This design comes from an exercise in tuning for small area and a short achievable clock period on the open sky130 flow, not from production work.
RTL that was checked went through simulation tests only; none was proved equivalent to the original.
The series may have gaps, and a smaller design here may also do less where the tests do not look.
For runs 5 and 6, only the layout was checked, not whether the RTL still works.

**Run 1: met1 routing**

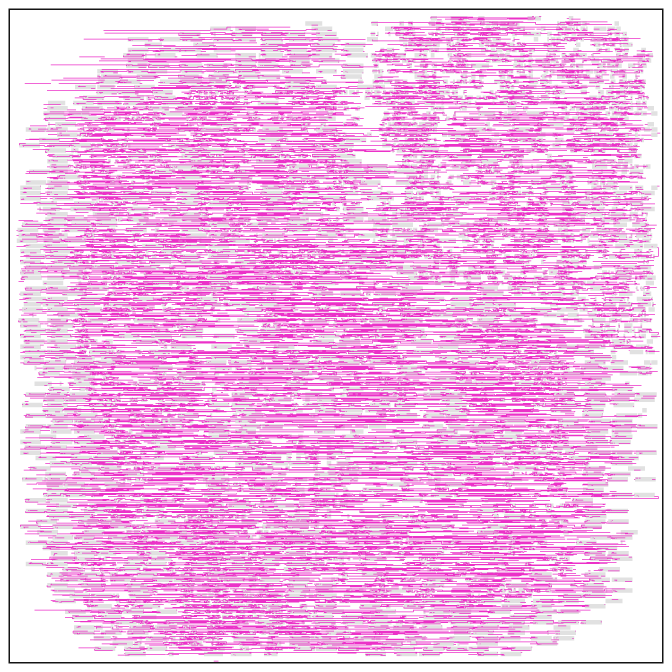
**Run 1: M2 wires**

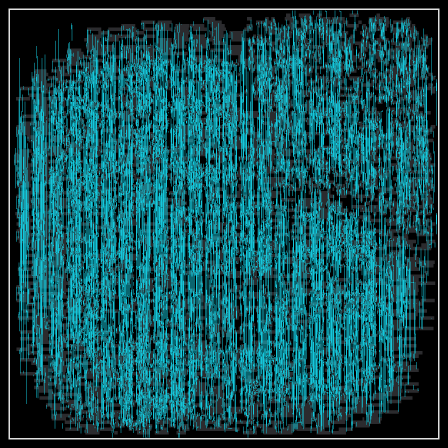
**Run 1: signal wires on met3**

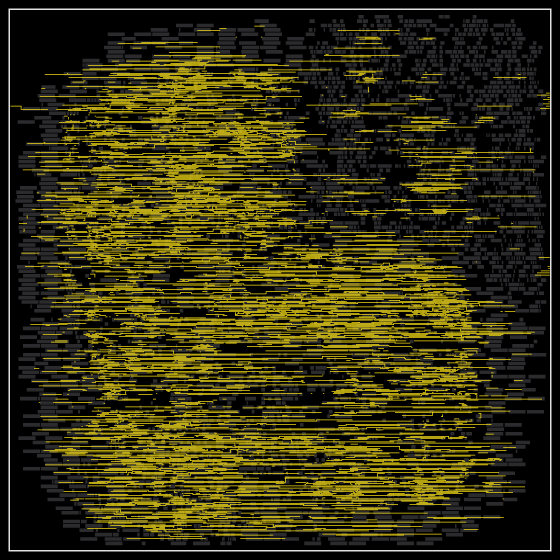
[flow/run.sh]
#!/bin/bash
# synth_recipe.tcl (not shown) runs the flow's synth.tcl, then flattens the netlist and writes it again
# the make line also repeats each setting of config.mk as NAME=value (left out here)
make -C /OpenROAD-flow-scripts/flow DESIGN_CONFIG=/design/flow/config.mk WORK_HOME=/design/flow/orfs CLKGATE_MAP_FILE= SYNTH_SCRIPT=/design/flow/synth_recipe.tcl finish
[flow/constraint.sdc]
create_clock -name core_clock -period 23.0 [get_ports {clk}]
set_input_delay 4.6000 -clock core_clock [delete_from_list [all_inputs] [get_ports {clk}]]
set_output_delay 4.6000 -clock core_clock [all_outputs]
set_load 0.01 [all_outputs]
[flow/config.mk]
export PLATFORM = sky130hd
export DESIGN_NAME = procesadorVonNeumann
export DESIGN_NICKNAME = procesadorVonNeumann
export VERILOG_FILES = /design/flow/design.v
export SDC_FILE = /design/flow/constraint.sdc
export NUM_CORES = 4
export LEC_CHECK = 0
export CAP_MARGIN = 20
export CORE_MARGIN = 2
export CORE_UTILIZATION = 40
export PLACE_DENSITY = 0.6
export SETUP_SLACK_MARGIN = 1.0
export SLEW_MARGIN = 20
[flow/design.v]
module procesadorVonNeumann(
	input wire clk,			   
	input wire reset,		   
	input wire wr,			   
	input wire [5:0] direccion,	   
	input wire [11:0] datoEntrante,    
	output wire [11:0] datoSaliente    
);
parameter NOP   = 4'b0000;  
parameter LOAD  = 4'b0001;  
parameter STORE = 4'b0010;  
parameter ADD   = 4'b0011;  
parameter SUB   = 4'b0100;  
parameter MUL   = 4'b0101;  
parameter DIV   = 4'b0110;  
parameter AND   = 4'b0111;  
parameter OR    = 4'b1000;  
parameter XOR   = 4'b1001;  
parameter NOT   = 4'b1010;  
parameter JMP   = 4'b1011;  
parameter INC   = 4'b1100;  
parameter DEC   = 4'b1101;  
parameter SHL	= 4'b1110;  
parameter SHR   = 4'b1111;  
parameter LARGO_DIRECCION = 6;
parameter LARGO_DATO      = 12;
parameter LARGO_CODIGOOP  = 4;
reg [LARGO_DATO-1:0] acumulador;
reg [LARGO_CODIGOOP-1:0] registroInstruccion;
reg [LARGO_DATO-1:0] memoria [0:63];
reg [LARGO_DIRECCION-1:0] contador;
reg [LARGO_DATO-1:0] direccionOperando;
assign datoSaliente = acumulador;
always @(posedge clk or posedge reset) begin
	if (reset) begin
		acumulador          <= 0;
		registroInstruccion <= NOP;
		contador 	    <= 0;
	end else begin
		if (wr) begin
			memoria[direccion] <= datoEntrante;
		end else begin
			registroInstruccion <= memoria[contador][LARGO_DATO-1:LARGO_DATO-LARGO_CODIGOOP];
			direccionOperando   <= memoria[contador][LARGO_DATO-LARGO_CODIGOOP-1:0];
			case (registroInstruccion)
				NOP:   acumulador = acumulador;
				LOAD:  acumulador = memoria[direccionOperando[LARGO_DIRECCION-1:0]];
				STORE: memoria[direccionOperando[LARGO_DIRECCION-1:0]] = acumulador;
				ADD:   acumulador = acumulador + memoria[direccionOperando[LARGO_DIRECCION-1:0]];
				SUB:   acumulador = acumulador - memoria[direccionOperando[LARGO_DIRECCION-1:0]];
				MUL:   acumulador = acumulador * memoria[direccionOperando[LARGO_DIRECCION-1:0]];
				DIV:   acumulador = (memoria[direccionOperando[LARGO_DIRECCION-1:0]] == 0) ? {LARGO_DATO{1'b1}} : acumulador / memoria[direccionOperando[LARGO_DIRECCION-1:0]];
				AND:   acumulador = acumulador & memoria[direccionOperando[LARGO_DIRECCION-1:0]];
				OR:    acumulador = acumulador | memoria[direccionOperando[LARGO_DIRECCION-1:0]];
				XOR:   acumulador = acumulador ^ memoria[direccionOperando[LARGO_DIRECCION-1:0]];
				NOT:   acumulador = ~memoria[direccionOperando[LARGO_DIRECCION-1:0]][7:0];
				JMP:   contador   = memoria[direccionOperando[LARGO_DIRECCION-1:0]] - 1;
				INC:   acumulador = memoria[direccionOperando[LARGO_DIRECCION-1:0]] + 1;
				DEC:   acumulador = memoria[direccionOperando[LARGO_DIRECCION-1:0]] - 1;
				SHL:   acumulador = memoria[direccionOperando[LARGO_DIRECCION-1:0]] << 1;
				SHR:   acumulador = memoria[direccionOperando[LARGO_DIRECCION-1:0]] >> 1;
			endcase
			contador <= contador + 1;
		end
	end
end
endmodule
==> flow_metrics.tcl, run 1 <==
set metrics [dict create \
    place_ws_ns -0.162 \
    hold_path_class "flop to flop" \
    globalRoute.busiestLayer "met2" \
    layout_setup_ws_ns 1.75 \
    clock_path_buffers 3 \
    cts_root_buf "clkbuf_16" \
    synth-simple-area-share_pct 17.1 \
    grt.total_usage_pct 46.8 \
    min_from "contador[4]" \
    status "no timing/DRC/antenna violations" \
    tns_ns 0 \
    wl_per_cell_um 46.9 \
    final_cells 5723 \
    synth-async-reset-ratio_pct 2.76 \
    crit_required_ns 23.55 \
    startpoint "direccionOperando[0]" \
    start_util_pct 40.2 \
    crit_slowest_cell "edfxtp_1" \
    path_buf_inv 10 \
    use_met2_pct 63.9 \
    dr.max_layer_used "met5" \
    final_cell_mix "edfxtp_1, nand3_1, buf_4" \
    seq_cells 796 \
    wl_met3_um 44000 \
    path_clk_slew_ns 0.07 \
    critPathLaunchType "flop" \
    ios 33 \
    largestClassByArea "sequential cells" \
    relSlewSlack_pct 15.0 \
    synth_top_family_by_area "simple AND/OR/NAND/NOR gates" \
    hold_depth 2 \
    yosys_most_used_dff "edfxtp_1" \
    port_buffers 32 \
    multi_input_area_share_pct 37.2 \
    grt_first_pass_wirelength_um 352000 \
    dr_wl_met2_um 106000 \
    clkCellAreaFrac_pct 5.59 \
    seq_area_share_pct 44.7 \
    final-setup-viol-count 0 \
    maxSlewViolCount 0 \
    wirelength_um 269000 \
    worst-r2r-setup-slack_ns 1.75 \
    fin_crit_sh_pct 92.4 \
    rsz0062_at_grt "false" \
    multi_input_area_mm2 0.0198 \
    dr.pass1.iters 7 \
    nClkBuffers 98 \
    nWellTaps 1414 \
    cts-resized-gates 39 \
    crit_arrival_ns 21.80 \
    rr_worst_depth 112 \
    largest_register_ffs 768 \
    place_congestion 1.07 \
    synth_edf_count 774 \
    seq_area_mm2 0.0238 \
    tightest_slew_ns 1.27 \
    fin_util_pct 48.9 \
    globalRouteMet1Util_pct 58.3 \
    yosysUniqueCellTypes 99 \
    max_cap_viol_count 0 \
    htreeDepth 3 \
    grt_max_degree 66 \
    synth_nets 4064 \
    finalClockSkew_ns 0.0522 \
]
About 'met1 routing':
nets with wire on the layer: 4212
longest straight run: 142 µm
main direction: horizontal

About 'M2 wires':
longest straight run: 128 µm
wire length on this layer: 106 mm

About 'signal wires on met3':
longest straight run: 196 µm
wire length on this layer: 44.0 mm

**Run 1: the whole layout, all layers**

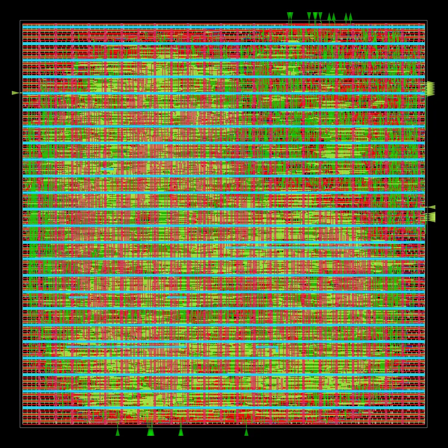

==> run 2: a larger rewrite; changed files in full <==
removed: flow/run.sh
==> flow/design.v <==
module procesadorVonNeumann(
	input wire clk,
	input wire reset,
	input wire wr,
	input wire [5:0] direccion,
	input wire [11:0] datoEntrante,
	output wire [11:0] datoSaliente
);
localparam NOP   = 4'd0,  LOAD = 4'd1,  STORE = 4'd2,  ADD = 4'd3;
localparam SUB   = 4'd4,  MUL  = 4'd5,  DIV   = 4'd6,  AND = 4'd7;
localparam OR    = 4'd8,  XOR  = 4'd9,  NOT   = 4'd10, JMP = 4'd11;
localparam INC   = 4'd12, DEC  = 4'd13, SHL   = 4'd14, SHR = 4'd15;
reg [11:0] acumulador;
reg [3:0]  registroInstruccion;
reg [5:0]  contador;
reg [5:0]  direccionOperando;
reg [11:0] operando;       
reg [13:0] operando3;      
reg [11:0] memoria [0:63];
assign datoSaliente = acumulador;
function [63:0] decode6(input [5:0] a);
	integer i;
	begin
		for (i = 0; i < 64; i = i + 1) decode6[i] = (a == i);
	end
endfunction
wire [63:0] selPC = decode6(contador);
reg  [9:0]  instr;           
integer ri;
always @* begin
	instr = 10'd0;
	for (ri = 0; ri < 64; ri = ri + 1)
		instr = instr | ({10{selPC[ri]}} & {memoria[ri][11:8], memoria[ri][5:0]});
end
wire [5:0] oaNext = instr[5:0];
wire [63:0] selOA = decode6(oaNext);
reg  [11:0] rdOA;
always @* begin
	rdOA = 12'd0;
	for (ri = 0; ri < 64; ri = ri + 1)
		rdOA = rdOA | ({12{selOA[ri]}} & memoria[ri]);
end
function [14:0] sub14(input [13:0] x, input [13:0] k);
	reg [13:0] p, g, pp, gg;
	integer i, j;
	begin
		p = x ^ ~k;
		g = x & ~k;
		gg = g; pp = p;
		gg[0] = g[0] | p[0];
		for (i = 0; i < 4; i = i + 1)
			for (j = 13; j >= (1 << i); j = j - 1) begin
				gg[j] = gg[j] | (pp[j] & gg[j - (1 << i)]);
				pp[j] = pp[j] & pp[j - (1 << i)];
			end
		sub14[14] = gg[13];
		sub14[0]  = ~p[0];
		for (i = 1; i < 14; i = i + 1) sub14[i] = p[i] ^ gg[i-1];
	end
endfunction
reg [11:0] cociente;
reg [11:0] rem;
reg [13:0] x;
reg [14:0] d1, d2, d3;
reg s1, s2, s3;
integer dj;
always @* begin
	rem = 12'd0;
	for (dj = 5; dj >= 0; dj = dj - 1) begin
		x  = {rem, acumulador[2*dj+1], acumulador[2*dj]};
		d1 = sub14(x, {2'b00, operando});
		d2 = sub14(x, {1'b0, operando, 1'b0});
		d3 = sub14(x, operando3);
		s3 = d3[14];
		s2 = d2[14] & ~d3[14];
		s1 = d1[14] & ~d2[14];
		cociente[2*dj+1] = d2[14];
		cociente[2*dj]   = d3[14] | s1;
		rem = ({12{s3}} & d3[11:0]) | ({12{s2}} & d2[11:0]) |
		      ({12{s1}} & d1[11:0]) | ({12{~d1[14]}} & x[11:0]);
	end
end
reg [11:0] resultado;
always @* begin
	case (registroInstruccion)
		LOAD:    resultado = operando;
		ADD:     resultado = acumulador + operando;
		SUB:     resultado = acumulador - operando;
		MUL:     resultado = acumulador * operando;
		DIV:     resultado = cociente;
		AND:     resultado = acumulador & operando;
		OR:      resultado = acumulador | operando;
		XOR:     resultado = acumulador ^ operando;
		NOT:     resultado = {4'hF, ~operando[7:0]};
		INC:     resultado = operando + 12'd1;
		DEC:     resultado = operando - 12'd1;
		SHL:     resultado = {operando[10:0], 1'b0};
		SHR:     resultado = {1'b0, operando[11:1]};
		default: resultado = acumulador;    
	endcase
end
wire esStore = (registroInstruccion == STORE);
wire esJmp   = (registroInstruccion == JMP);
wire fwd     = esStore & (direccionOperando == oaNext);
wire [11:0] opNext = fwd ? acumulador : rdOA;
wire portHit = (direccion == direccionOperando);
always @(posedge clk or posedge reset) begin
	if (reset) begin
		acumulador          <= 12'd0;
		registroInstruccion <= NOP;
		contador            <= 6'd0;
	end else if (!wr) begin
		acumulador          <= resultado;
		registroInstruccion <= instr[9:6];
		contador            <= esJmp ? operando[5:0] : contador + 6'd1;
	end
end
always @(posedge clk) begin
	if (!reset) begin
		if (wr) begin
			memoria[direccion] <= datoEntrante;
			if (portHit) begin
				operando  <= datoEntrante;
				operando3 <= {2'b00, datoEntrante} + {1'b0, datoEntrante, 1'b0};
			end
		end else begin
			if (esStore) memoria[direccionOperando] <= acumulador;
			direccionOperando <= oaNext;
			operando  <= opNext;
			operando3 <= {2'b00, opNext} + {1'b0, opNext, 1'b0};
		end
	end
end
endmodule
==> flow/flow/run.sh <==
#!/bin/bash
# The standard layout, with Yosys's adder extraction (extract_fa and the
# sky130 fa/ha map) turned off so that ABC maps the arithmetic itself.
export ADDER_MAP_FILE=
bash standard.sh synth > synth.log 2>&1 || exit 1
bash standard.sh finish > layout.log 2>&1 || exit 1
==> flow/standard.sh <==
#!/bin/bash
# synth_recipe.tcl (not shown) runs the flow's synth.tcl, then flattens the netlist and writes it again
# the make line also repeats each setting of config.mk as NAME=value (left out here)
make -C /OpenROAD-flow-scripts/flow DESIGN_CONFIG=/design/flow/config.mk WORK_HOME=/design/flow/orfs CLKGATE_MAP_FILE= SYNTH_SCRIPT=/design/flow/synth_recipe.tcl "${@:-finish}"
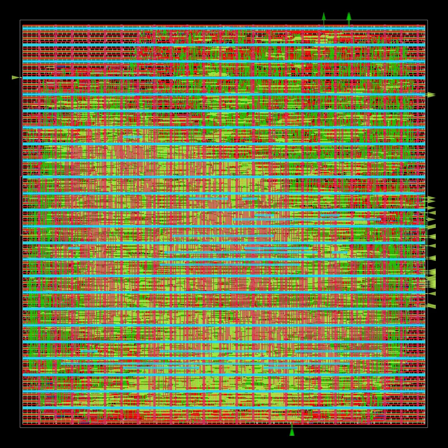
**Above:** run 2 (the whole layout, all layers).
final core occ: 47.1%
die width: 336 µm
Routed WL: 281000 µm
I/O pins: 33

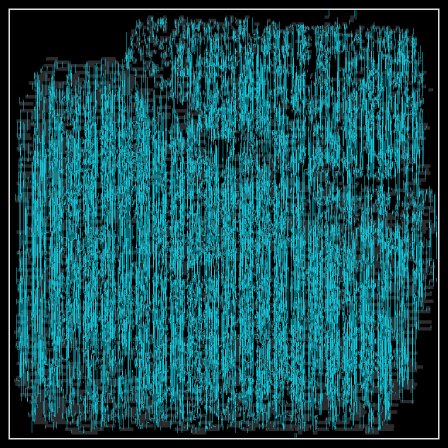
**Above:** run 2 (M2 wires).
wire length on this layer: 105 mm
nets with wire on the layer: 3492

==> flow_metrics.tcl, run 2 <==
set metrics [dict create \
    buf_share_pct 5.13 \
    vias 44100 \
    nWellTaps 1476 \
    seq_area_mm2 0.0245 \
    tns_ns 0 \
    reg.largest.list "memoria (768), operando3 (14), acumulador (12)" \
    whs_endpoint "contador[1]" \
    hold_depth 1 \
    place_area_mm2 0.0479 \
    maxSlewViolCount 0 \
    grt_max_degree 65 \
    rsz0062_at_grt "false" \
    crit_family "compound AO/OA/AOI/OAI gates" \
    cts_setup_buffers 0 \
    synth-async-reset-ratio_pct 2.68 \
    path_clk_slew_ns 0.07 \
    startpoint "operando[3]" \
    inv_count 53 \
    fin_crit_sh_pct 53.0 \
    tritoncts "built" \
    status "no timing/DRC/antenna violations" \
    use_met2_pct 62.1 \
    synth_compound_area_share_pct 21.6 \
    hold_path_class "flop to flop" \
    place_ws_ns 11.39 \
    area_growth_pct 16.6 \
    drt-met1-wl_um 100000 \
    cts-resized-gates 0 \
    dr.pass1.iters 12 \
    clock_path_buffers 3 \
    tightest_slew_ns 1.38 \
    clkCellAreaFrac_pct 5.58 \
    slowest_delay_ns 0.86 \
    clock_insertion_delay_worst_skew_ns 0.74 \
    seq_cells 821 \
    critPathLaunchType "flop" \
    yosysTopAreaCellShare_pct 54.4 \
    grt_first_pass_wirelength_um 362000 \
    gr-total-overflow 0 \
    multi_input_area_share_pct 37.4 \
    endpoint "acumulador[0]" \
    crit_slowest_cell "nor3_1" \
    min_from "contador[1]" \
    worst-r2r-setup-slack_ns 10.82 \
    path_buf_inv 1 \
    final_cells 5660 \
    avgSynthCellArea_um2 11.3 \
    nNonClkBuffers 291 \
    rr_worst_depth 36 \
    nClkBuffers 111 \
    synth-simple-area-share_pct 12.8 \
    post-route-drc-count 0 \
    layout_setup_ws_ns 10.82 \
    seq_area_share_pct 47.7 \
    relSlewSlack_pct 7.99 \
    cts_root_buf "clkbuf_16" \
    fin_area_mm2 0.0514 \
    diodes 35 \
    wl_met3_um 51900 \
    max_freq_mhz 82.1 \
    yosys_most_used_dff "edfxtp_1" \
    globalRouteMet1Util_pct 60.2 \
    start_util_pct 40.4 \
    syn_inst 3912 \
    synth_top_family_by_area "compound AO/OA/AOI/OAI gates" \
    final_cell_mix "edfxtp_1, a22oi_1, nand2_1" \
    routed_via_density 7.79 \
    fp-row-count 121 \
    dr.max_layer_used "met5" \
    antenna_found_initial 26 \
    cts.sinks 821 \
    syn_area_mm2 0.0441 \
    crit_fanout 45 \
    max_cap_viol_count 0 \
    largest_register_ffs 768 \
    place_inst 5438 \
    holdWs_ns 0.728 \
    yosysMostFrequentCell "edfxtp_1" \
    fin_crit_ns 12.18 \
    htreeDepth 3 \
    synth_area_leader_cell "edfxtp_1" \
    ys_ff_latch 821 \
    place_congestion 1.08 \
    crit_required_ns 23.56 \
    finalClockSkew_ns 0.0693 \
    synth_nets 3933 \
    timing_hold_violations_final 0 \
    cp-end-kind "flop" \
    wl_per_cell_um 49.7 \
    globalRoute.busiestLayer "met2" \
    dieArea_mm2 0.113 \
    path_depth 36 \
    multi_input_area_mm2 0.0192 \
    largestClassByArea "sequential cells" \
    yosysSeqAreaShare_pct 55.6 \
    synth_edf_count 799 \
    grt.total_usage_pct 48.6 \
    yosys-top-cells-count "edfxtp_1, a22oi_1, nor2_1, nand2_1, xnor2_1" \
    port_buffers 32 \
    dr_wl_met2_um 105000 \
    drive_gt1_share_pct 14.7 \
    dp_hpwl_um 187000 \
    yosysUniqueCellTypes 114 \
    ys_warn_count 1 \
    final-setup-viol-count 0 \
    reg2reg_from "operando[3]" \
    crit_arrival_ns 12.74 \
]
**Run 2: signal wires on met4**

Bar = 100 µm.
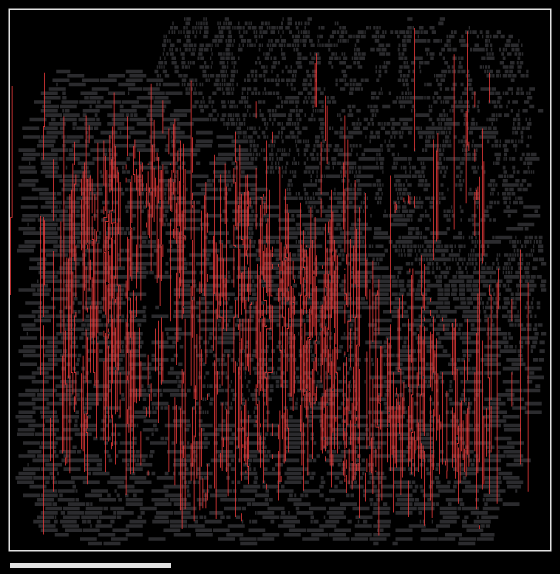

## Run 3: files that changed since run 2, shown whole
==> flow/design.v <==
module procesadorVonNeumann(
	input wire clk,
	input wire reset,
	input wire wr,
	input wire [5:0] direccion,
	input wire [11:0] datoEntrante,
	output wire [11:0] datoSaliente
);
localparam NOP   = 4'd0,  LOAD = 4'd1,  STORE = 4'd2,  ADD = 4'd3;
localparam SUB   = 4'd4,  MUL  = 4'd5,  DIV   = 4'd6,  AND = 4'd7;
localparam OR    = 4'd8,  XOR  = 4'd9,  NOT   = 4'd10, JMP = 4'd11;
localparam INC   = 4'd12, DEC  = 4'd13, SHL   = 4'd14, SHR = 4'd15;
reg [11:0] acumulador;
reg [3:0]  registroInstruccion;
reg [5:0]  contador;
reg [5:0]  direccionOperando;
reg [11:0] operando1;      
reg [14:0] operando3;       
reg [14:0] operando5;       
reg [14:0] operando7;       
reg [11:0] memoria [0:63];
assign datoSaliente = acumulador;
wire [11:0] palabraPC = memoria[contador];
wire [5:0]  oaNext    = palabraPC[5:0];
wire [11:0] rdOA      = memoria[oaNext];
wire [11:0] cociente;
function [15:0] subw(input [14:0] x, input [14:0] k);
	reg [14:0] p, g, pp, gg;
	integer i, j;
	begin
		p = x ^ ~k;
		g = x & ~k;
		gg = g; pp = p;
		gg[0] = g[0] | p[0];
		for (i = 0; i < 4; i = i + 1)
			for (j = 14; j >= (1 << i); j = j - 1) begin
				gg[j] = gg[j] | (pp[j] & gg[j - (1 << i)]);
				pp[j] = pp[j] & pp[j - (1 << i)];
			end
		subw[15] = gg[14];
		subw[0]  = ~p[0];
		for (i = 1; i < 15; i = i + 1) subw[i] = p[i] ^ gg[i-1];
	end
endfunction
wire [14:0] dx0 = {12'd0, acumulador[11:9]};
wire [15:0] dd0_1 = subw(dx0, 15'(operando1));
wire [15:0] dd0_2 = subw(dx0, 15'({operando1, 1'd0}));
wire [15:0] dd0_3 = subw(dx0, 15'(operando3));
wire [15:0] dd0_4 = subw(dx0, 15'({operando1, 2'd0}));
wire [15:0] dd0_5 = subw(dx0, 15'(operando5));
wire [15:0] dd0_6 = subw(dx0, 15'({operando3, 1'd0}));
wire [15:0] dd0_7 = subw(dx0, 15'(operando7));
wire ds0_1 = dd0_1[15] & ~dd0_2[15];
wire ds0_2 = dd0_2[15] & ~dd0_3[15];
wire ds0_3 = dd0_3[15] & ~dd0_4[15];
wire ds0_4 = dd0_4[15] & ~dd0_5[15];
wire ds0_5 = dd0_5[15] & ~dd0_6[15];
wire ds0_6 = dd0_6[15] & ~dd0_7[15];
wire ds0_7 = dd0_7[15];
assign cociente[9] = ds0_1 | ds0_3 | ds0_5 | ds0_7;
assign cociente[10] = ds0_2 | ds0_3 | ds0_6 | ds0_7;
assign cociente[11] = ds0_4 | ds0_5 | ds0_6 | ds0_7;
wire [11:0] dr0 = ({12{ds0_1}} & dd0_1[11:0]) |
	({12{ds0_2}} & dd0_2[11:0]) |
	({12{ds0_3}} & dd0_3[11:0]) |
	({12{ds0_4}} & dd0_4[11:0]) |
	({12{ds0_5}} & dd0_5[11:0]) |
	({12{ds0_6}} & dd0_6[11:0]) |
	({12{ds0_7}} & dd0_7[11:0]) |
	({12{~dd0_1[15]}} & dx0[11:0]);
wire [14:0] dx1 = {9'd0, dr0[2:0], acumulador[8:6]};
wire [15:0] dd1_1 = subw(dx1, 15'(operando1));
wire [15:0] dd1_2 = subw(dx1, 15'({operando1, 1'd0}));
wire [15:0] dd1_3 = subw(dx1, 15'(operando3));
wire [15:0] dd1_4 = subw(dx1, 15'({operando1, 2'd0}));
wire [15:0] dd1_5 = subw(dx1, 15'(operando5));
wire [15:0] dd1_6 = subw(dx1, 15'({operando3, 1'd0}));
wire [15:0] dd1_7 = subw(dx1, 15'(operando7));
wire ds1_1 = dd1_1[15] & ~dd1_2[15];
wire ds1_2 = dd1_2[15] & ~dd1_3[15];
wire ds1_3 = dd1_3[15] & ~dd1_4[15];
wire ds1_4 = dd1_4[15] & ~dd1_5[15];
wire ds1_5 = dd1_5[15] & ~dd1_6[15];
wire ds1_6 = dd1_6[15] & ~dd1_7[15];
wire ds1_7 = dd1_7[15];
assign cociente[6] = ds1_1 | ds1_3 | ds1_5 | ds1_7;
assign cociente[7] = ds1_2 | ds1_3 | ds1_6 | ds1_7;
assign cociente[8] = ds1_4 | ds1_5 | ds1_6 | ds1_7;
wire [11:0] dr1 = ({12{ds1_1}} & dd1_1[11:0]) |
	({12{ds1_2}} & dd1_2[11:0]) |
	({12{ds1_3}} & dd1_3[11:0]) |
	({12{ds1_4}} & dd1_4[11:0]) |
	({12{ds1_5}} & dd1_5[11:0]) |
	({12{ds1_6}} & dd1_6[11:0]) |
	({12{ds1_7}} & dd1_7[11:0]) |
	({12{~dd1_1[15]}} & dx1[11:0]);
wire [14:0] dx2 = {6'd0, dr1[5:0], acumulador[5:3]};
wire [15:0] dd2_1 = subw(dx2, 15'(operando1));
wire [15:0] dd2_2 = subw(dx2, 15'({operando1, 1'd0}));
wire [15:0] dd2_3 = subw(dx2, 15'(operando3));
wire [15:0] dd2_4 = subw(dx2, 15'({operando1, 2'd0}));
wire [15:0] dd2_5 = subw(dx2, 15'(operando5));
wire [15:0] dd2_6 = subw(dx2, 15'({operando3, 1'd0}));
wire [15:0] dd2_7 = subw(dx2, 15'(operando7));
wire ds2_1 = dd2_1[15] & ~dd2_2[15];
wire ds2_2 = dd2_2[15] & ~dd2_3[15];
wire ds2_3 = dd2_3[15] & ~dd2_4[15];
wire ds2_4 = dd2_4[15] & ~dd2_5[15];
wire ds2_5 = dd2_5[15] & ~dd2_6[15];
wire ds2_6 = dd2_6[15] & ~dd2_7[15];
wire ds2_7 = dd2_7[15];
assign cociente[3] = ds2_1 | ds2_3 | ds2_5 | ds2_7;
assign cociente[4] = ds2_2 | ds2_3 | ds2_6 | ds2_7;
assign cociente[5] = ds2_4 | ds2_5 | ds2_6 | ds2_7;
wire [11:0] dr2 = ({12{ds2_1}} & dd2_1[11:0]) |
	({12{ds2_2}} & dd2_2[11:0]) |
	({12{ds2_3}} & dd2_3[11:0]) |
	({12{ds2_4}} & dd2_4[11:0]) |
	({12{ds2_5}} & dd2_5[11:0]) |
	({12{ds2_6}} & dd2_6[11:0]) |
	({12{ds2_7}} & dd2_7[11:0]) |
	({12{~dd2_1[15]}} & dx2[11:0]);
wire [14:0] dx3 = {3'd0, dr2[8:0], acumulador[2:0]};
wire [15:0] dd3_1 = subw(dx3, 15'(operando1));
wire [15:0] dd3_2 = subw(dx3, 15'({operando1, 1'd0}));
wire [15:0] dd3_3 = subw(dx3, 15'(operando3));
wire [15:0] dd3_4 = subw(dx3, 15'({operando1, 2'd0}));
wire [15:0] dd3_5 = subw(dx3, 15'(operando5));
wire [15:0] dd3_6 = subw(dx3, 15'({operando3, 1'd0}));
wire [15:0] dd3_7 = subw(dx3, 15'(operando7));
wire ds3_1 = dd3_1[15] & ~dd3_2[15];
wire ds3_2 = dd3_2[15] & ~dd3_3[15];
wire ds3_3 = dd3_3[15] & ~dd3_4[15];
wire ds3_4 = dd3_4[15] & ~dd3_5[15];
wire ds3_5 = dd3_5[15] & ~dd3_6[15];
wire ds3_6 = dd3_6[15] & ~dd3_7[15];
wire ds3_7 = dd3_7[15];
assign cociente[0] = ds3_1 | ds3_3 | ds3_5 | ds3_7;
assign cociente[1] = ds3_2 | ds3_3 | ds3_6 | ds3_7;
assign cociente[2] = ds3_4 | ds3_5 | ds3_6 | ds3_7;
reg [11:0] resultado;
always @* begin
	case (registroInstruccion)
		LOAD:    resultado = operando1;
		ADD:     resultado = acumulador + operando1;
		SUB:     resultado = acumulador - operando1;
		MUL:     resultado = acumulador * operando1;
		DIV:     resultado = cociente;
		AND:     resultado = acumulador & operando1;
		OR:      resultado = acumulador | operando1;
		XOR:     resultado = acumulador ^ operando1;
		NOT:     resultado = {4'hF, ~operando1[7:0]};
		INC:     resultado = operando1 + 12'd1;
		DEC:     resultado = operando1 - 12'd1;
		SHL:     resultado = {operando1[10:0], 1'b0};
		SHR:     resultado = {1'b0, operando1[11:1]};
		default: resultado = acumulador;    
	endcase
end
wire esStore = (registroInstruccion == STORE);
wire esJmp   = (registroInstruccion == JMP);
wire fwd     = esStore & (direccionOperando == oaNext);
wire [11:0] opNext = fwd ? acumulador : rdOA;
wire portHit = (direccion == direccionOperando);
wire [11:0] opNew = wr ? datoEntrante : opNext;
wire [14:0] mNext3 = 15'd3 * opNew;
wire [14:0] mNext5 = 15'd5 * opNew;
wire [14:0] mNext7 = 15'd7 * opNew;
always @(posedge clk or posedge reset) begin
	if (reset) begin
		acumulador          <= 12'd0;
		registroInstruccion <= NOP;
		contador            <= 6'd0;
	end else if (!wr) begin
		acumulador          <= resultado;
		registroInstruccion <= palabraPC[11:8];
		contador            <= esJmp ? operando1[5:0] : contador + 6'd1;
	end
end
always @(posedge clk) begin
	if (!reset) begin
		if (wr) memoria[direccion] <= datoEntrante;
		else if (esStore) memoria[direccionOperando] <= acumulador;
		if (!wr) direccionOperando <= oaNext;
		if (!wr || portHit) begin
			operando1 <= opNew;
			operando3 <= mNext3;
			operando5 <= mNext5;
			operando7 <= mNext7;
		end
	end
end
endmodule
==> flow/flow/run.sh <==
#!/bin/bash
# Own flow: the standard ORFS flow (standard.sh) with three changes.
#  - Yosys's adder extraction (extract_fa + sky130 fa/ha map) is off, so ABC
#    maps the arithmetic itself (much shorter paths through the divider).
#  - repair_timing works to a larger setup margin, so that the resizer also
#    improves paths that already meet the 23 ns clock; the SDC is unchanged.
#  - CTS builds the tree without dummy loads.
MARGIN=$(cat flow/margin.txt 2>/dev/null || echo 16)
export ADDER_MAP_FILE=
export CTS_ARGS="-sink_clustering_enable -repair_clock_nets -dont_use_dummy_load"
sed -e "s/SETUP_SLACK_MARGIN=[-0-9.]*/SETUP_SLACK_MARGIN=$MARGIN/" standard.sh > flow_standard.sh
bash flow_standard.sh synth > synth.log 2>&1 || exit 1
bash flow_standard.sh finish > layout.log 2>&1 || exit 1
==> flow/flow/margin.txt <==
16
==> flow/config.mk <==
export PLATFORM = sky130hd
export DESIGN_NAME = procesadorVonNeumann
export DESIGN_NICKNAME = procesadorVonNeumann
export VERILOG_FILES = /design/flow/design.v
export SDC_FILE = /design/flow/constraint.sdc
export NUM_CORES = 4
export LEC_CHECK = 0
export CAP_MARGIN = 20
export CORE_MARGIN = 2
export CORE_UTILIZATION = 55
export PLACE_DENSITY = 0.7
export SETUP_SLACK_MARGIN = 1.0
export SLEW_MARGIN = 20
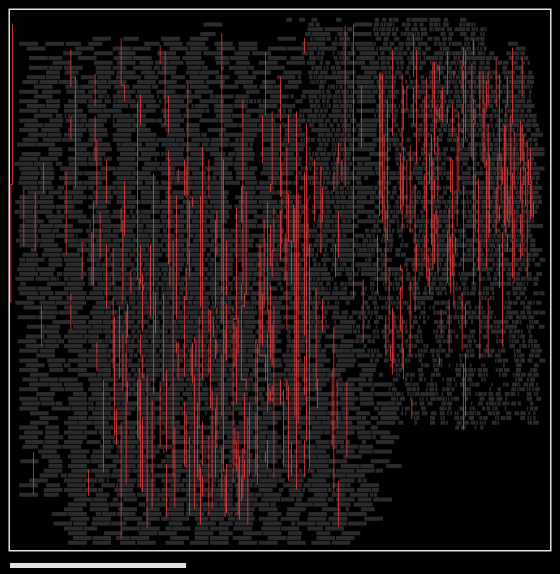
**Above:** run 3 (signal wires on met4).
Bar = 100 µm.
share of all routed wire: 7.4%
nets with wire on the layer: 268
main direction: vertical

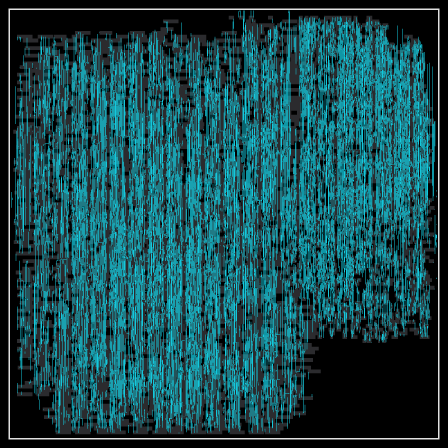
**Above:** run 3 (M2 wires).
longest straight run: 128 µm
wire length on this layer: 79.2 mm
nets with wire on the layer: 3674
share of all routed wire: 46%
main direction: vertical

==> flow_metrics.tcl, run 3 <==
set metrics [dict create \
    start_util_pct 55.7 \
    syn_area_mm2 0.0502 \
    use_met2_pct 56.4 \
    clock_path_buffers 3 \
    yosys-top-cells-count "edfxtp_1, mux4_2, nand2_1, xnor2_1, nor2_1" \
    htreeDepth 3 \
    rsz0062_at_grt "true" \
    synth-simple-area-share_pct 7.52 \
    path_clk_slew_ns 0.06 \
    wirelength_um 172000 \
    globalRouteMet1Util_pct 46.6 \
    max_cap_viol_count 0 \
    finalClockSkew_ns 0.0695 \
    place_ws_ns 11.72 \
    synth_top_family_by_area "multiplexers" \
    crit_family "compound AO/OA/AOI/OAI gates" \
    synth_nets 3744 \
    drt-met1-wl_um 59000 \
    min_from "contador[3]" \
    globalRoute.busiestLayer "met2" \
    fp-row-count 110 \
    seq_area_mm2 0.0253 \
    final_cells 5251 \
    inv_count 63 \
    vias 38200 \
    crit_fanout 44 \
    drive_gt1_share_pct 37.4 \
    hold_depth 1 \
    path_buf_inv 8 \
    ys_ff_latch 847 \
    place_area_mm2 0.0523 \
    yosysMostFrequentCell "edfxtp_1" \
    path_depth 32 \
    critPathLaunchType "flop" \
    max_freq_mhz 125 \
    layout_setup_ws_ns 14.97 \
    multi_input_area_mm2 0.0262 \
    ys_warn_count 1 \
    yosysUniqueCellTypes 111 \
    cts_setup_buffers 289 \
    startpoint "operando5[1]" \
    wl_per_cell_um 32.7 \
    relSlewSlack_pct 27.6 \
    crit_required_ns 23.54 \
    worst-r2r-setup-slack_ns 14.97 \
    timing_hold_violations_final 0 \
    fin_crit_ns 8.03 \
    diodes 2 \
    fin_area_mm2 0.0618 \
    reg.largest.list "memoria (768), operando7 (15), operando5 (14)" \
    nWellTaps 1176 \
    grt_max_degree 65 \
    buf_share_pct 10.3 \
    cts_root_buf "clkbuf_16" \
    fin_util_pct 68.5 \
    grt_first_pass_wirelength_um 247000 \
    dieArea_mm2 0.0937 \
    dr_wl_met2_um 79200 \
    clock_insertion_delay_worst_skew_ns 0.67 \
    area_growth_pct 23.1 \
    ios 33 \
    multi_input_area_share_pct 42.4 \
    crit_arrival_ns 8.56 \
    die_w_um 306 \
    yosysSeqAreaShare_pct 50.5 \
    slowest_delay_ns 0.73 \
    place_inst 4720 \
    tns_ns 0 \
    antenna_found_initial 5 \
    wl_met3_um 20900 \
    port_buffers 32 \
    fin_crit_sh_pct 34.9 \
    seq_cells 847 \
    nNonClkBuffers 549 \
    yosysTopAreaCellShare_pct 49.4 \
    final_cell_mix "edfxtp_1, mux4_2, buf_4" \
    synth-async-reset-ratio_pct 2.60 \
    seq_area_share_pct 41.0 \
    cts-resized-gates 373 \
    largest_register_ffs 768 \
    hold_path_class "flop to flop" \
    clkCellAreaFrac_pct 3.52 \
    status "no timing/DRC/antenna violations" \
    place_congestion 0.963 \
    tritoncts "built" \
    syn_inst 3723 \
    dr.pass1.iters 6 \
    yosys_most_used_dff "edfxtp_1" \
    dp_hpwl_um 93500 \
    crit_slowest_cell "a2111oi_0" \
    rr_worst_depth 32 \
    gr-total-overflow 0 \
    tightest_slew_ns 1.09 \
    reg2reg_from "operando5[1]" \
    maxSlewViolCount 0 \
    routed_via_density 7.27 \
    endpoint "acumulador[0]" \
    largestClassByArea "multi-input combinational cells" \
]
**Run 3: signal wires on met3**

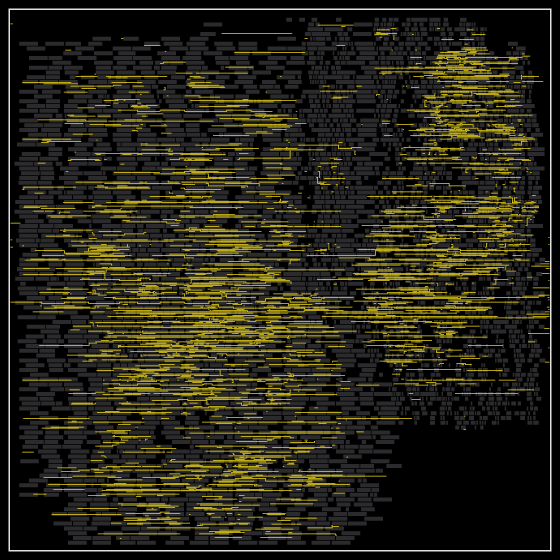

--- run 4 (diff from run 3) ---
--- a/flow/config.mk
+++ b/flow/config.mk
@@ -7,7 +7,7 @@
 export LEC_CHECK = 0
 export CAP_MARGIN = 20
 export CORE_MARGIN = 2
-export CORE_UTILIZATION = 55
-export PLACE_DENSITY = 0.7
+export CORE_UTILIZATION = 40
+export PLACE_DENSITY = 0.6
 export SETUP_SLACK_MARGIN = 1.0
 export SLEW_MARGIN = 20
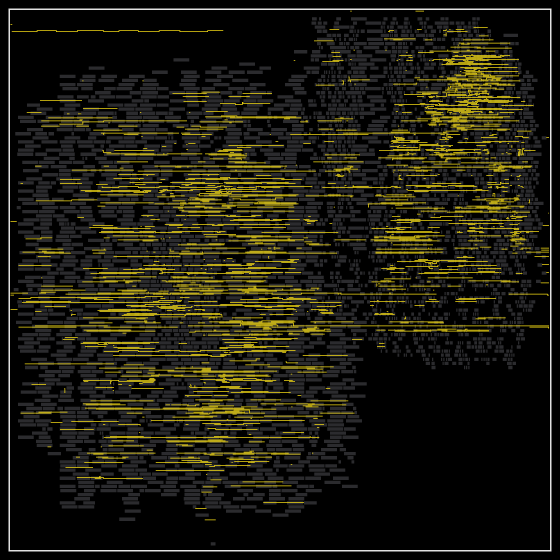
**Above:** run 4 (signal wires on met3).
share of all routed wire: 10%
nets with wire on the layer: 644

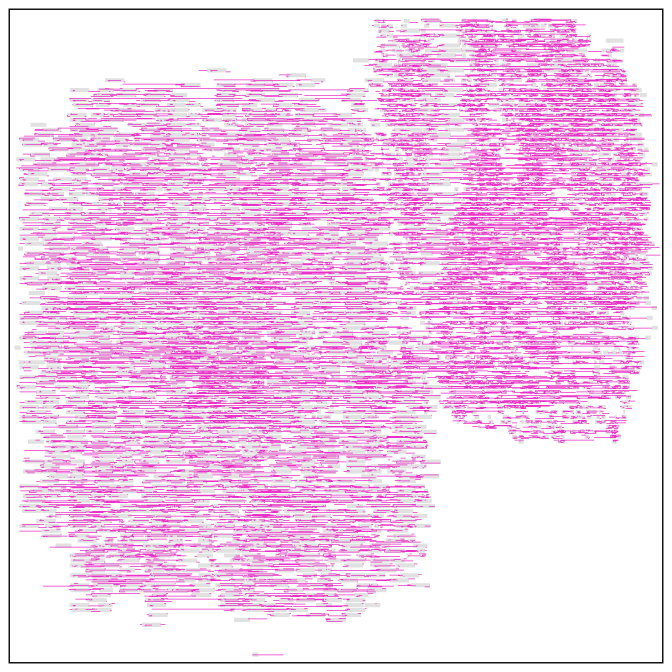
**Above:** run 4 (met1 routing).
wire length on this layer: 64.9 mm
longest straight run: 92.5 µm
main direction: horizontal

==> flow_metrics.tcl, run 4 <==
set metrics [dict create \
    port_buffers 32 \
    diodes 2 \
    clkCellAreaFrac_pct 3.50 \
    fin_crit_sh_pct 34.1 \
    path_buf_inv 8 \
    dp_hpwl_um 95100 \
    wirelength_um 174000 \
    yosysTopAreaCellShare_pct 49.4 \
    ys_warn_count 1 \
    yosysMostFrequentCell "edfxtp_1" \
    nNonClkBuffers 586 \
    clock_insertion_delay_worst_skew_ns 0.66 \
    status "no timing/DRC/antenna violations" \
    die_w_um 358 \
    timing_hold_violations_final 0 \
    synth_nets 3744 \
    use_met2_pct 42.1 \
    dr_wl_met2_um 81500 \
    drt-met1-wl_um 64900 \
    maxSlewViolCount 0 \
    synth-async-reset-ratio_pct 2.60 \
    ys_ff_latch 847 \
    crit_fanout 9 \
    vias 37300 \
    fin_area_mm2 0.0628 \
    path_depth 33 \
    syn_inst 3723 \
    dieArea_mm2 0.128 \
    tightest_slew_ns 1.16 \
    reg.largest.list "memoria (768), operando7 (15), operando5 (14)" \
    reg2reg_from "operando1[9]" \
    rr_worst_depth 33 \
    grt_max_degree 65 \
    path_clk_slew_ns 0.06 \
    gr-total-overflow 0 \
    fp-row-count 129 \
    grt_first_pass_wirelength_um 244000 \
    seq_area_mm2 0.0253 \
    final_cells 5750 \
    yosys_most_used_dff "edfxtp_1" \
    yosys-top-cells-count "edfxtp_1, mux4_2, nand2_1, xnor2_1, nor2_1" \
    critPathLaunchType "flop" \
    hold_depth 1 \
    yosysUniqueCellTypes 111 \
    wl_per_cell_um 30.2 \
    globalRouteMet1Util_pct 34.0 \
    area_growth_pct 25.3 \
    largest_register_ffs 768 \
    rsz0062_at_grt "true" \
    slowest_delay_ns 0.46 \
    multi_input_area_share_pct 41.9 \
    wl_met3_um 17600 \
    min_from "contador[3]" \
    place_congestion 0.933 \
    synth-simple-area-share_pct 7.52 \
    inv_count 63 \
    max_freq_mhz 127 \
    largestClassByArea "multi-input combinational cells" \
    drive_gt1_share_pct 38.2 \
    hold_path_class "flop to flop" \
    endpoint "acumulador[0]" \
    htreeDepth 3 \
]
**Run 4: signal wires on met4**

Bar = 100 µm.
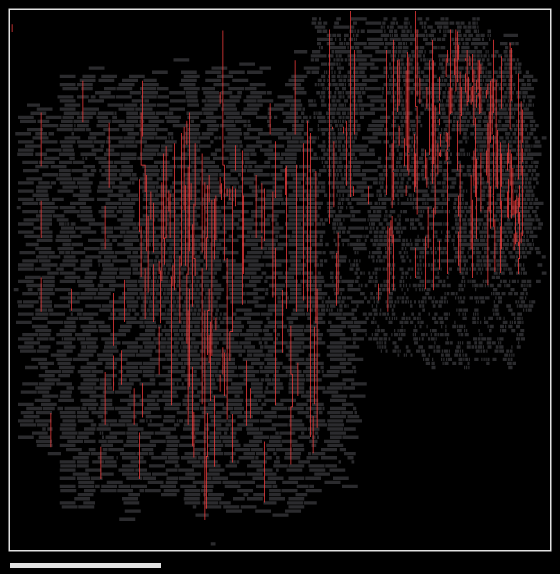

--- run 5 (diff from run 4) ---
--- a/flow/design.v
+++ b/flow/design.v
@@ -20,9 +20,20 @@
 reg [14:0] operando7;       
 reg [11:0] memoria [0:63];
 assign datoSaliente = acumulador;
-wire [11:0] palabraPC = memoria[contador];
-wire [5:0]  oaNext    = palabraPC[5:0];
-wire [11:0] rdOA      = memoria[oaNext];
+reg  [11:0] palabraPC;      
+reg  [11:0] rdOA;           
+wire [5:0]  oaNext = palabraPC[5:0];
+integer ri;
+always @* begin
+	palabraPC = 12'd0;
+	for (ri = 0; ri < 64; ri = ri + 1)
+		palabraPC = palabraPC | ({12{contador == ri}} & memoria[ri]);
+end
+always @* begin
+	rdOA = 12'd0;
+	for (ri = 0; ri < 64; ri = ri + 1)
+		rdOA = rdOA | ({12{oaNext == ri}} & memoria[ri]);
+end
 wire [11:0] cociente;
 function [15:0] subw(input [14:0] x, input [14:0] k);
 	reg [14:0] p, g, pp, gg;
--- a/flow/config.mk
+++ b/flow/config.mk
@@ -11,3 +11,4 @@
 export PLACE_DENSITY = 0.6
 export SETUP_SLACK_MARGIN = 1.0
 export SLEW_MARGIN = 20
+export TNS_END_PERCENT = 1
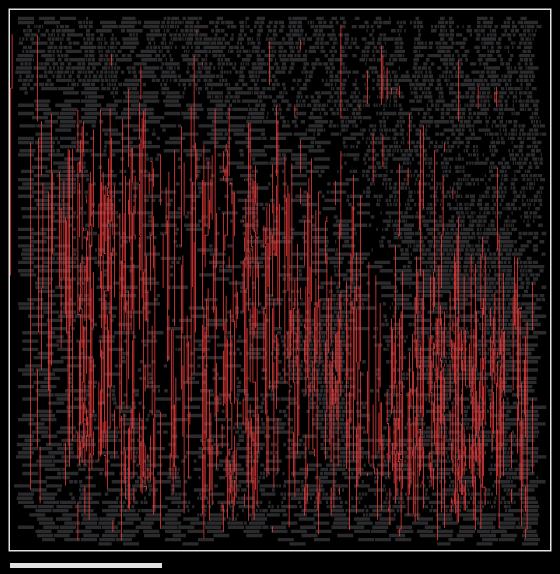
**Above:** run 5 (signal wires on met4).
Bar = 100 µm.
longest straight run: 228 µm
main direction: vertical
wire length on this layer: 28.6 mm
share of all routed wire: 8.4%
nets with wire on the layer: 404

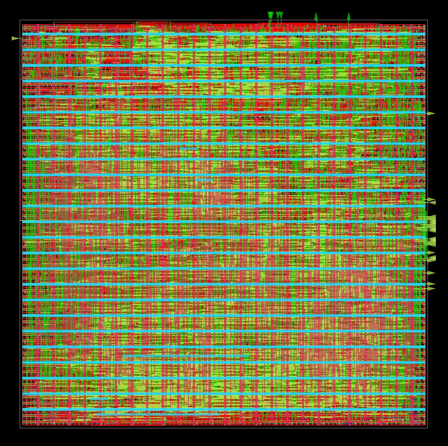
**Above:** run 5 (the whole layout, all layers).
final core occ: 51.4%
# rows: 128

==> flow_metrics.tcl, run 5 <==
set metrics [dict create \
    synth_compound_area_share_pct 18.7 \
    reg.largest.list "memoria (768), operando7 (15), operando5 (14)" \
    yosys_most_used_dff "edfxtp_1" \
    crit_required_ns 23.46 \
    crit_fanout 39 \
    synth_nets 4615 \
    cts_buffers 93 \
    largest_register_ffs 768 \
    reg2reg_from "contador[4]" \
    post-route-drc-count 0 \
    area_growth_pct 27.3 \
    multi_input_area_share_pct 40.7 \
    hold_depth 4 \
    place_congestion 1.10 \
    yosys-top-cells-count "edfxtp_1, nand3_1, a22oi_1, nand2_1, xnor2_1" \
    grt_max_degree 65 \
    vias 51700 \
    hold_path_class "flop to flop" \
    use_met2_pct 67.7 \
    yosysTopAreaCellShare_pct 50.3 \
    dp_hpwl_um 230000 \
    drive_gt1_share_pct 27.5 \
    seq_area_mm2 0.0253 \
    synth_area_leader_cell "edfxtp_1" \
    synthMuxAreaShare_pct 0.736 \
    synth-async-reset-ratio_pct 2.60 \
    synth-simple-area-share_pct 17.3 \
    rsz0062_at_grt "true" \
    fin_crit_sh_pct 36.4 \
    fin_crit_ns 8.36 \
    endpoint "operando7[11]" \
    slowest_delay_ns 0.55 \
    globalRouteMet1Util_pct 66.8 \
    gr-total-overflow 0 \
    nNonClkBuffers 716 \
    critPathLaunchType "flop" \
    yosysMostFrequentCell "edfxtp_1" \
    die_w_um 355 \
    finalClockSkew_ns 0.0764 \
    inv_count 88 \
    clkCellAreaFrac_pct 3.71 \
    yosysUniqueCellTypes 135 \
    dr.pass1.iters 9 \
    wl_per_cell_um 50.9 \
    grt_first_pass_wirelength_um 437000 \
    ys_ff_latch 847 \
    diodes 33 \
    drt-met1-wl_um 125000 \
    path_buf_inv 9 \
    min_from "memoria[6][9]" \
    port_buffers 32 \
    htreeDepth 3 \
    clock_insertion_delay_worst_skew_ns 0.73 \
    fin_area_mm2 0.0627 \
    dieArea_mm2 0.126 \
    final_cells 6702 \
    tightest_slew_ns 1.28 \
    syn_inst 4594 \
    status "no timing/DRC/antenna violations" \
    buf_share_pct 11.3 \
    path_depth 35 \
    dr_wl_met2_um 128000 \
    path_clk_slew_ns 0.06 \
    maxSlewViolCount 0 \
    rr_worst_depth 35 \
    yosysSeqAreaShare_pct 51.4 \
    final-setup-viol-count 0 \
    timing_hold_violations_final 0 \
    wirelength_um 341000 \
    ys_warn_count 1 \
    wl_met3_um 59500 \
    max_freq_mhz 120 \
]
**Run 5: signal wires on met3**

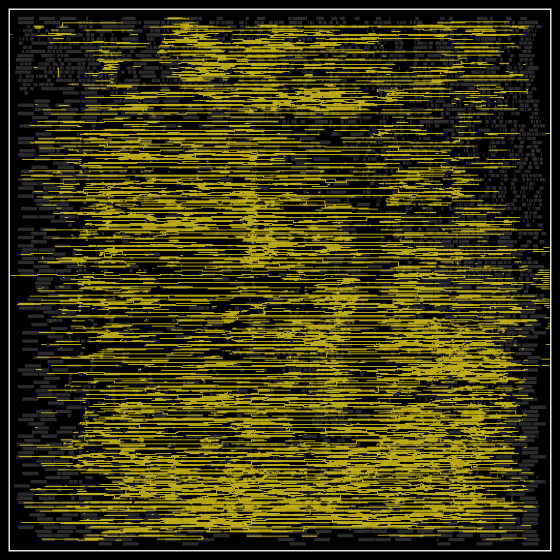

--- run 6 (diff from run 5) ---
==> flow/flow/margin.txt (replaced) <==
14
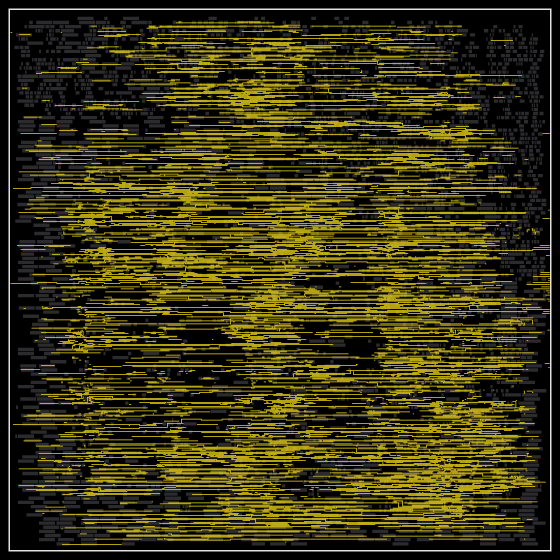
**Above:** run 6 (signal wires on met3).
wire length on this layer: 52.8 mm
nets with wire on the layer: 1141

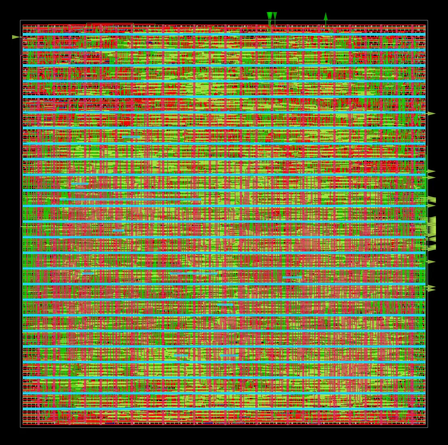
**Above:** run 6 (the whole layout, all layers).
design area: 0.0570 mm²
Routed WL: 326000 µm
post-route insts no fill: 6337
final core occ: 46.7%
Die Ht: 355 µm

==> flow_metrics.tcl, run 6 <==
set metrics [dict create \
    largest_register_ffs 768 \
    post-route-drc-count 0 \
    fin_crit_sh_pct 39.0 \
    path_buf_inv 6 \
    path_depth 32 \
    critPathLaunchType "flop" \
    yosysMostFrequentCell "edfxtp_1" \
    relSlewSlack_pct 11.3 \
    synth_nets 4615 \
    dr_wl_met2_um 126000 \
    area_growth_pct 15.6 \
    rr_worst_depth 32 \
    crit_required_ns 23.49 \
    drt-met1-wl_um 118000 \
    synthMuxAreaShare_pct 0.736 \
    cp-end-kind "flop" \
    syn_inst 4594 \
    grt_first_pass_wirelength_um 420000 \
    reg.largest.list "memoria (768), operando7 (15), operando5 (14)" \
    multi_input_area_share_pct 41.7 \
    inv_count 88 \
    reg2reg_from "contador[5]" \
    largest-register "memoria" \
    vias 48900 \
    yosysUniqueCellTypes 135 \
    hold_path_class "flop to flop" \
    globalRouteMet1Util_pct 64.3 \
    fp-row-count 128 \
    fin_crit_ns 8.96 \
    max_freq_mhz 112 \
    nNonClkBuffers 356 \
    endpoint "operando5[14]" \
    yosysTopAreaCellShare_pct 50.3 \
    cts_buffers 95 \
    dp_hpwl_um 228000 \
    maxSlewViolCount 0 \
    hold_depth 1 \
    synth_compound_area_share_pct 18.7 \
    slowest_delay_ns 0.67 \
    crit_fanout 34 \
    seq_area_mm2 0.0253 \
    status "no timing/DRC/antenna violations" \
    dr.pass1.iters 7 \
    ys_ff_latch 847 \
    buf_share_pct 5.33 \
    yosys_most_used_dff "edfxtp_1" \
    use_met2_pct 66.8 \
    finalClockSkew_ns 0.134 \
    synth-simple-area-share_pct 17.3 \
    grt_max_degree 65 \
    die_w_um 355 \
    diodes 31 \
    tightest_slew_ns 1.33 \
    gr-total-overflow 0 \
    dieArea_mm2 0.126 \
    min_from "contador[5]" \
    htreeDepth 3 \
    synth-async-reset-ratio_pct 2.60 \
    yosys-top-cells-count "edfxtp_1, nand3_1, a22oi_1, nand2_1, xnor2_1" \
    timing_hold_violations_final 0 \
    final-setup-viol-count 0 \
    path_clk_slew_ns 0.06 \
    place_congestion 1.12 \
    wl_met3_um 52800 \
    yosysSeqAreaShare_pct 51.4 \
    clock_insertion_delay_worst_skew_ns 0.77 \
    clkCellAreaFrac_pct 4.17 \
]
**Run 6: signal wires on met4**

Bar = 100 µm.
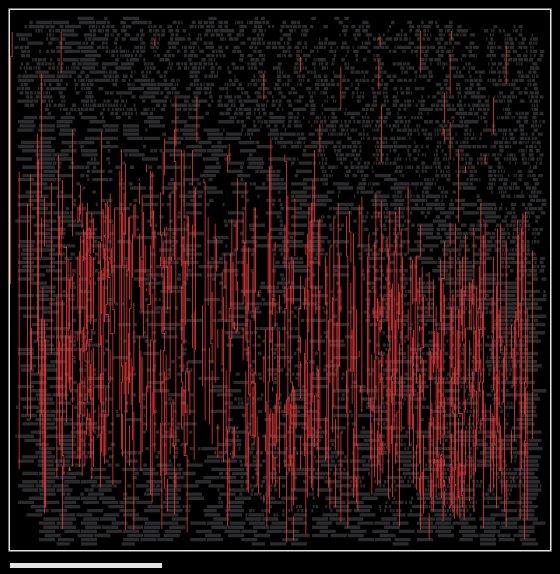

## Run 7: files that changed since run 6, shown whole
==> flow/design.v <==
module procesadorVonNeumann(
	input wire clk,
	input wire reset,
	input wire wr,
	input wire [5:0] direccion,
	input wire [11:0] datoEntrante,
	output wire [11:0] datoSaliente
);
localparam NOP   = 4'd0,  LOAD = 4'd1,  STORE = 4'd2,  ADD = 4'd3;
localparam SUB   = 4'd4,  MUL  = 4'd5,  DIV   = 4'd6,  AND = 4'd7;
localparam OR    = 4'd8,  XOR  = 4'd9,  NOT   = 4'd10, JMP = 4'd11;
localparam INC   = 4'd12, DEC  = 4'd13, SHL   = 4'd14, SHR = 4'd15;
reg [11:0] acumulador;
reg [3:0]  registroInstruccion;
reg [5:0]  contador;
reg [5:0]  direccionOperando;
reg [11:0] operando1;      
reg        operandoMenor9;   
reg        operandoMenor6;   
reg        operandoMenor3;   
reg [11:0] memoria [0:63];
reg [9:0]  palabra;        
reg        recienReset;    
reg        escPend;        
reg [5:0]  escDir;
reg [11:0] escDato;
assign datoSaliente = acumulador;
wire [11:0] palabra0  = (escPend && escDir == 6'd0) ? escDato : memoria[0];
wire [9:0]  palabraM0 = {palabra0[11:8], palabra0[5:0]};
wire [9:0]  palabraPC = recienReset ? palabraM0 : palabra;
wire [5:0]  oaNext    = palabraPC[5:0];
function [11:0] leer(input [5:0] dir);
	integer i;
	begin
		leer = 12'd0;
		for (i = 0; i < 64; i = i + 1)
			leer = leer | ({12{dir == i}} & memoria[i]);
		if (escPend && escDir == dir) leer = escDato;
	end
endfunction
wire [11:0] rdOA = leer(oaNext);
wire [14:0] operando3 = 15'd3 * operando1;
wire [14:0] operando5 = 15'd5 * operando1;
wire [14:0] operando7 = 15'd7 * operando1;
wire [11:0] cociente;
function [12:0] subn(input [11:0] x, input [11:0] k);
	reg [11:0] p, g, pp, gg;
	integer i, j;
	begin
		p = x ^ ~k;
		g = x & ~k;
		gg = g; pp = p;
		gg[0] = g[0] | p[0];
		for (i = 0; i < 4; i = i + 1)
			for (j = 11; j >= (1 << i); j = j - 1) begin
				gg[j] = gg[j] | (pp[j] & gg[j - (1 << i)]);
				pp[j] = pp[j] & pp[j - (1 << i)];
			end
		subn[12] = gg[11];
		subn[0]  = ~p[0];
		for (i = 1; i < 12; i = i + 1) subn[i] = p[i] ^ gg[i-1];
	end
endfunction
wire [14:0] dk1 = 15'(operando1);
wire [14:0] dk2 = 15'({operando1, 1'd0});
wire [14:0] dk3 = 15'(operando3);
wire [14:0] dk4 = 15'({operando1, 2'd0});
wire [14:0] dk5 = 15'(operando5);
wire [14:0] dk6 = 15'({operando3, 1'd0});
wire [14:0] dk7 = 15'(operando7);
wire [2:0] dx0 = acumulador[11:9];
wire [12:0] dd0_1 = subn({9'd0, dx0}, {9'd0, dk1[2:0]});
wire ge0_1 = operandoMenor3 & ~|dk1[5:3] & dd0_1[12];
wire [12:0] dd0_2 = subn({9'd0, dx0}, {9'd0, dk2[2:0]});
wire ge0_2 = operandoMenor3 & ~|dk2[5:3] & dd0_2[12];
wire [12:0] dd0_3 = subn({9'd0, dx0}, {9'd0, dk3[2:0]});
wire ge0_3 = operandoMenor3 & ~|dk3[5:3] & dd0_3[12];
wire [12:0] dd0_4 = subn({9'd0, dx0}, {9'd0, dk4[2:0]});
wire ge0_4 = operandoMenor3 & ~|dk4[5:3] & dd0_4[12];
wire [12:0] dd0_5 = subn({9'd0, dx0}, {9'd0, dk5[2:0]});
wire ge0_5 = operandoMenor3 & ~|dk5[5:3] & dd0_5[12];
wire [12:0] dd0_6 = subn({9'd0, dx0}, {9'd0, dk6[2:0]});
wire ge0_6 = operandoMenor3 & ~|dk6[5:3] & dd0_6[12];
wire [12:0] dd0_7 = subn({9'd0, dx0}, {9'd0, dk7[2:0]});
wire ge0_7 = operandoMenor3 & ~|dk7[5:3] & dd0_7[12];
wire ds0_1 = ge0_1 & ~ge0_2;
wire ds0_2 = ge0_2 & ~ge0_3;
wire ds0_3 = ge0_3 & ~ge0_4;
wire ds0_4 = ge0_4 & ~ge0_5;
wire ds0_5 = ge0_5 & ~ge0_6;
wire ds0_6 = ge0_6 & ~ge0_7;
wire ds0_7 = ge0_7;
assign cociente[9] = ds0_1 | ds0_3 | ds0_5 | ds0_7;
assign cociente[10] = ds0_2 | ds0_3 | ds0_6 | ds0_7;
assign cociente[11] = ds0_4 | ds0_5 | ds0_6 | ds0_7;
wire [2:0] dr0 = ({3{ds0_1}} & dd0_1[2:0]) |
	({3{ds0_2}} & dd0_2[2:0]) |
	({3{ds0_3}} & dd0_3[2:0]) |
	({3{ds0_4}} & dd0_4[2:0]) |
	({3{ds0_5}} & dd0_5[2:0]) |
	({3{ds0_6}} & dd0_6[2:0]) |
	({3{ds0_7}} & dd0_7[2:0]) |
	({3{~ge0_1}} & dx0);
wire [5:0] dx1 = {dr0, acumulador[8:6]};
wire [12:0] dd1_1 = subn({6'd0, dx1}, {6'd0, dk1[5:0]});
wire ge1_1 = operandoMenor6 & ~|dk1[8:6] & dd1_1[12];
wire [12:0] dd1_2 = subn({6'd0, dx1}, {6'd0, dk2[5:0]});
wire ge1_2 = operandoMenor6 & ~|dk2[8:6] & dd1_2[12];
wire [12:0] dd1_3 = subn({6'd0, dx1}, {6'd0, dk3[5:0]});
wire ge1_3 = operandoMenor6 & ~|dk3[8:6] & dd1_3[12];
wire [12:0] dd1_4 = subn({6'd0, dx1}, {6'd0, dk4[5:0]});
wire ge1_4 = operandoMenor6 & ~|dk4[8:6] & dd1_4[12];
wire [12:0] dd1_5 = subn({6'd0, dx1}, {6'd0, dk5[5:0]});
wire ge1_5 = operandoMenor6 & ~|dk5[8:6] & dd1_5[12];
wire [12:0] dd1_6 = subn({6'd0, dx1}, {6'd0, dk6[5:0]});
wire ge1_6 = operandoMenor6 & ~|dk6[8:6] & dd1_6[12];
wire [12:0] dd1_7 = subn({6'd0, dx1}, {6'd0, dk7[5:0]});
wire ge1_7 = operandoMenor6 & ~|dk7[8:6] & dd1_7[12];
wire ds1_1 = ge1_1 & ~ge1_2;
wire ds1_2 = ge1_2 & ~ge1_3;
wire ds1_3 = ge1_3 & ~ge1_4;
wire ds1_4 = ge1_4 & ~ge1_5;
wire ds1_5 = ge1_5 & ~ge1_6;
wire ds1_6 = ge1_6 & ~ge1_7;
wire ds1_7 = ge1_7;
assign cociente[6] = ds1_1 | ds1_3 | ds1_5 | ds1_7;
assign cociente[7] = ds1_2 | ds1_3 | ds1_6 | ds1_7;
assign cociente[8] = ds1_4 | ds1_5 | ds1_6 | ds1_7;
wire [5:0] dr1 = ({6{ds1_1}} & dd1_1[5:0]) |
	({6{ds1_2}} & dd1_2[5:0]) |
	({6{ds1_3}} & dd1_3[5:0]) |
	({6{ds1_4}} & dd1_4[5:0]) |
	({6{ds1_5}} & dd1_5[5:0]) |
	({6{ds1_6}} & dd1_6[5:0]) |
	({6{ds1_7}} & dd1_7[5:0]) |
	({6{~ge1_1}} & dx1);
wire [8:0] dx2 = {dr1, acumulador[5:3]};
wire [12:0] dd2_1 = subn({3'd0, dx2}, {3'd0, dk1[8:0]});
wire ge2_1 = operandoMenor9 & ~|dk1[11:9] & dd2_1[12];
wire [12:0] dd2_2 = subn({3'd0, dx2}, {3'd0, dk2[8:0]});
wire ge2_2 = operandoMenor9 & ~|dk2[11:9] & dd2_2[12];
wire [12:0] dd2_3 = subn({3'd0, dx2}, {3'd0, dk3[8:0]});
wire ge2_3 = operandoMenor9 & ~|dk3[11:9] & dd2_3[12];
wire [12:0] dd2_4 = subn({3'd0, dx2}, {3'd0, dk4[8:0]});
wire ge2_4 = operandoMenor9 & ~|dk4[11:9] & dd2_4[12];
wire [12:0] dd2_5 = subn({3'd0, dx2}, {3'd0, dk5[8:0]});
wire ge2_5 = operandoMenor9 & ~|dk5[11:9] & dd2_5[12];
wire [12:0] dd2_6 = subn({3'd0, dx2}, {3'd0, dk6[8:0]});
wire ge2_6 = operandoMenor9 & ~|dk6[11:9] & dd2_6[12];
wire [12:0] dd2_7 = subn({3'd0, dx2}, {3'd0, dk7[8:0]});
wire ge2_7 = operandoMenor9 & ~|dk7[11:9] & dd2_7[12];
wire ds2_1 = ge2_1 & ~ge2_2;
wire ds2_2 = ge2_2 & ~ge2_3;
wire ds2_3 = ge2_3 & ~ge2_4;
wire ds2_4 = ge2_4 & ~ge2_5;
wire ds2_5 = ge2_5 & ~ge2_6;
wire ds2_6 = ge2_6 & ~ge2_7;
wire ds2_7 = ge2_7;
assign cociente[3] = ds2_1 | ds2_3 | ds2_5 | ds2_7;
assign cociente[4] = ds2_2 | ds2_3 | ds2_6 | ds2_7;
assign cociente[5] = ds2_4 | ds2_5 | ds2_6 | ds2_7;
wire [8:0] dr2 = ({9{ds2_1}} & dd2_1[8:0]) |
	({9{ds2_2}} & dd2_2[8:0]) |
	({9{ds2_3}} & dd2_3[8:0]) |
	({9{ds2_4}} & dd2_4[8:0]) |
	({9{ds2_5}} & dd2_5[8:0]) |
	({9{ds2_6}} & dd2_6[8:0]) |
	({9{ds2_7}} & dd2_7[8:0]) |
	({9{~ge2_1}} & dx2);
wire [11:0] dx3 = {dr2, acumulador[2:0]};
wire [12:0] dd3_1 = subn(dx3, dk1[11:0]);
wire ge3_1 = ~|dk1[14:12] & dd3_1[12];
wire [12:0] dd3_2 = subn(dx3, dk2[11:0]);
wire ge3_2 = ~|dk2[14:12] & dd3_2[12];
wire [12:0] dd3_3 = subn(dx3, dk3[11:0]);
wire ge3_3 = ~|dk3[14:12] & dd3_3[12];
wire [12:0] dd3_4 = subn(dx3, dk4[11:0]);
wire ge3_4 = ~|dk4[14:12] & dd3_4[12];
wire [12:0] dd3_5 = subn(dx3, dk5[11:0]);
wire ge3_5 = ~|dk5[14:12] & dd3_5[12];
wire [12:0] dd3_6 = subn(dx3, dk6[11:0]);
wire ge3_6 = ~|dk6[14:12] & dd3_6[12];
wire [12:0] dd3_7 = subn(dx3, dk7[11:0]);
wire ge3_7 = ~|dk7[14:12] & dd3_7[12];
wire ds3_1 = ge3_1 & ~ge3_2;
wire ds3_2 = ge3_2 & ~ge3_3;
wire ds3_3 = ge3_3 & ~ge3_4;
wire ds3_4 = ge3_4 & ~ge3_5;
wire ds3_5 = ge3_5 & ~ge3_6;
wire ds3_6 = ge3_6 & ~ge3_7;
wire ds3_7 = ge3_7;
assign cociente[0] = ds3_1 | ds3_3 | ds3_5 | ds3_7;
assign cociente[1] = ds3_2 | ds3_3 | ds3_6 | ds3_7;
assign cociente[2] = ds3_4 | ds3_5 | ds3_6 | ds3_7;
reg [11:0] resultado;
always @* begin
	case (registroInstruccion)
		LOAD:    resultado = operando1;
		ADD:     resultado = acumulador + operando1;
		SUB:     resultado = acumulador - operando1;
		MUL:     resultado = acumulador * operando1;
		DIV:     resultado = cociente;
		AND:     resultado = acumulador & operando1;
		OR:      resultado = acumulador | operando1;
		XOR:     resultado = acumulador ^ operando1;
		NOT:     resultado = {4'hF, ~operando1[7:0]};
		INC:     resultado = operando1 + 12'd1;
		DEC:     resultado = operando1 - 12'd1;
		SHL:     resultado = {operando1[10:0], 1'b0};
		SHR:     resultado = {1'b0, operando1[11:1]};
		default: resultado = acumulador;    
	endcase
end
wire esStore = (registroInstruccion == STORE);
wire esJmp   = (registroInstruccion == JMP);
wire [5:0] pcNext = esJmp ? operando1[5:0] : contador + 6'd1;
wire fwd     = esStore & (direccionOperando == oaNext);
wire [11:0] opNext = fwd ? acumulador : rdOA;
wire fwdPC   = esStore & (direccionOperando == pcNext);
wire [11:0] rdPC = leer(pcNext);
wire [9:0]  palabraNext = fwdPC ? {acumulador[11:8], acumulador[5:0]} : {rdPC[11:8], rdPC[5:0]};
wire portHit   = (direccion == direccionOperando);
wire portHitPC = (direccion == contador);
wire [11:0] opNew = wr ? datoEntrante : opNext;
always @(posedge clk or posedge reset) begin
	if (reset) begin
		acumulador          <= 12'd0;
		registroInstruccion <= NOP;
		contador            <= 6'd0;
		recienReset         <= 1'b1;
	end else if (!wr) begin
		acumulador          <= resultado;
		registroInstruccion <= palabraPC[9:6];
		contador            <= pcNext;
		recienReset         <= 1'b0;
	end
end
always @(posedge clk) begin
	if (escPend) memoria[escDir] <= escDato;
	if (reset) escPend <= 1'b0;
	else begin
		escPend <= wr | esStore;
		escDir  <= wr ? direccion : direccionOperando;
		escDato <= wr ? datoEntrante : acumulador;
		if (!wr) direccionOperando <= oaNext;
		if (!wr || portHit) begin
			operando1 <= opNew;
			operandoMenor9 <= (opNew[11:9] == 0);
			operandoMenor6 <= (opNew[11:6] == 0);
			operandoMenor3 <= (opNew[11:3] == 0);
		end
		if (!wr) palabra <= palabraNext;
		else if (portHitPC) palabra <= {datoEntrante[11:8], datoEntrante[5:0]};
	end
end
endmodule
==> flow/flow/run.sh <==
#!/bin/bash
# Own flow: the standard ORFS flow (standard.sh) with three changes.
#  - Yosys's adder extraction (extract_fa + sky130 fa/ha map) is off, so ABC
#    maps the arithmetic itself (much shorter paths through the divider).
#  - repair_timing works to a larger setup margin, so that the resizer also
#    improves paths that already meet the 23 ns clock; the SDC is unchanged.
#  - CTS builds the tree without dummy loads.
MARGIN=$(cat flow/margin.txt 2>/dev/null || echo 16)
export ADDER_MAP_FILE=
export CTS_ARGS="-sink_clustering_enable -repair_clock_nets -dont_use_dummy_load $(cat flow/cts_args.txt 2>/dev/null)"
sed -e "s/SETUP_SLACK_MARGIN=[-0-9.]*/SETUP_SLACK_MARGIN=$MARGIN/" standard.sh > flow_standard.sh
bash flow_standard.sh synth > synth.log 2>&1 || exit 1
bash flow_standard.sh finish > layout.log 2>&1 || exit 1
==> flow/flow/cts_args.txt <==
-sink_clustering_size 20 -sink_clustering_max_diameter 150
==> flow/flow/margin.txt <==
16
==> flow/config.mk <==
export PLATFORM = sky130hd
export DESIGN_NAME = procesadorVonNeumann
export DESIGN_NICKNAME = procesadorVonNeumann
export VERILOG_FILES = /design/flow/design.v
export SDC_FILE = /design/flow/constraint.sdc
export NUM_CORES = 4
export LEC_CHECK = 0
export CAP_MARGIN = 20
export CORE_MARGIN = 2
export CORE_UTILIZATION = 40
export PLACE_DENSITY = 0.6
export SETUP_SLACK_MARGIN = 1.0
export SLEW_MARGIN = 20
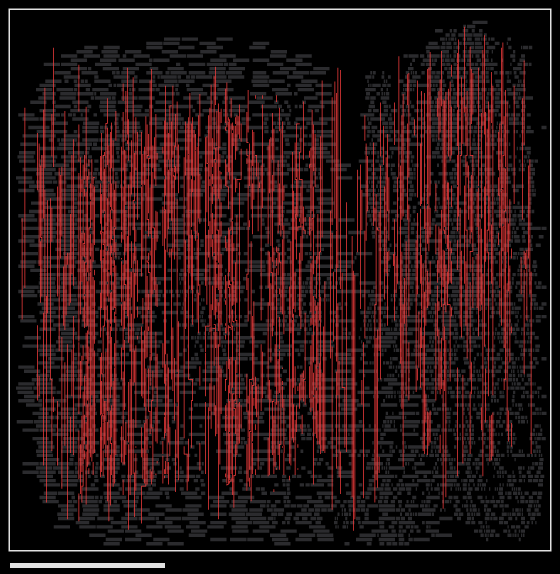
**Above:** run 7 (signal wires on met4).
Bar = 100 µm.
nets with wire on the layer: 441
share of all routed wire: 11%

==> flow_metrics.tcl, run 7 <==
set metrics [dict create \
    place_inst 5891 \
    crit_required_ns 23.48 \
    cts.sinks 841 \
    grt.total_usage_pct 48.1 \
    grt_max_degree 69 \
    seq_area_mm2 0.0251 \
    place_ws_ns 13.04 \
    grt_pass1_vias 42900 \
    yosys_most_used_dff "edfxtp_1" \
    buf_share_pct 7.34 \
    crit_slowest_cell "edfxtp_1" \
    synth_area_leader_cell "edfxtp_1" \
    synth-simple-area-share_pct 12.0 \
    fin_util_pct 47.8 \
    post-route-drc-count 0 \
    wl_met3_um 47900 \
    synth_compound_area_share_pct 23.4 \
    dr.pass1.iters 10 \
    wirelength_um 303000 \
    dieArea_mm2 0.122 \
    port_buffers 32 \
    start_util_pct 40.3 \
    multi_input_gates 3169 \
    clock_insertion_delay_worst_skew_ns 0.69 \
    ys_ff_latch 841 \
    dp_hpwl_um 193000 \
    avgSynthCellArea_um2 11.0 \
    detail-route-antenna-nets 0 \
    final_common_cell "edfxtp_1" \
    hold_path_class "flop to flop" \
    drive_gt1_share_pct 20.1 \
    crit_top_cell "maj3_2" \
    multi_input_area_share_pct 42.1 \
    maxSlewViolCount 5 \
    antenna_found_initial 29 \
    max_cap_viol_count 1 \
    dr.max_layer_used "met5" \
    yosysUniqueCellTypes 112 \
    use_met3_pct 24.6 \
    wl_per_cell_um 49.3 \
    yosysSeqAreaShare_pct 52.7 \
    nWellTaps 1536 \
    vias 48400 \
    fin_crit_sh_pct 34.4 \
    yosys-top-cells-count "edfxtp_1, nor2_1, nand2_1, xnor2_1, a221oi_1" \
    inv_count 60 \
    syn_area_mm2 0.0477 \
    fin_area_mm2 0.0565 \
    drt-met1-wl_um 99600 \
    synth_nets 4373 \
    synth_top_family_by_area "compound AO/OA/AOI/OAI gates" \
    area_growth_pct 18.5 \
    synth_area_leaders "edfxtp_1, xnor2_1, a221oi_1, a22o_1, a22oi_1" \
    tritoncts "built" \
    fp-row-count 126 \
    clock_path_buffers 3 \
    largest_register_ffs 768 \
    fillers 10700 \
    cts_hold_buffers 0 \
    largest-register "memoria" \
    endpoint "acumulador[0]" \
    final_cells 6146 \
    seq_cells 841 \
    startpoint "operando1[0]" \
    cp-end-kind "flop" \
    dr_wl_met2_um 120000 \
    syn_inst 4352 \
    whs_endpoint "contador[5]" \
    final-setup-viol-count 0 \
    ys_warn_count 1 \
    tns_ns 0 \
    worst-r2r-setup-slack_ns 15.09 \
    drt_iter0_drc 9924 \
    relSlewSlack_pct -9.88 \
    synth_fa_ha_area_share_pct 1.87 \
    routed_via_density 7.88 \
    nNetsFinal 4602 \
    die_h_um 349 \
    yosysMostFrequentCell "edfxtp_1" \
    tightest_slew_ns 1.65 \
    slowest_delay_ns 0.48 \
    path_class "flop to flop" \
    timing_hold_violations_final 0 \
    die_w_um 349 \
    nNonClkBuffers 461 \
    cts_root_buf "clkbuf_16" \
    rsz0062_at_grt "true" \
    crit_family "compound AO/OA/AOI/OAI gates" \
    multi_input_area_mm2 0.0238 \
    synth-xor-area-share_pct 6.41 \
    crit_fanout 6 \
    max_freq_mhz 126 \
    use_met2_pct 67.1 \
    min_from "contador[5]" \
    holdWs_ns 0.587 \
    place_area_mm2 0.0516 \
    nClkBuffers 48 \
    reg2reg_from "operando1[0]" \
    rr_worst_depth 32 \
    cts_buffers 48 \
    path_depth 32 \
    seq_area_share_pct 44.5 \
    htreeDepth 2 \
    finalClockSkew_ns 0.0895 \
    r2r_end "acumulador[0]" \
    grt_first_pass_wirelength_um 394000 \
    clkCellAreaFrac_pct 2.13 \
    hold_depth 2 \
    cts_setup_buffers 118 \
    synthMuxAreaShare_pct 0.729 \
    gr-total-overflow 0 \
    place_congestion 1.10 \
    path_buf_inv 6 \
    so_faults "max-slew violations" \
    critPathLaunchType "flop" \
    synth_edf_count 817 \
    diodes 31 \
    path_clk_slew_ns 0.10 \
    fin_crit_ns 7.91 \
    largestClassByArea "sequential cells" \
    globalRoute.busiestLayer "met2" \
    status "failed layout checks" \
    yosysTopAreaCellShare_pct 51.4 \
    globalRouteMet1Util_pct 54.4 \
    ios 33 \
    synth-async-reset-ratio_pct 2.73 \
]
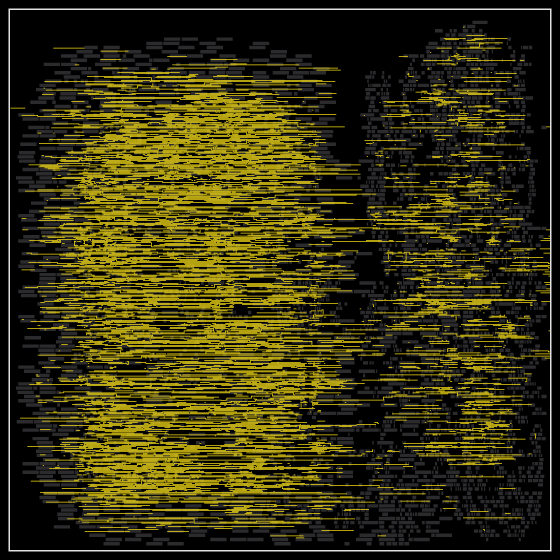
**Above:** run 7 (signal wires on met3).
nets with wire on the layer: 1013
share of all routed wire: 16%
main direction: horizontal
wire length on this layer: 47.9 mm

**Run 7: the whole layout, all layers**

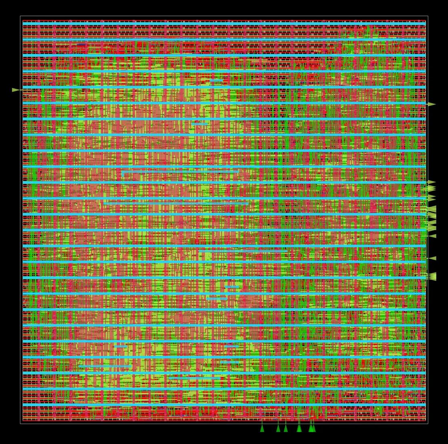

--- run 8 (diff from run 7) ---
==> flow/flow/margin.txt (replaced) <==
15
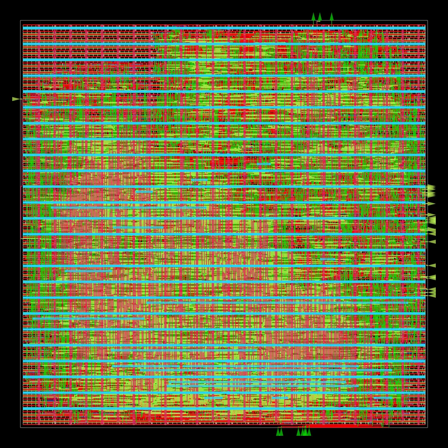
**Above:** run 8 (the whole layout, all layers).
Die Ht: 349 µm
post-route insts no fill: 6152

==> flow_metrics.tcl, run 8 <==
set metrics [dict create \
    status "no timing/DRC/antenna violations" \
    whs_endpoint "registroInstruccion[3]" \
    htreeDepth 2 \
    nClkBuffers 48 \
    path_clk_slew_ns 0.11 \
    port_buffers 32 \
    critPathLaunchType "flop" \
    seq_area_share_pct 44.8 \
    antenna_found_initial 39 \
    timing_hold_violations_final 0 \
    multi_input_area_share_pct 41.7 \
    fin_crit_sh_pct 35.3 \
    use_met3_pct 27.7 \
    syn_area_mm2 0.0477 \
    max_freq_mhz 123 \
    rr_worst_depth 29 \
    place_area_mm2 0.0515 \
    reg2reg_from "operando1[1]" \
    tns_ns 0 \
    largest-register "memoria" \
    synth-simple-area-share_pct 12.0 \
    place_congestion 1.09 \
    rsz0062_at_grt "true" \
    crit_required_ns 23.48 \
    cts_setup_buffers 65 \
    path_class "flop to flop" \
    seq_cells 841 \
    fin_util_pct 47.4 \
    start_util_pct 40.3 \
    cts_root_buf "clkbuf_16" \
    syn_inst 4352 \
    yosysUniqueCellTypes 112 \
    fp-row-count 126 \
    fin_area_mm2 0.0561 \
    hold_depth 2 \
    globalRouteMet1Util_pct 62.5 \
    crit_fanout 7 \
    yosysTopAreaCellShare_pct 51.4 \
    synth_compound_area_share_pct 23.4 \
    synth_top_family_by_area "compound AO/OA/AOI/OAI gates" \
    dieArea_mm2 0.122 \
    ys_warn_count 1 \
    finalClockSkew_ns 0.0884 \
    tightest_slew_ns 1.35 \
    wirelength_um 312000 \
    crit_slowest_cell "a221o_2" \
    grt.total_usage_pct 49.4 \
    detail-route-antenna-nets 0 \
    dr_wl_met2_um 117000 \
    wl_met3_um 55600 \
    globalRoute.busiestLayer "met2" \
    r2r_end "acumulador[0]" \
    path_buf_inv 3 \
    synth_area_leader_cell "edfxtp_1" \
    final_common_cell "edfxtp_1" \
    area_growth_pct 17.5 \
    diodes 50 \
    clock_path_buffers 3 \
    startpoint "operando1[1]" \
    worst-r2r-setup-slack_ns 14.89 \
    crit_family "compound AO/OA/AOI/OAI gates" \
    place_inst 5894 \
    grt_first_pass_wirelength_um 402000 \
    clock_insertion_delay_worst_skew_ns 0.72 \
    place_ws_ns 12.97 \
    yosys-top-cells-count "edfxtp_1, nor2_1, nand2_1, xnor2_1, a221oi_1" \
    die_w_um 349 \
    endpoint "acumulador[0]" \
]
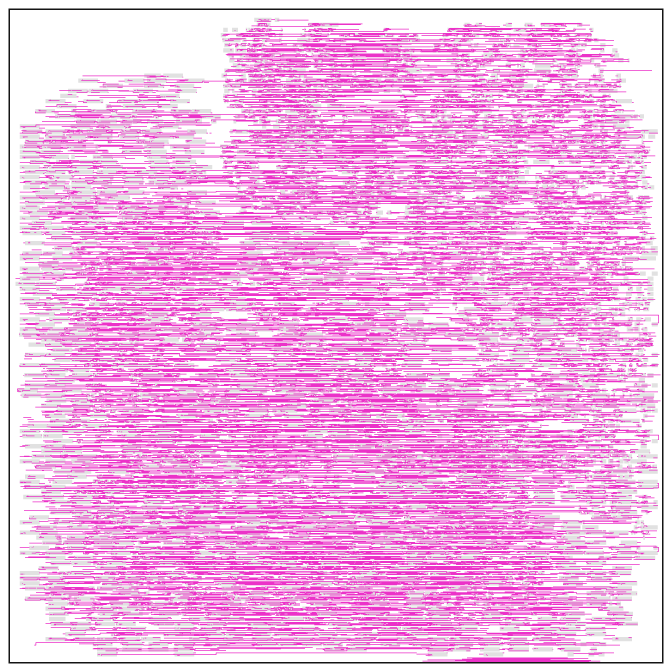
**Above:** run 8 (met1 routing).
nets with wire on the layer: 4406
main direction: horizontal


==> layout pictures side by side <==
M2 wires.
Plate I
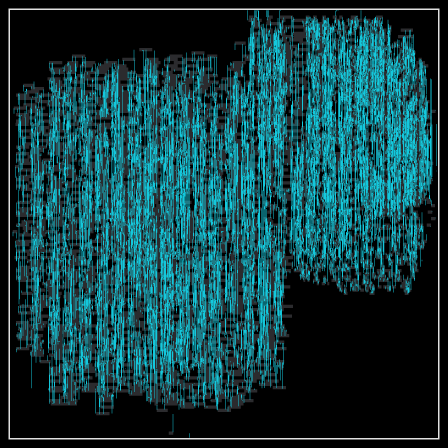
Plate II
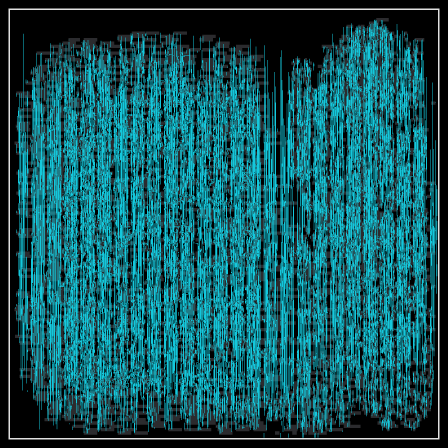
Plate III
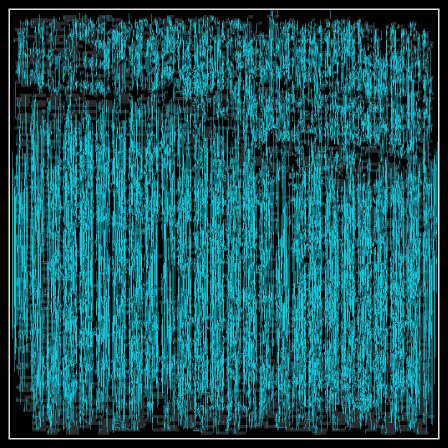
Plate IV
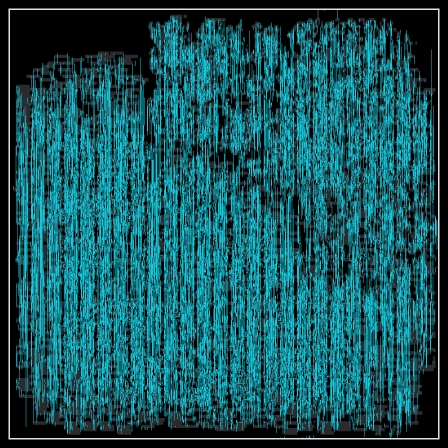
- run 4 = Plate I
- run 7 = Plate II
- run 6 = Plate III
- run 8 = Plate IV

Key to Plate II:
share of all routed wire: 40%
longest straight run: 147 µm
wire length on this layer: 120 mm
nets with wire on the layer: 3919


## Gallery

Met1 routing.
shot_01.png
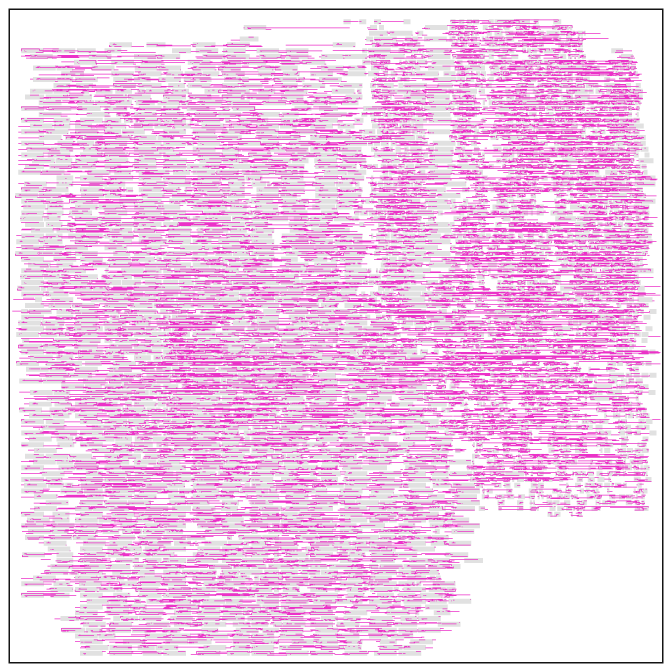
shot_02.png
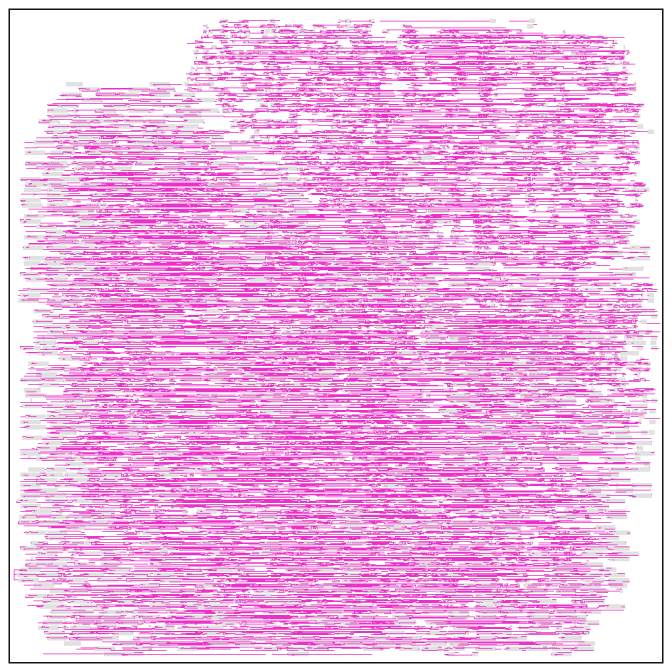
shot_03.png
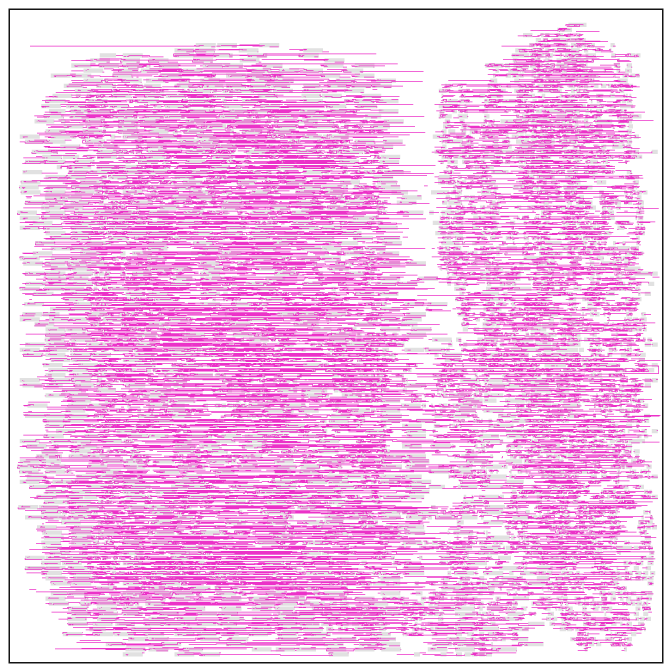
shot_04.png
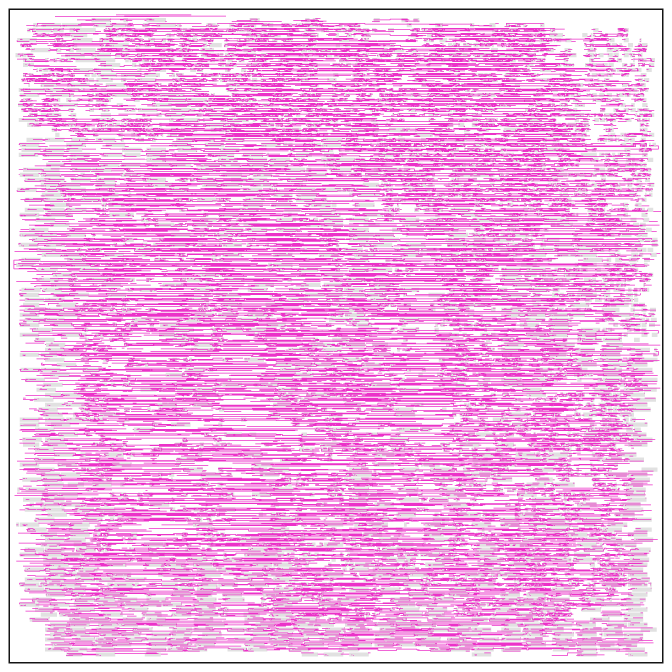
| picture | from |
|---|---|
| shot_01.png | run 3 |
| shot_02.png | run 2 |
| shot_04.png | run 6 |
| shot_03.png | run 7 |

[separate check: timing with driven ports]
In the flow no input, the clock included, has a driving cell. The finished layouts below were timed again as built, in two steps. Step 1 assumes that a clkbuf_16 drives the clock port and a buf_2 every other input. Step 2, shift: input delay + t, output delay - t, t = (earliest + latest rising clock arrival at the registers) / 2. This alone moves slack from input paths to output paths. Three values: ideal, step 1, step 2; two values: the first two.
run	t (ns)	slack for setup (ns)	worst register clock-pin slew, ns	worst slew at a driven data input, ns	cell pins on the clock port's net
run 1	0.776	1.755 / 1.755 / 1.755	0.07 / 0.07	0.05	1
run 2	0.778	10.821 / 10.821 / 10.821	0.07 / 0.07	0.07	1
run 3	0.698	14.974 / 14.974 / 14.803	0.07 / 0.07	0.22	1
run 4	0.706	15.149 / 15.149 / 14.994	0.07 / 0.07	0.22	1
run 5	0.768	14.637 / 14.637 / 14.072	0.07 / 0.07	0.07	1
run 6	0.783	14.040 / 14.040 / 13.621	0.07 / 0.07	0.11	1
run 7	0.729	15.089 / 15.089 / 15.089	0.11 / 0.11	0.09	1
run 8	0.735	14.887 / 14.887 / 14.887	0.11 / 0.11	0.12	1
For run 5, which loses most, drivers alone change the setup slack by 0.000 ns; drivers and shift together by -0.565 ns.
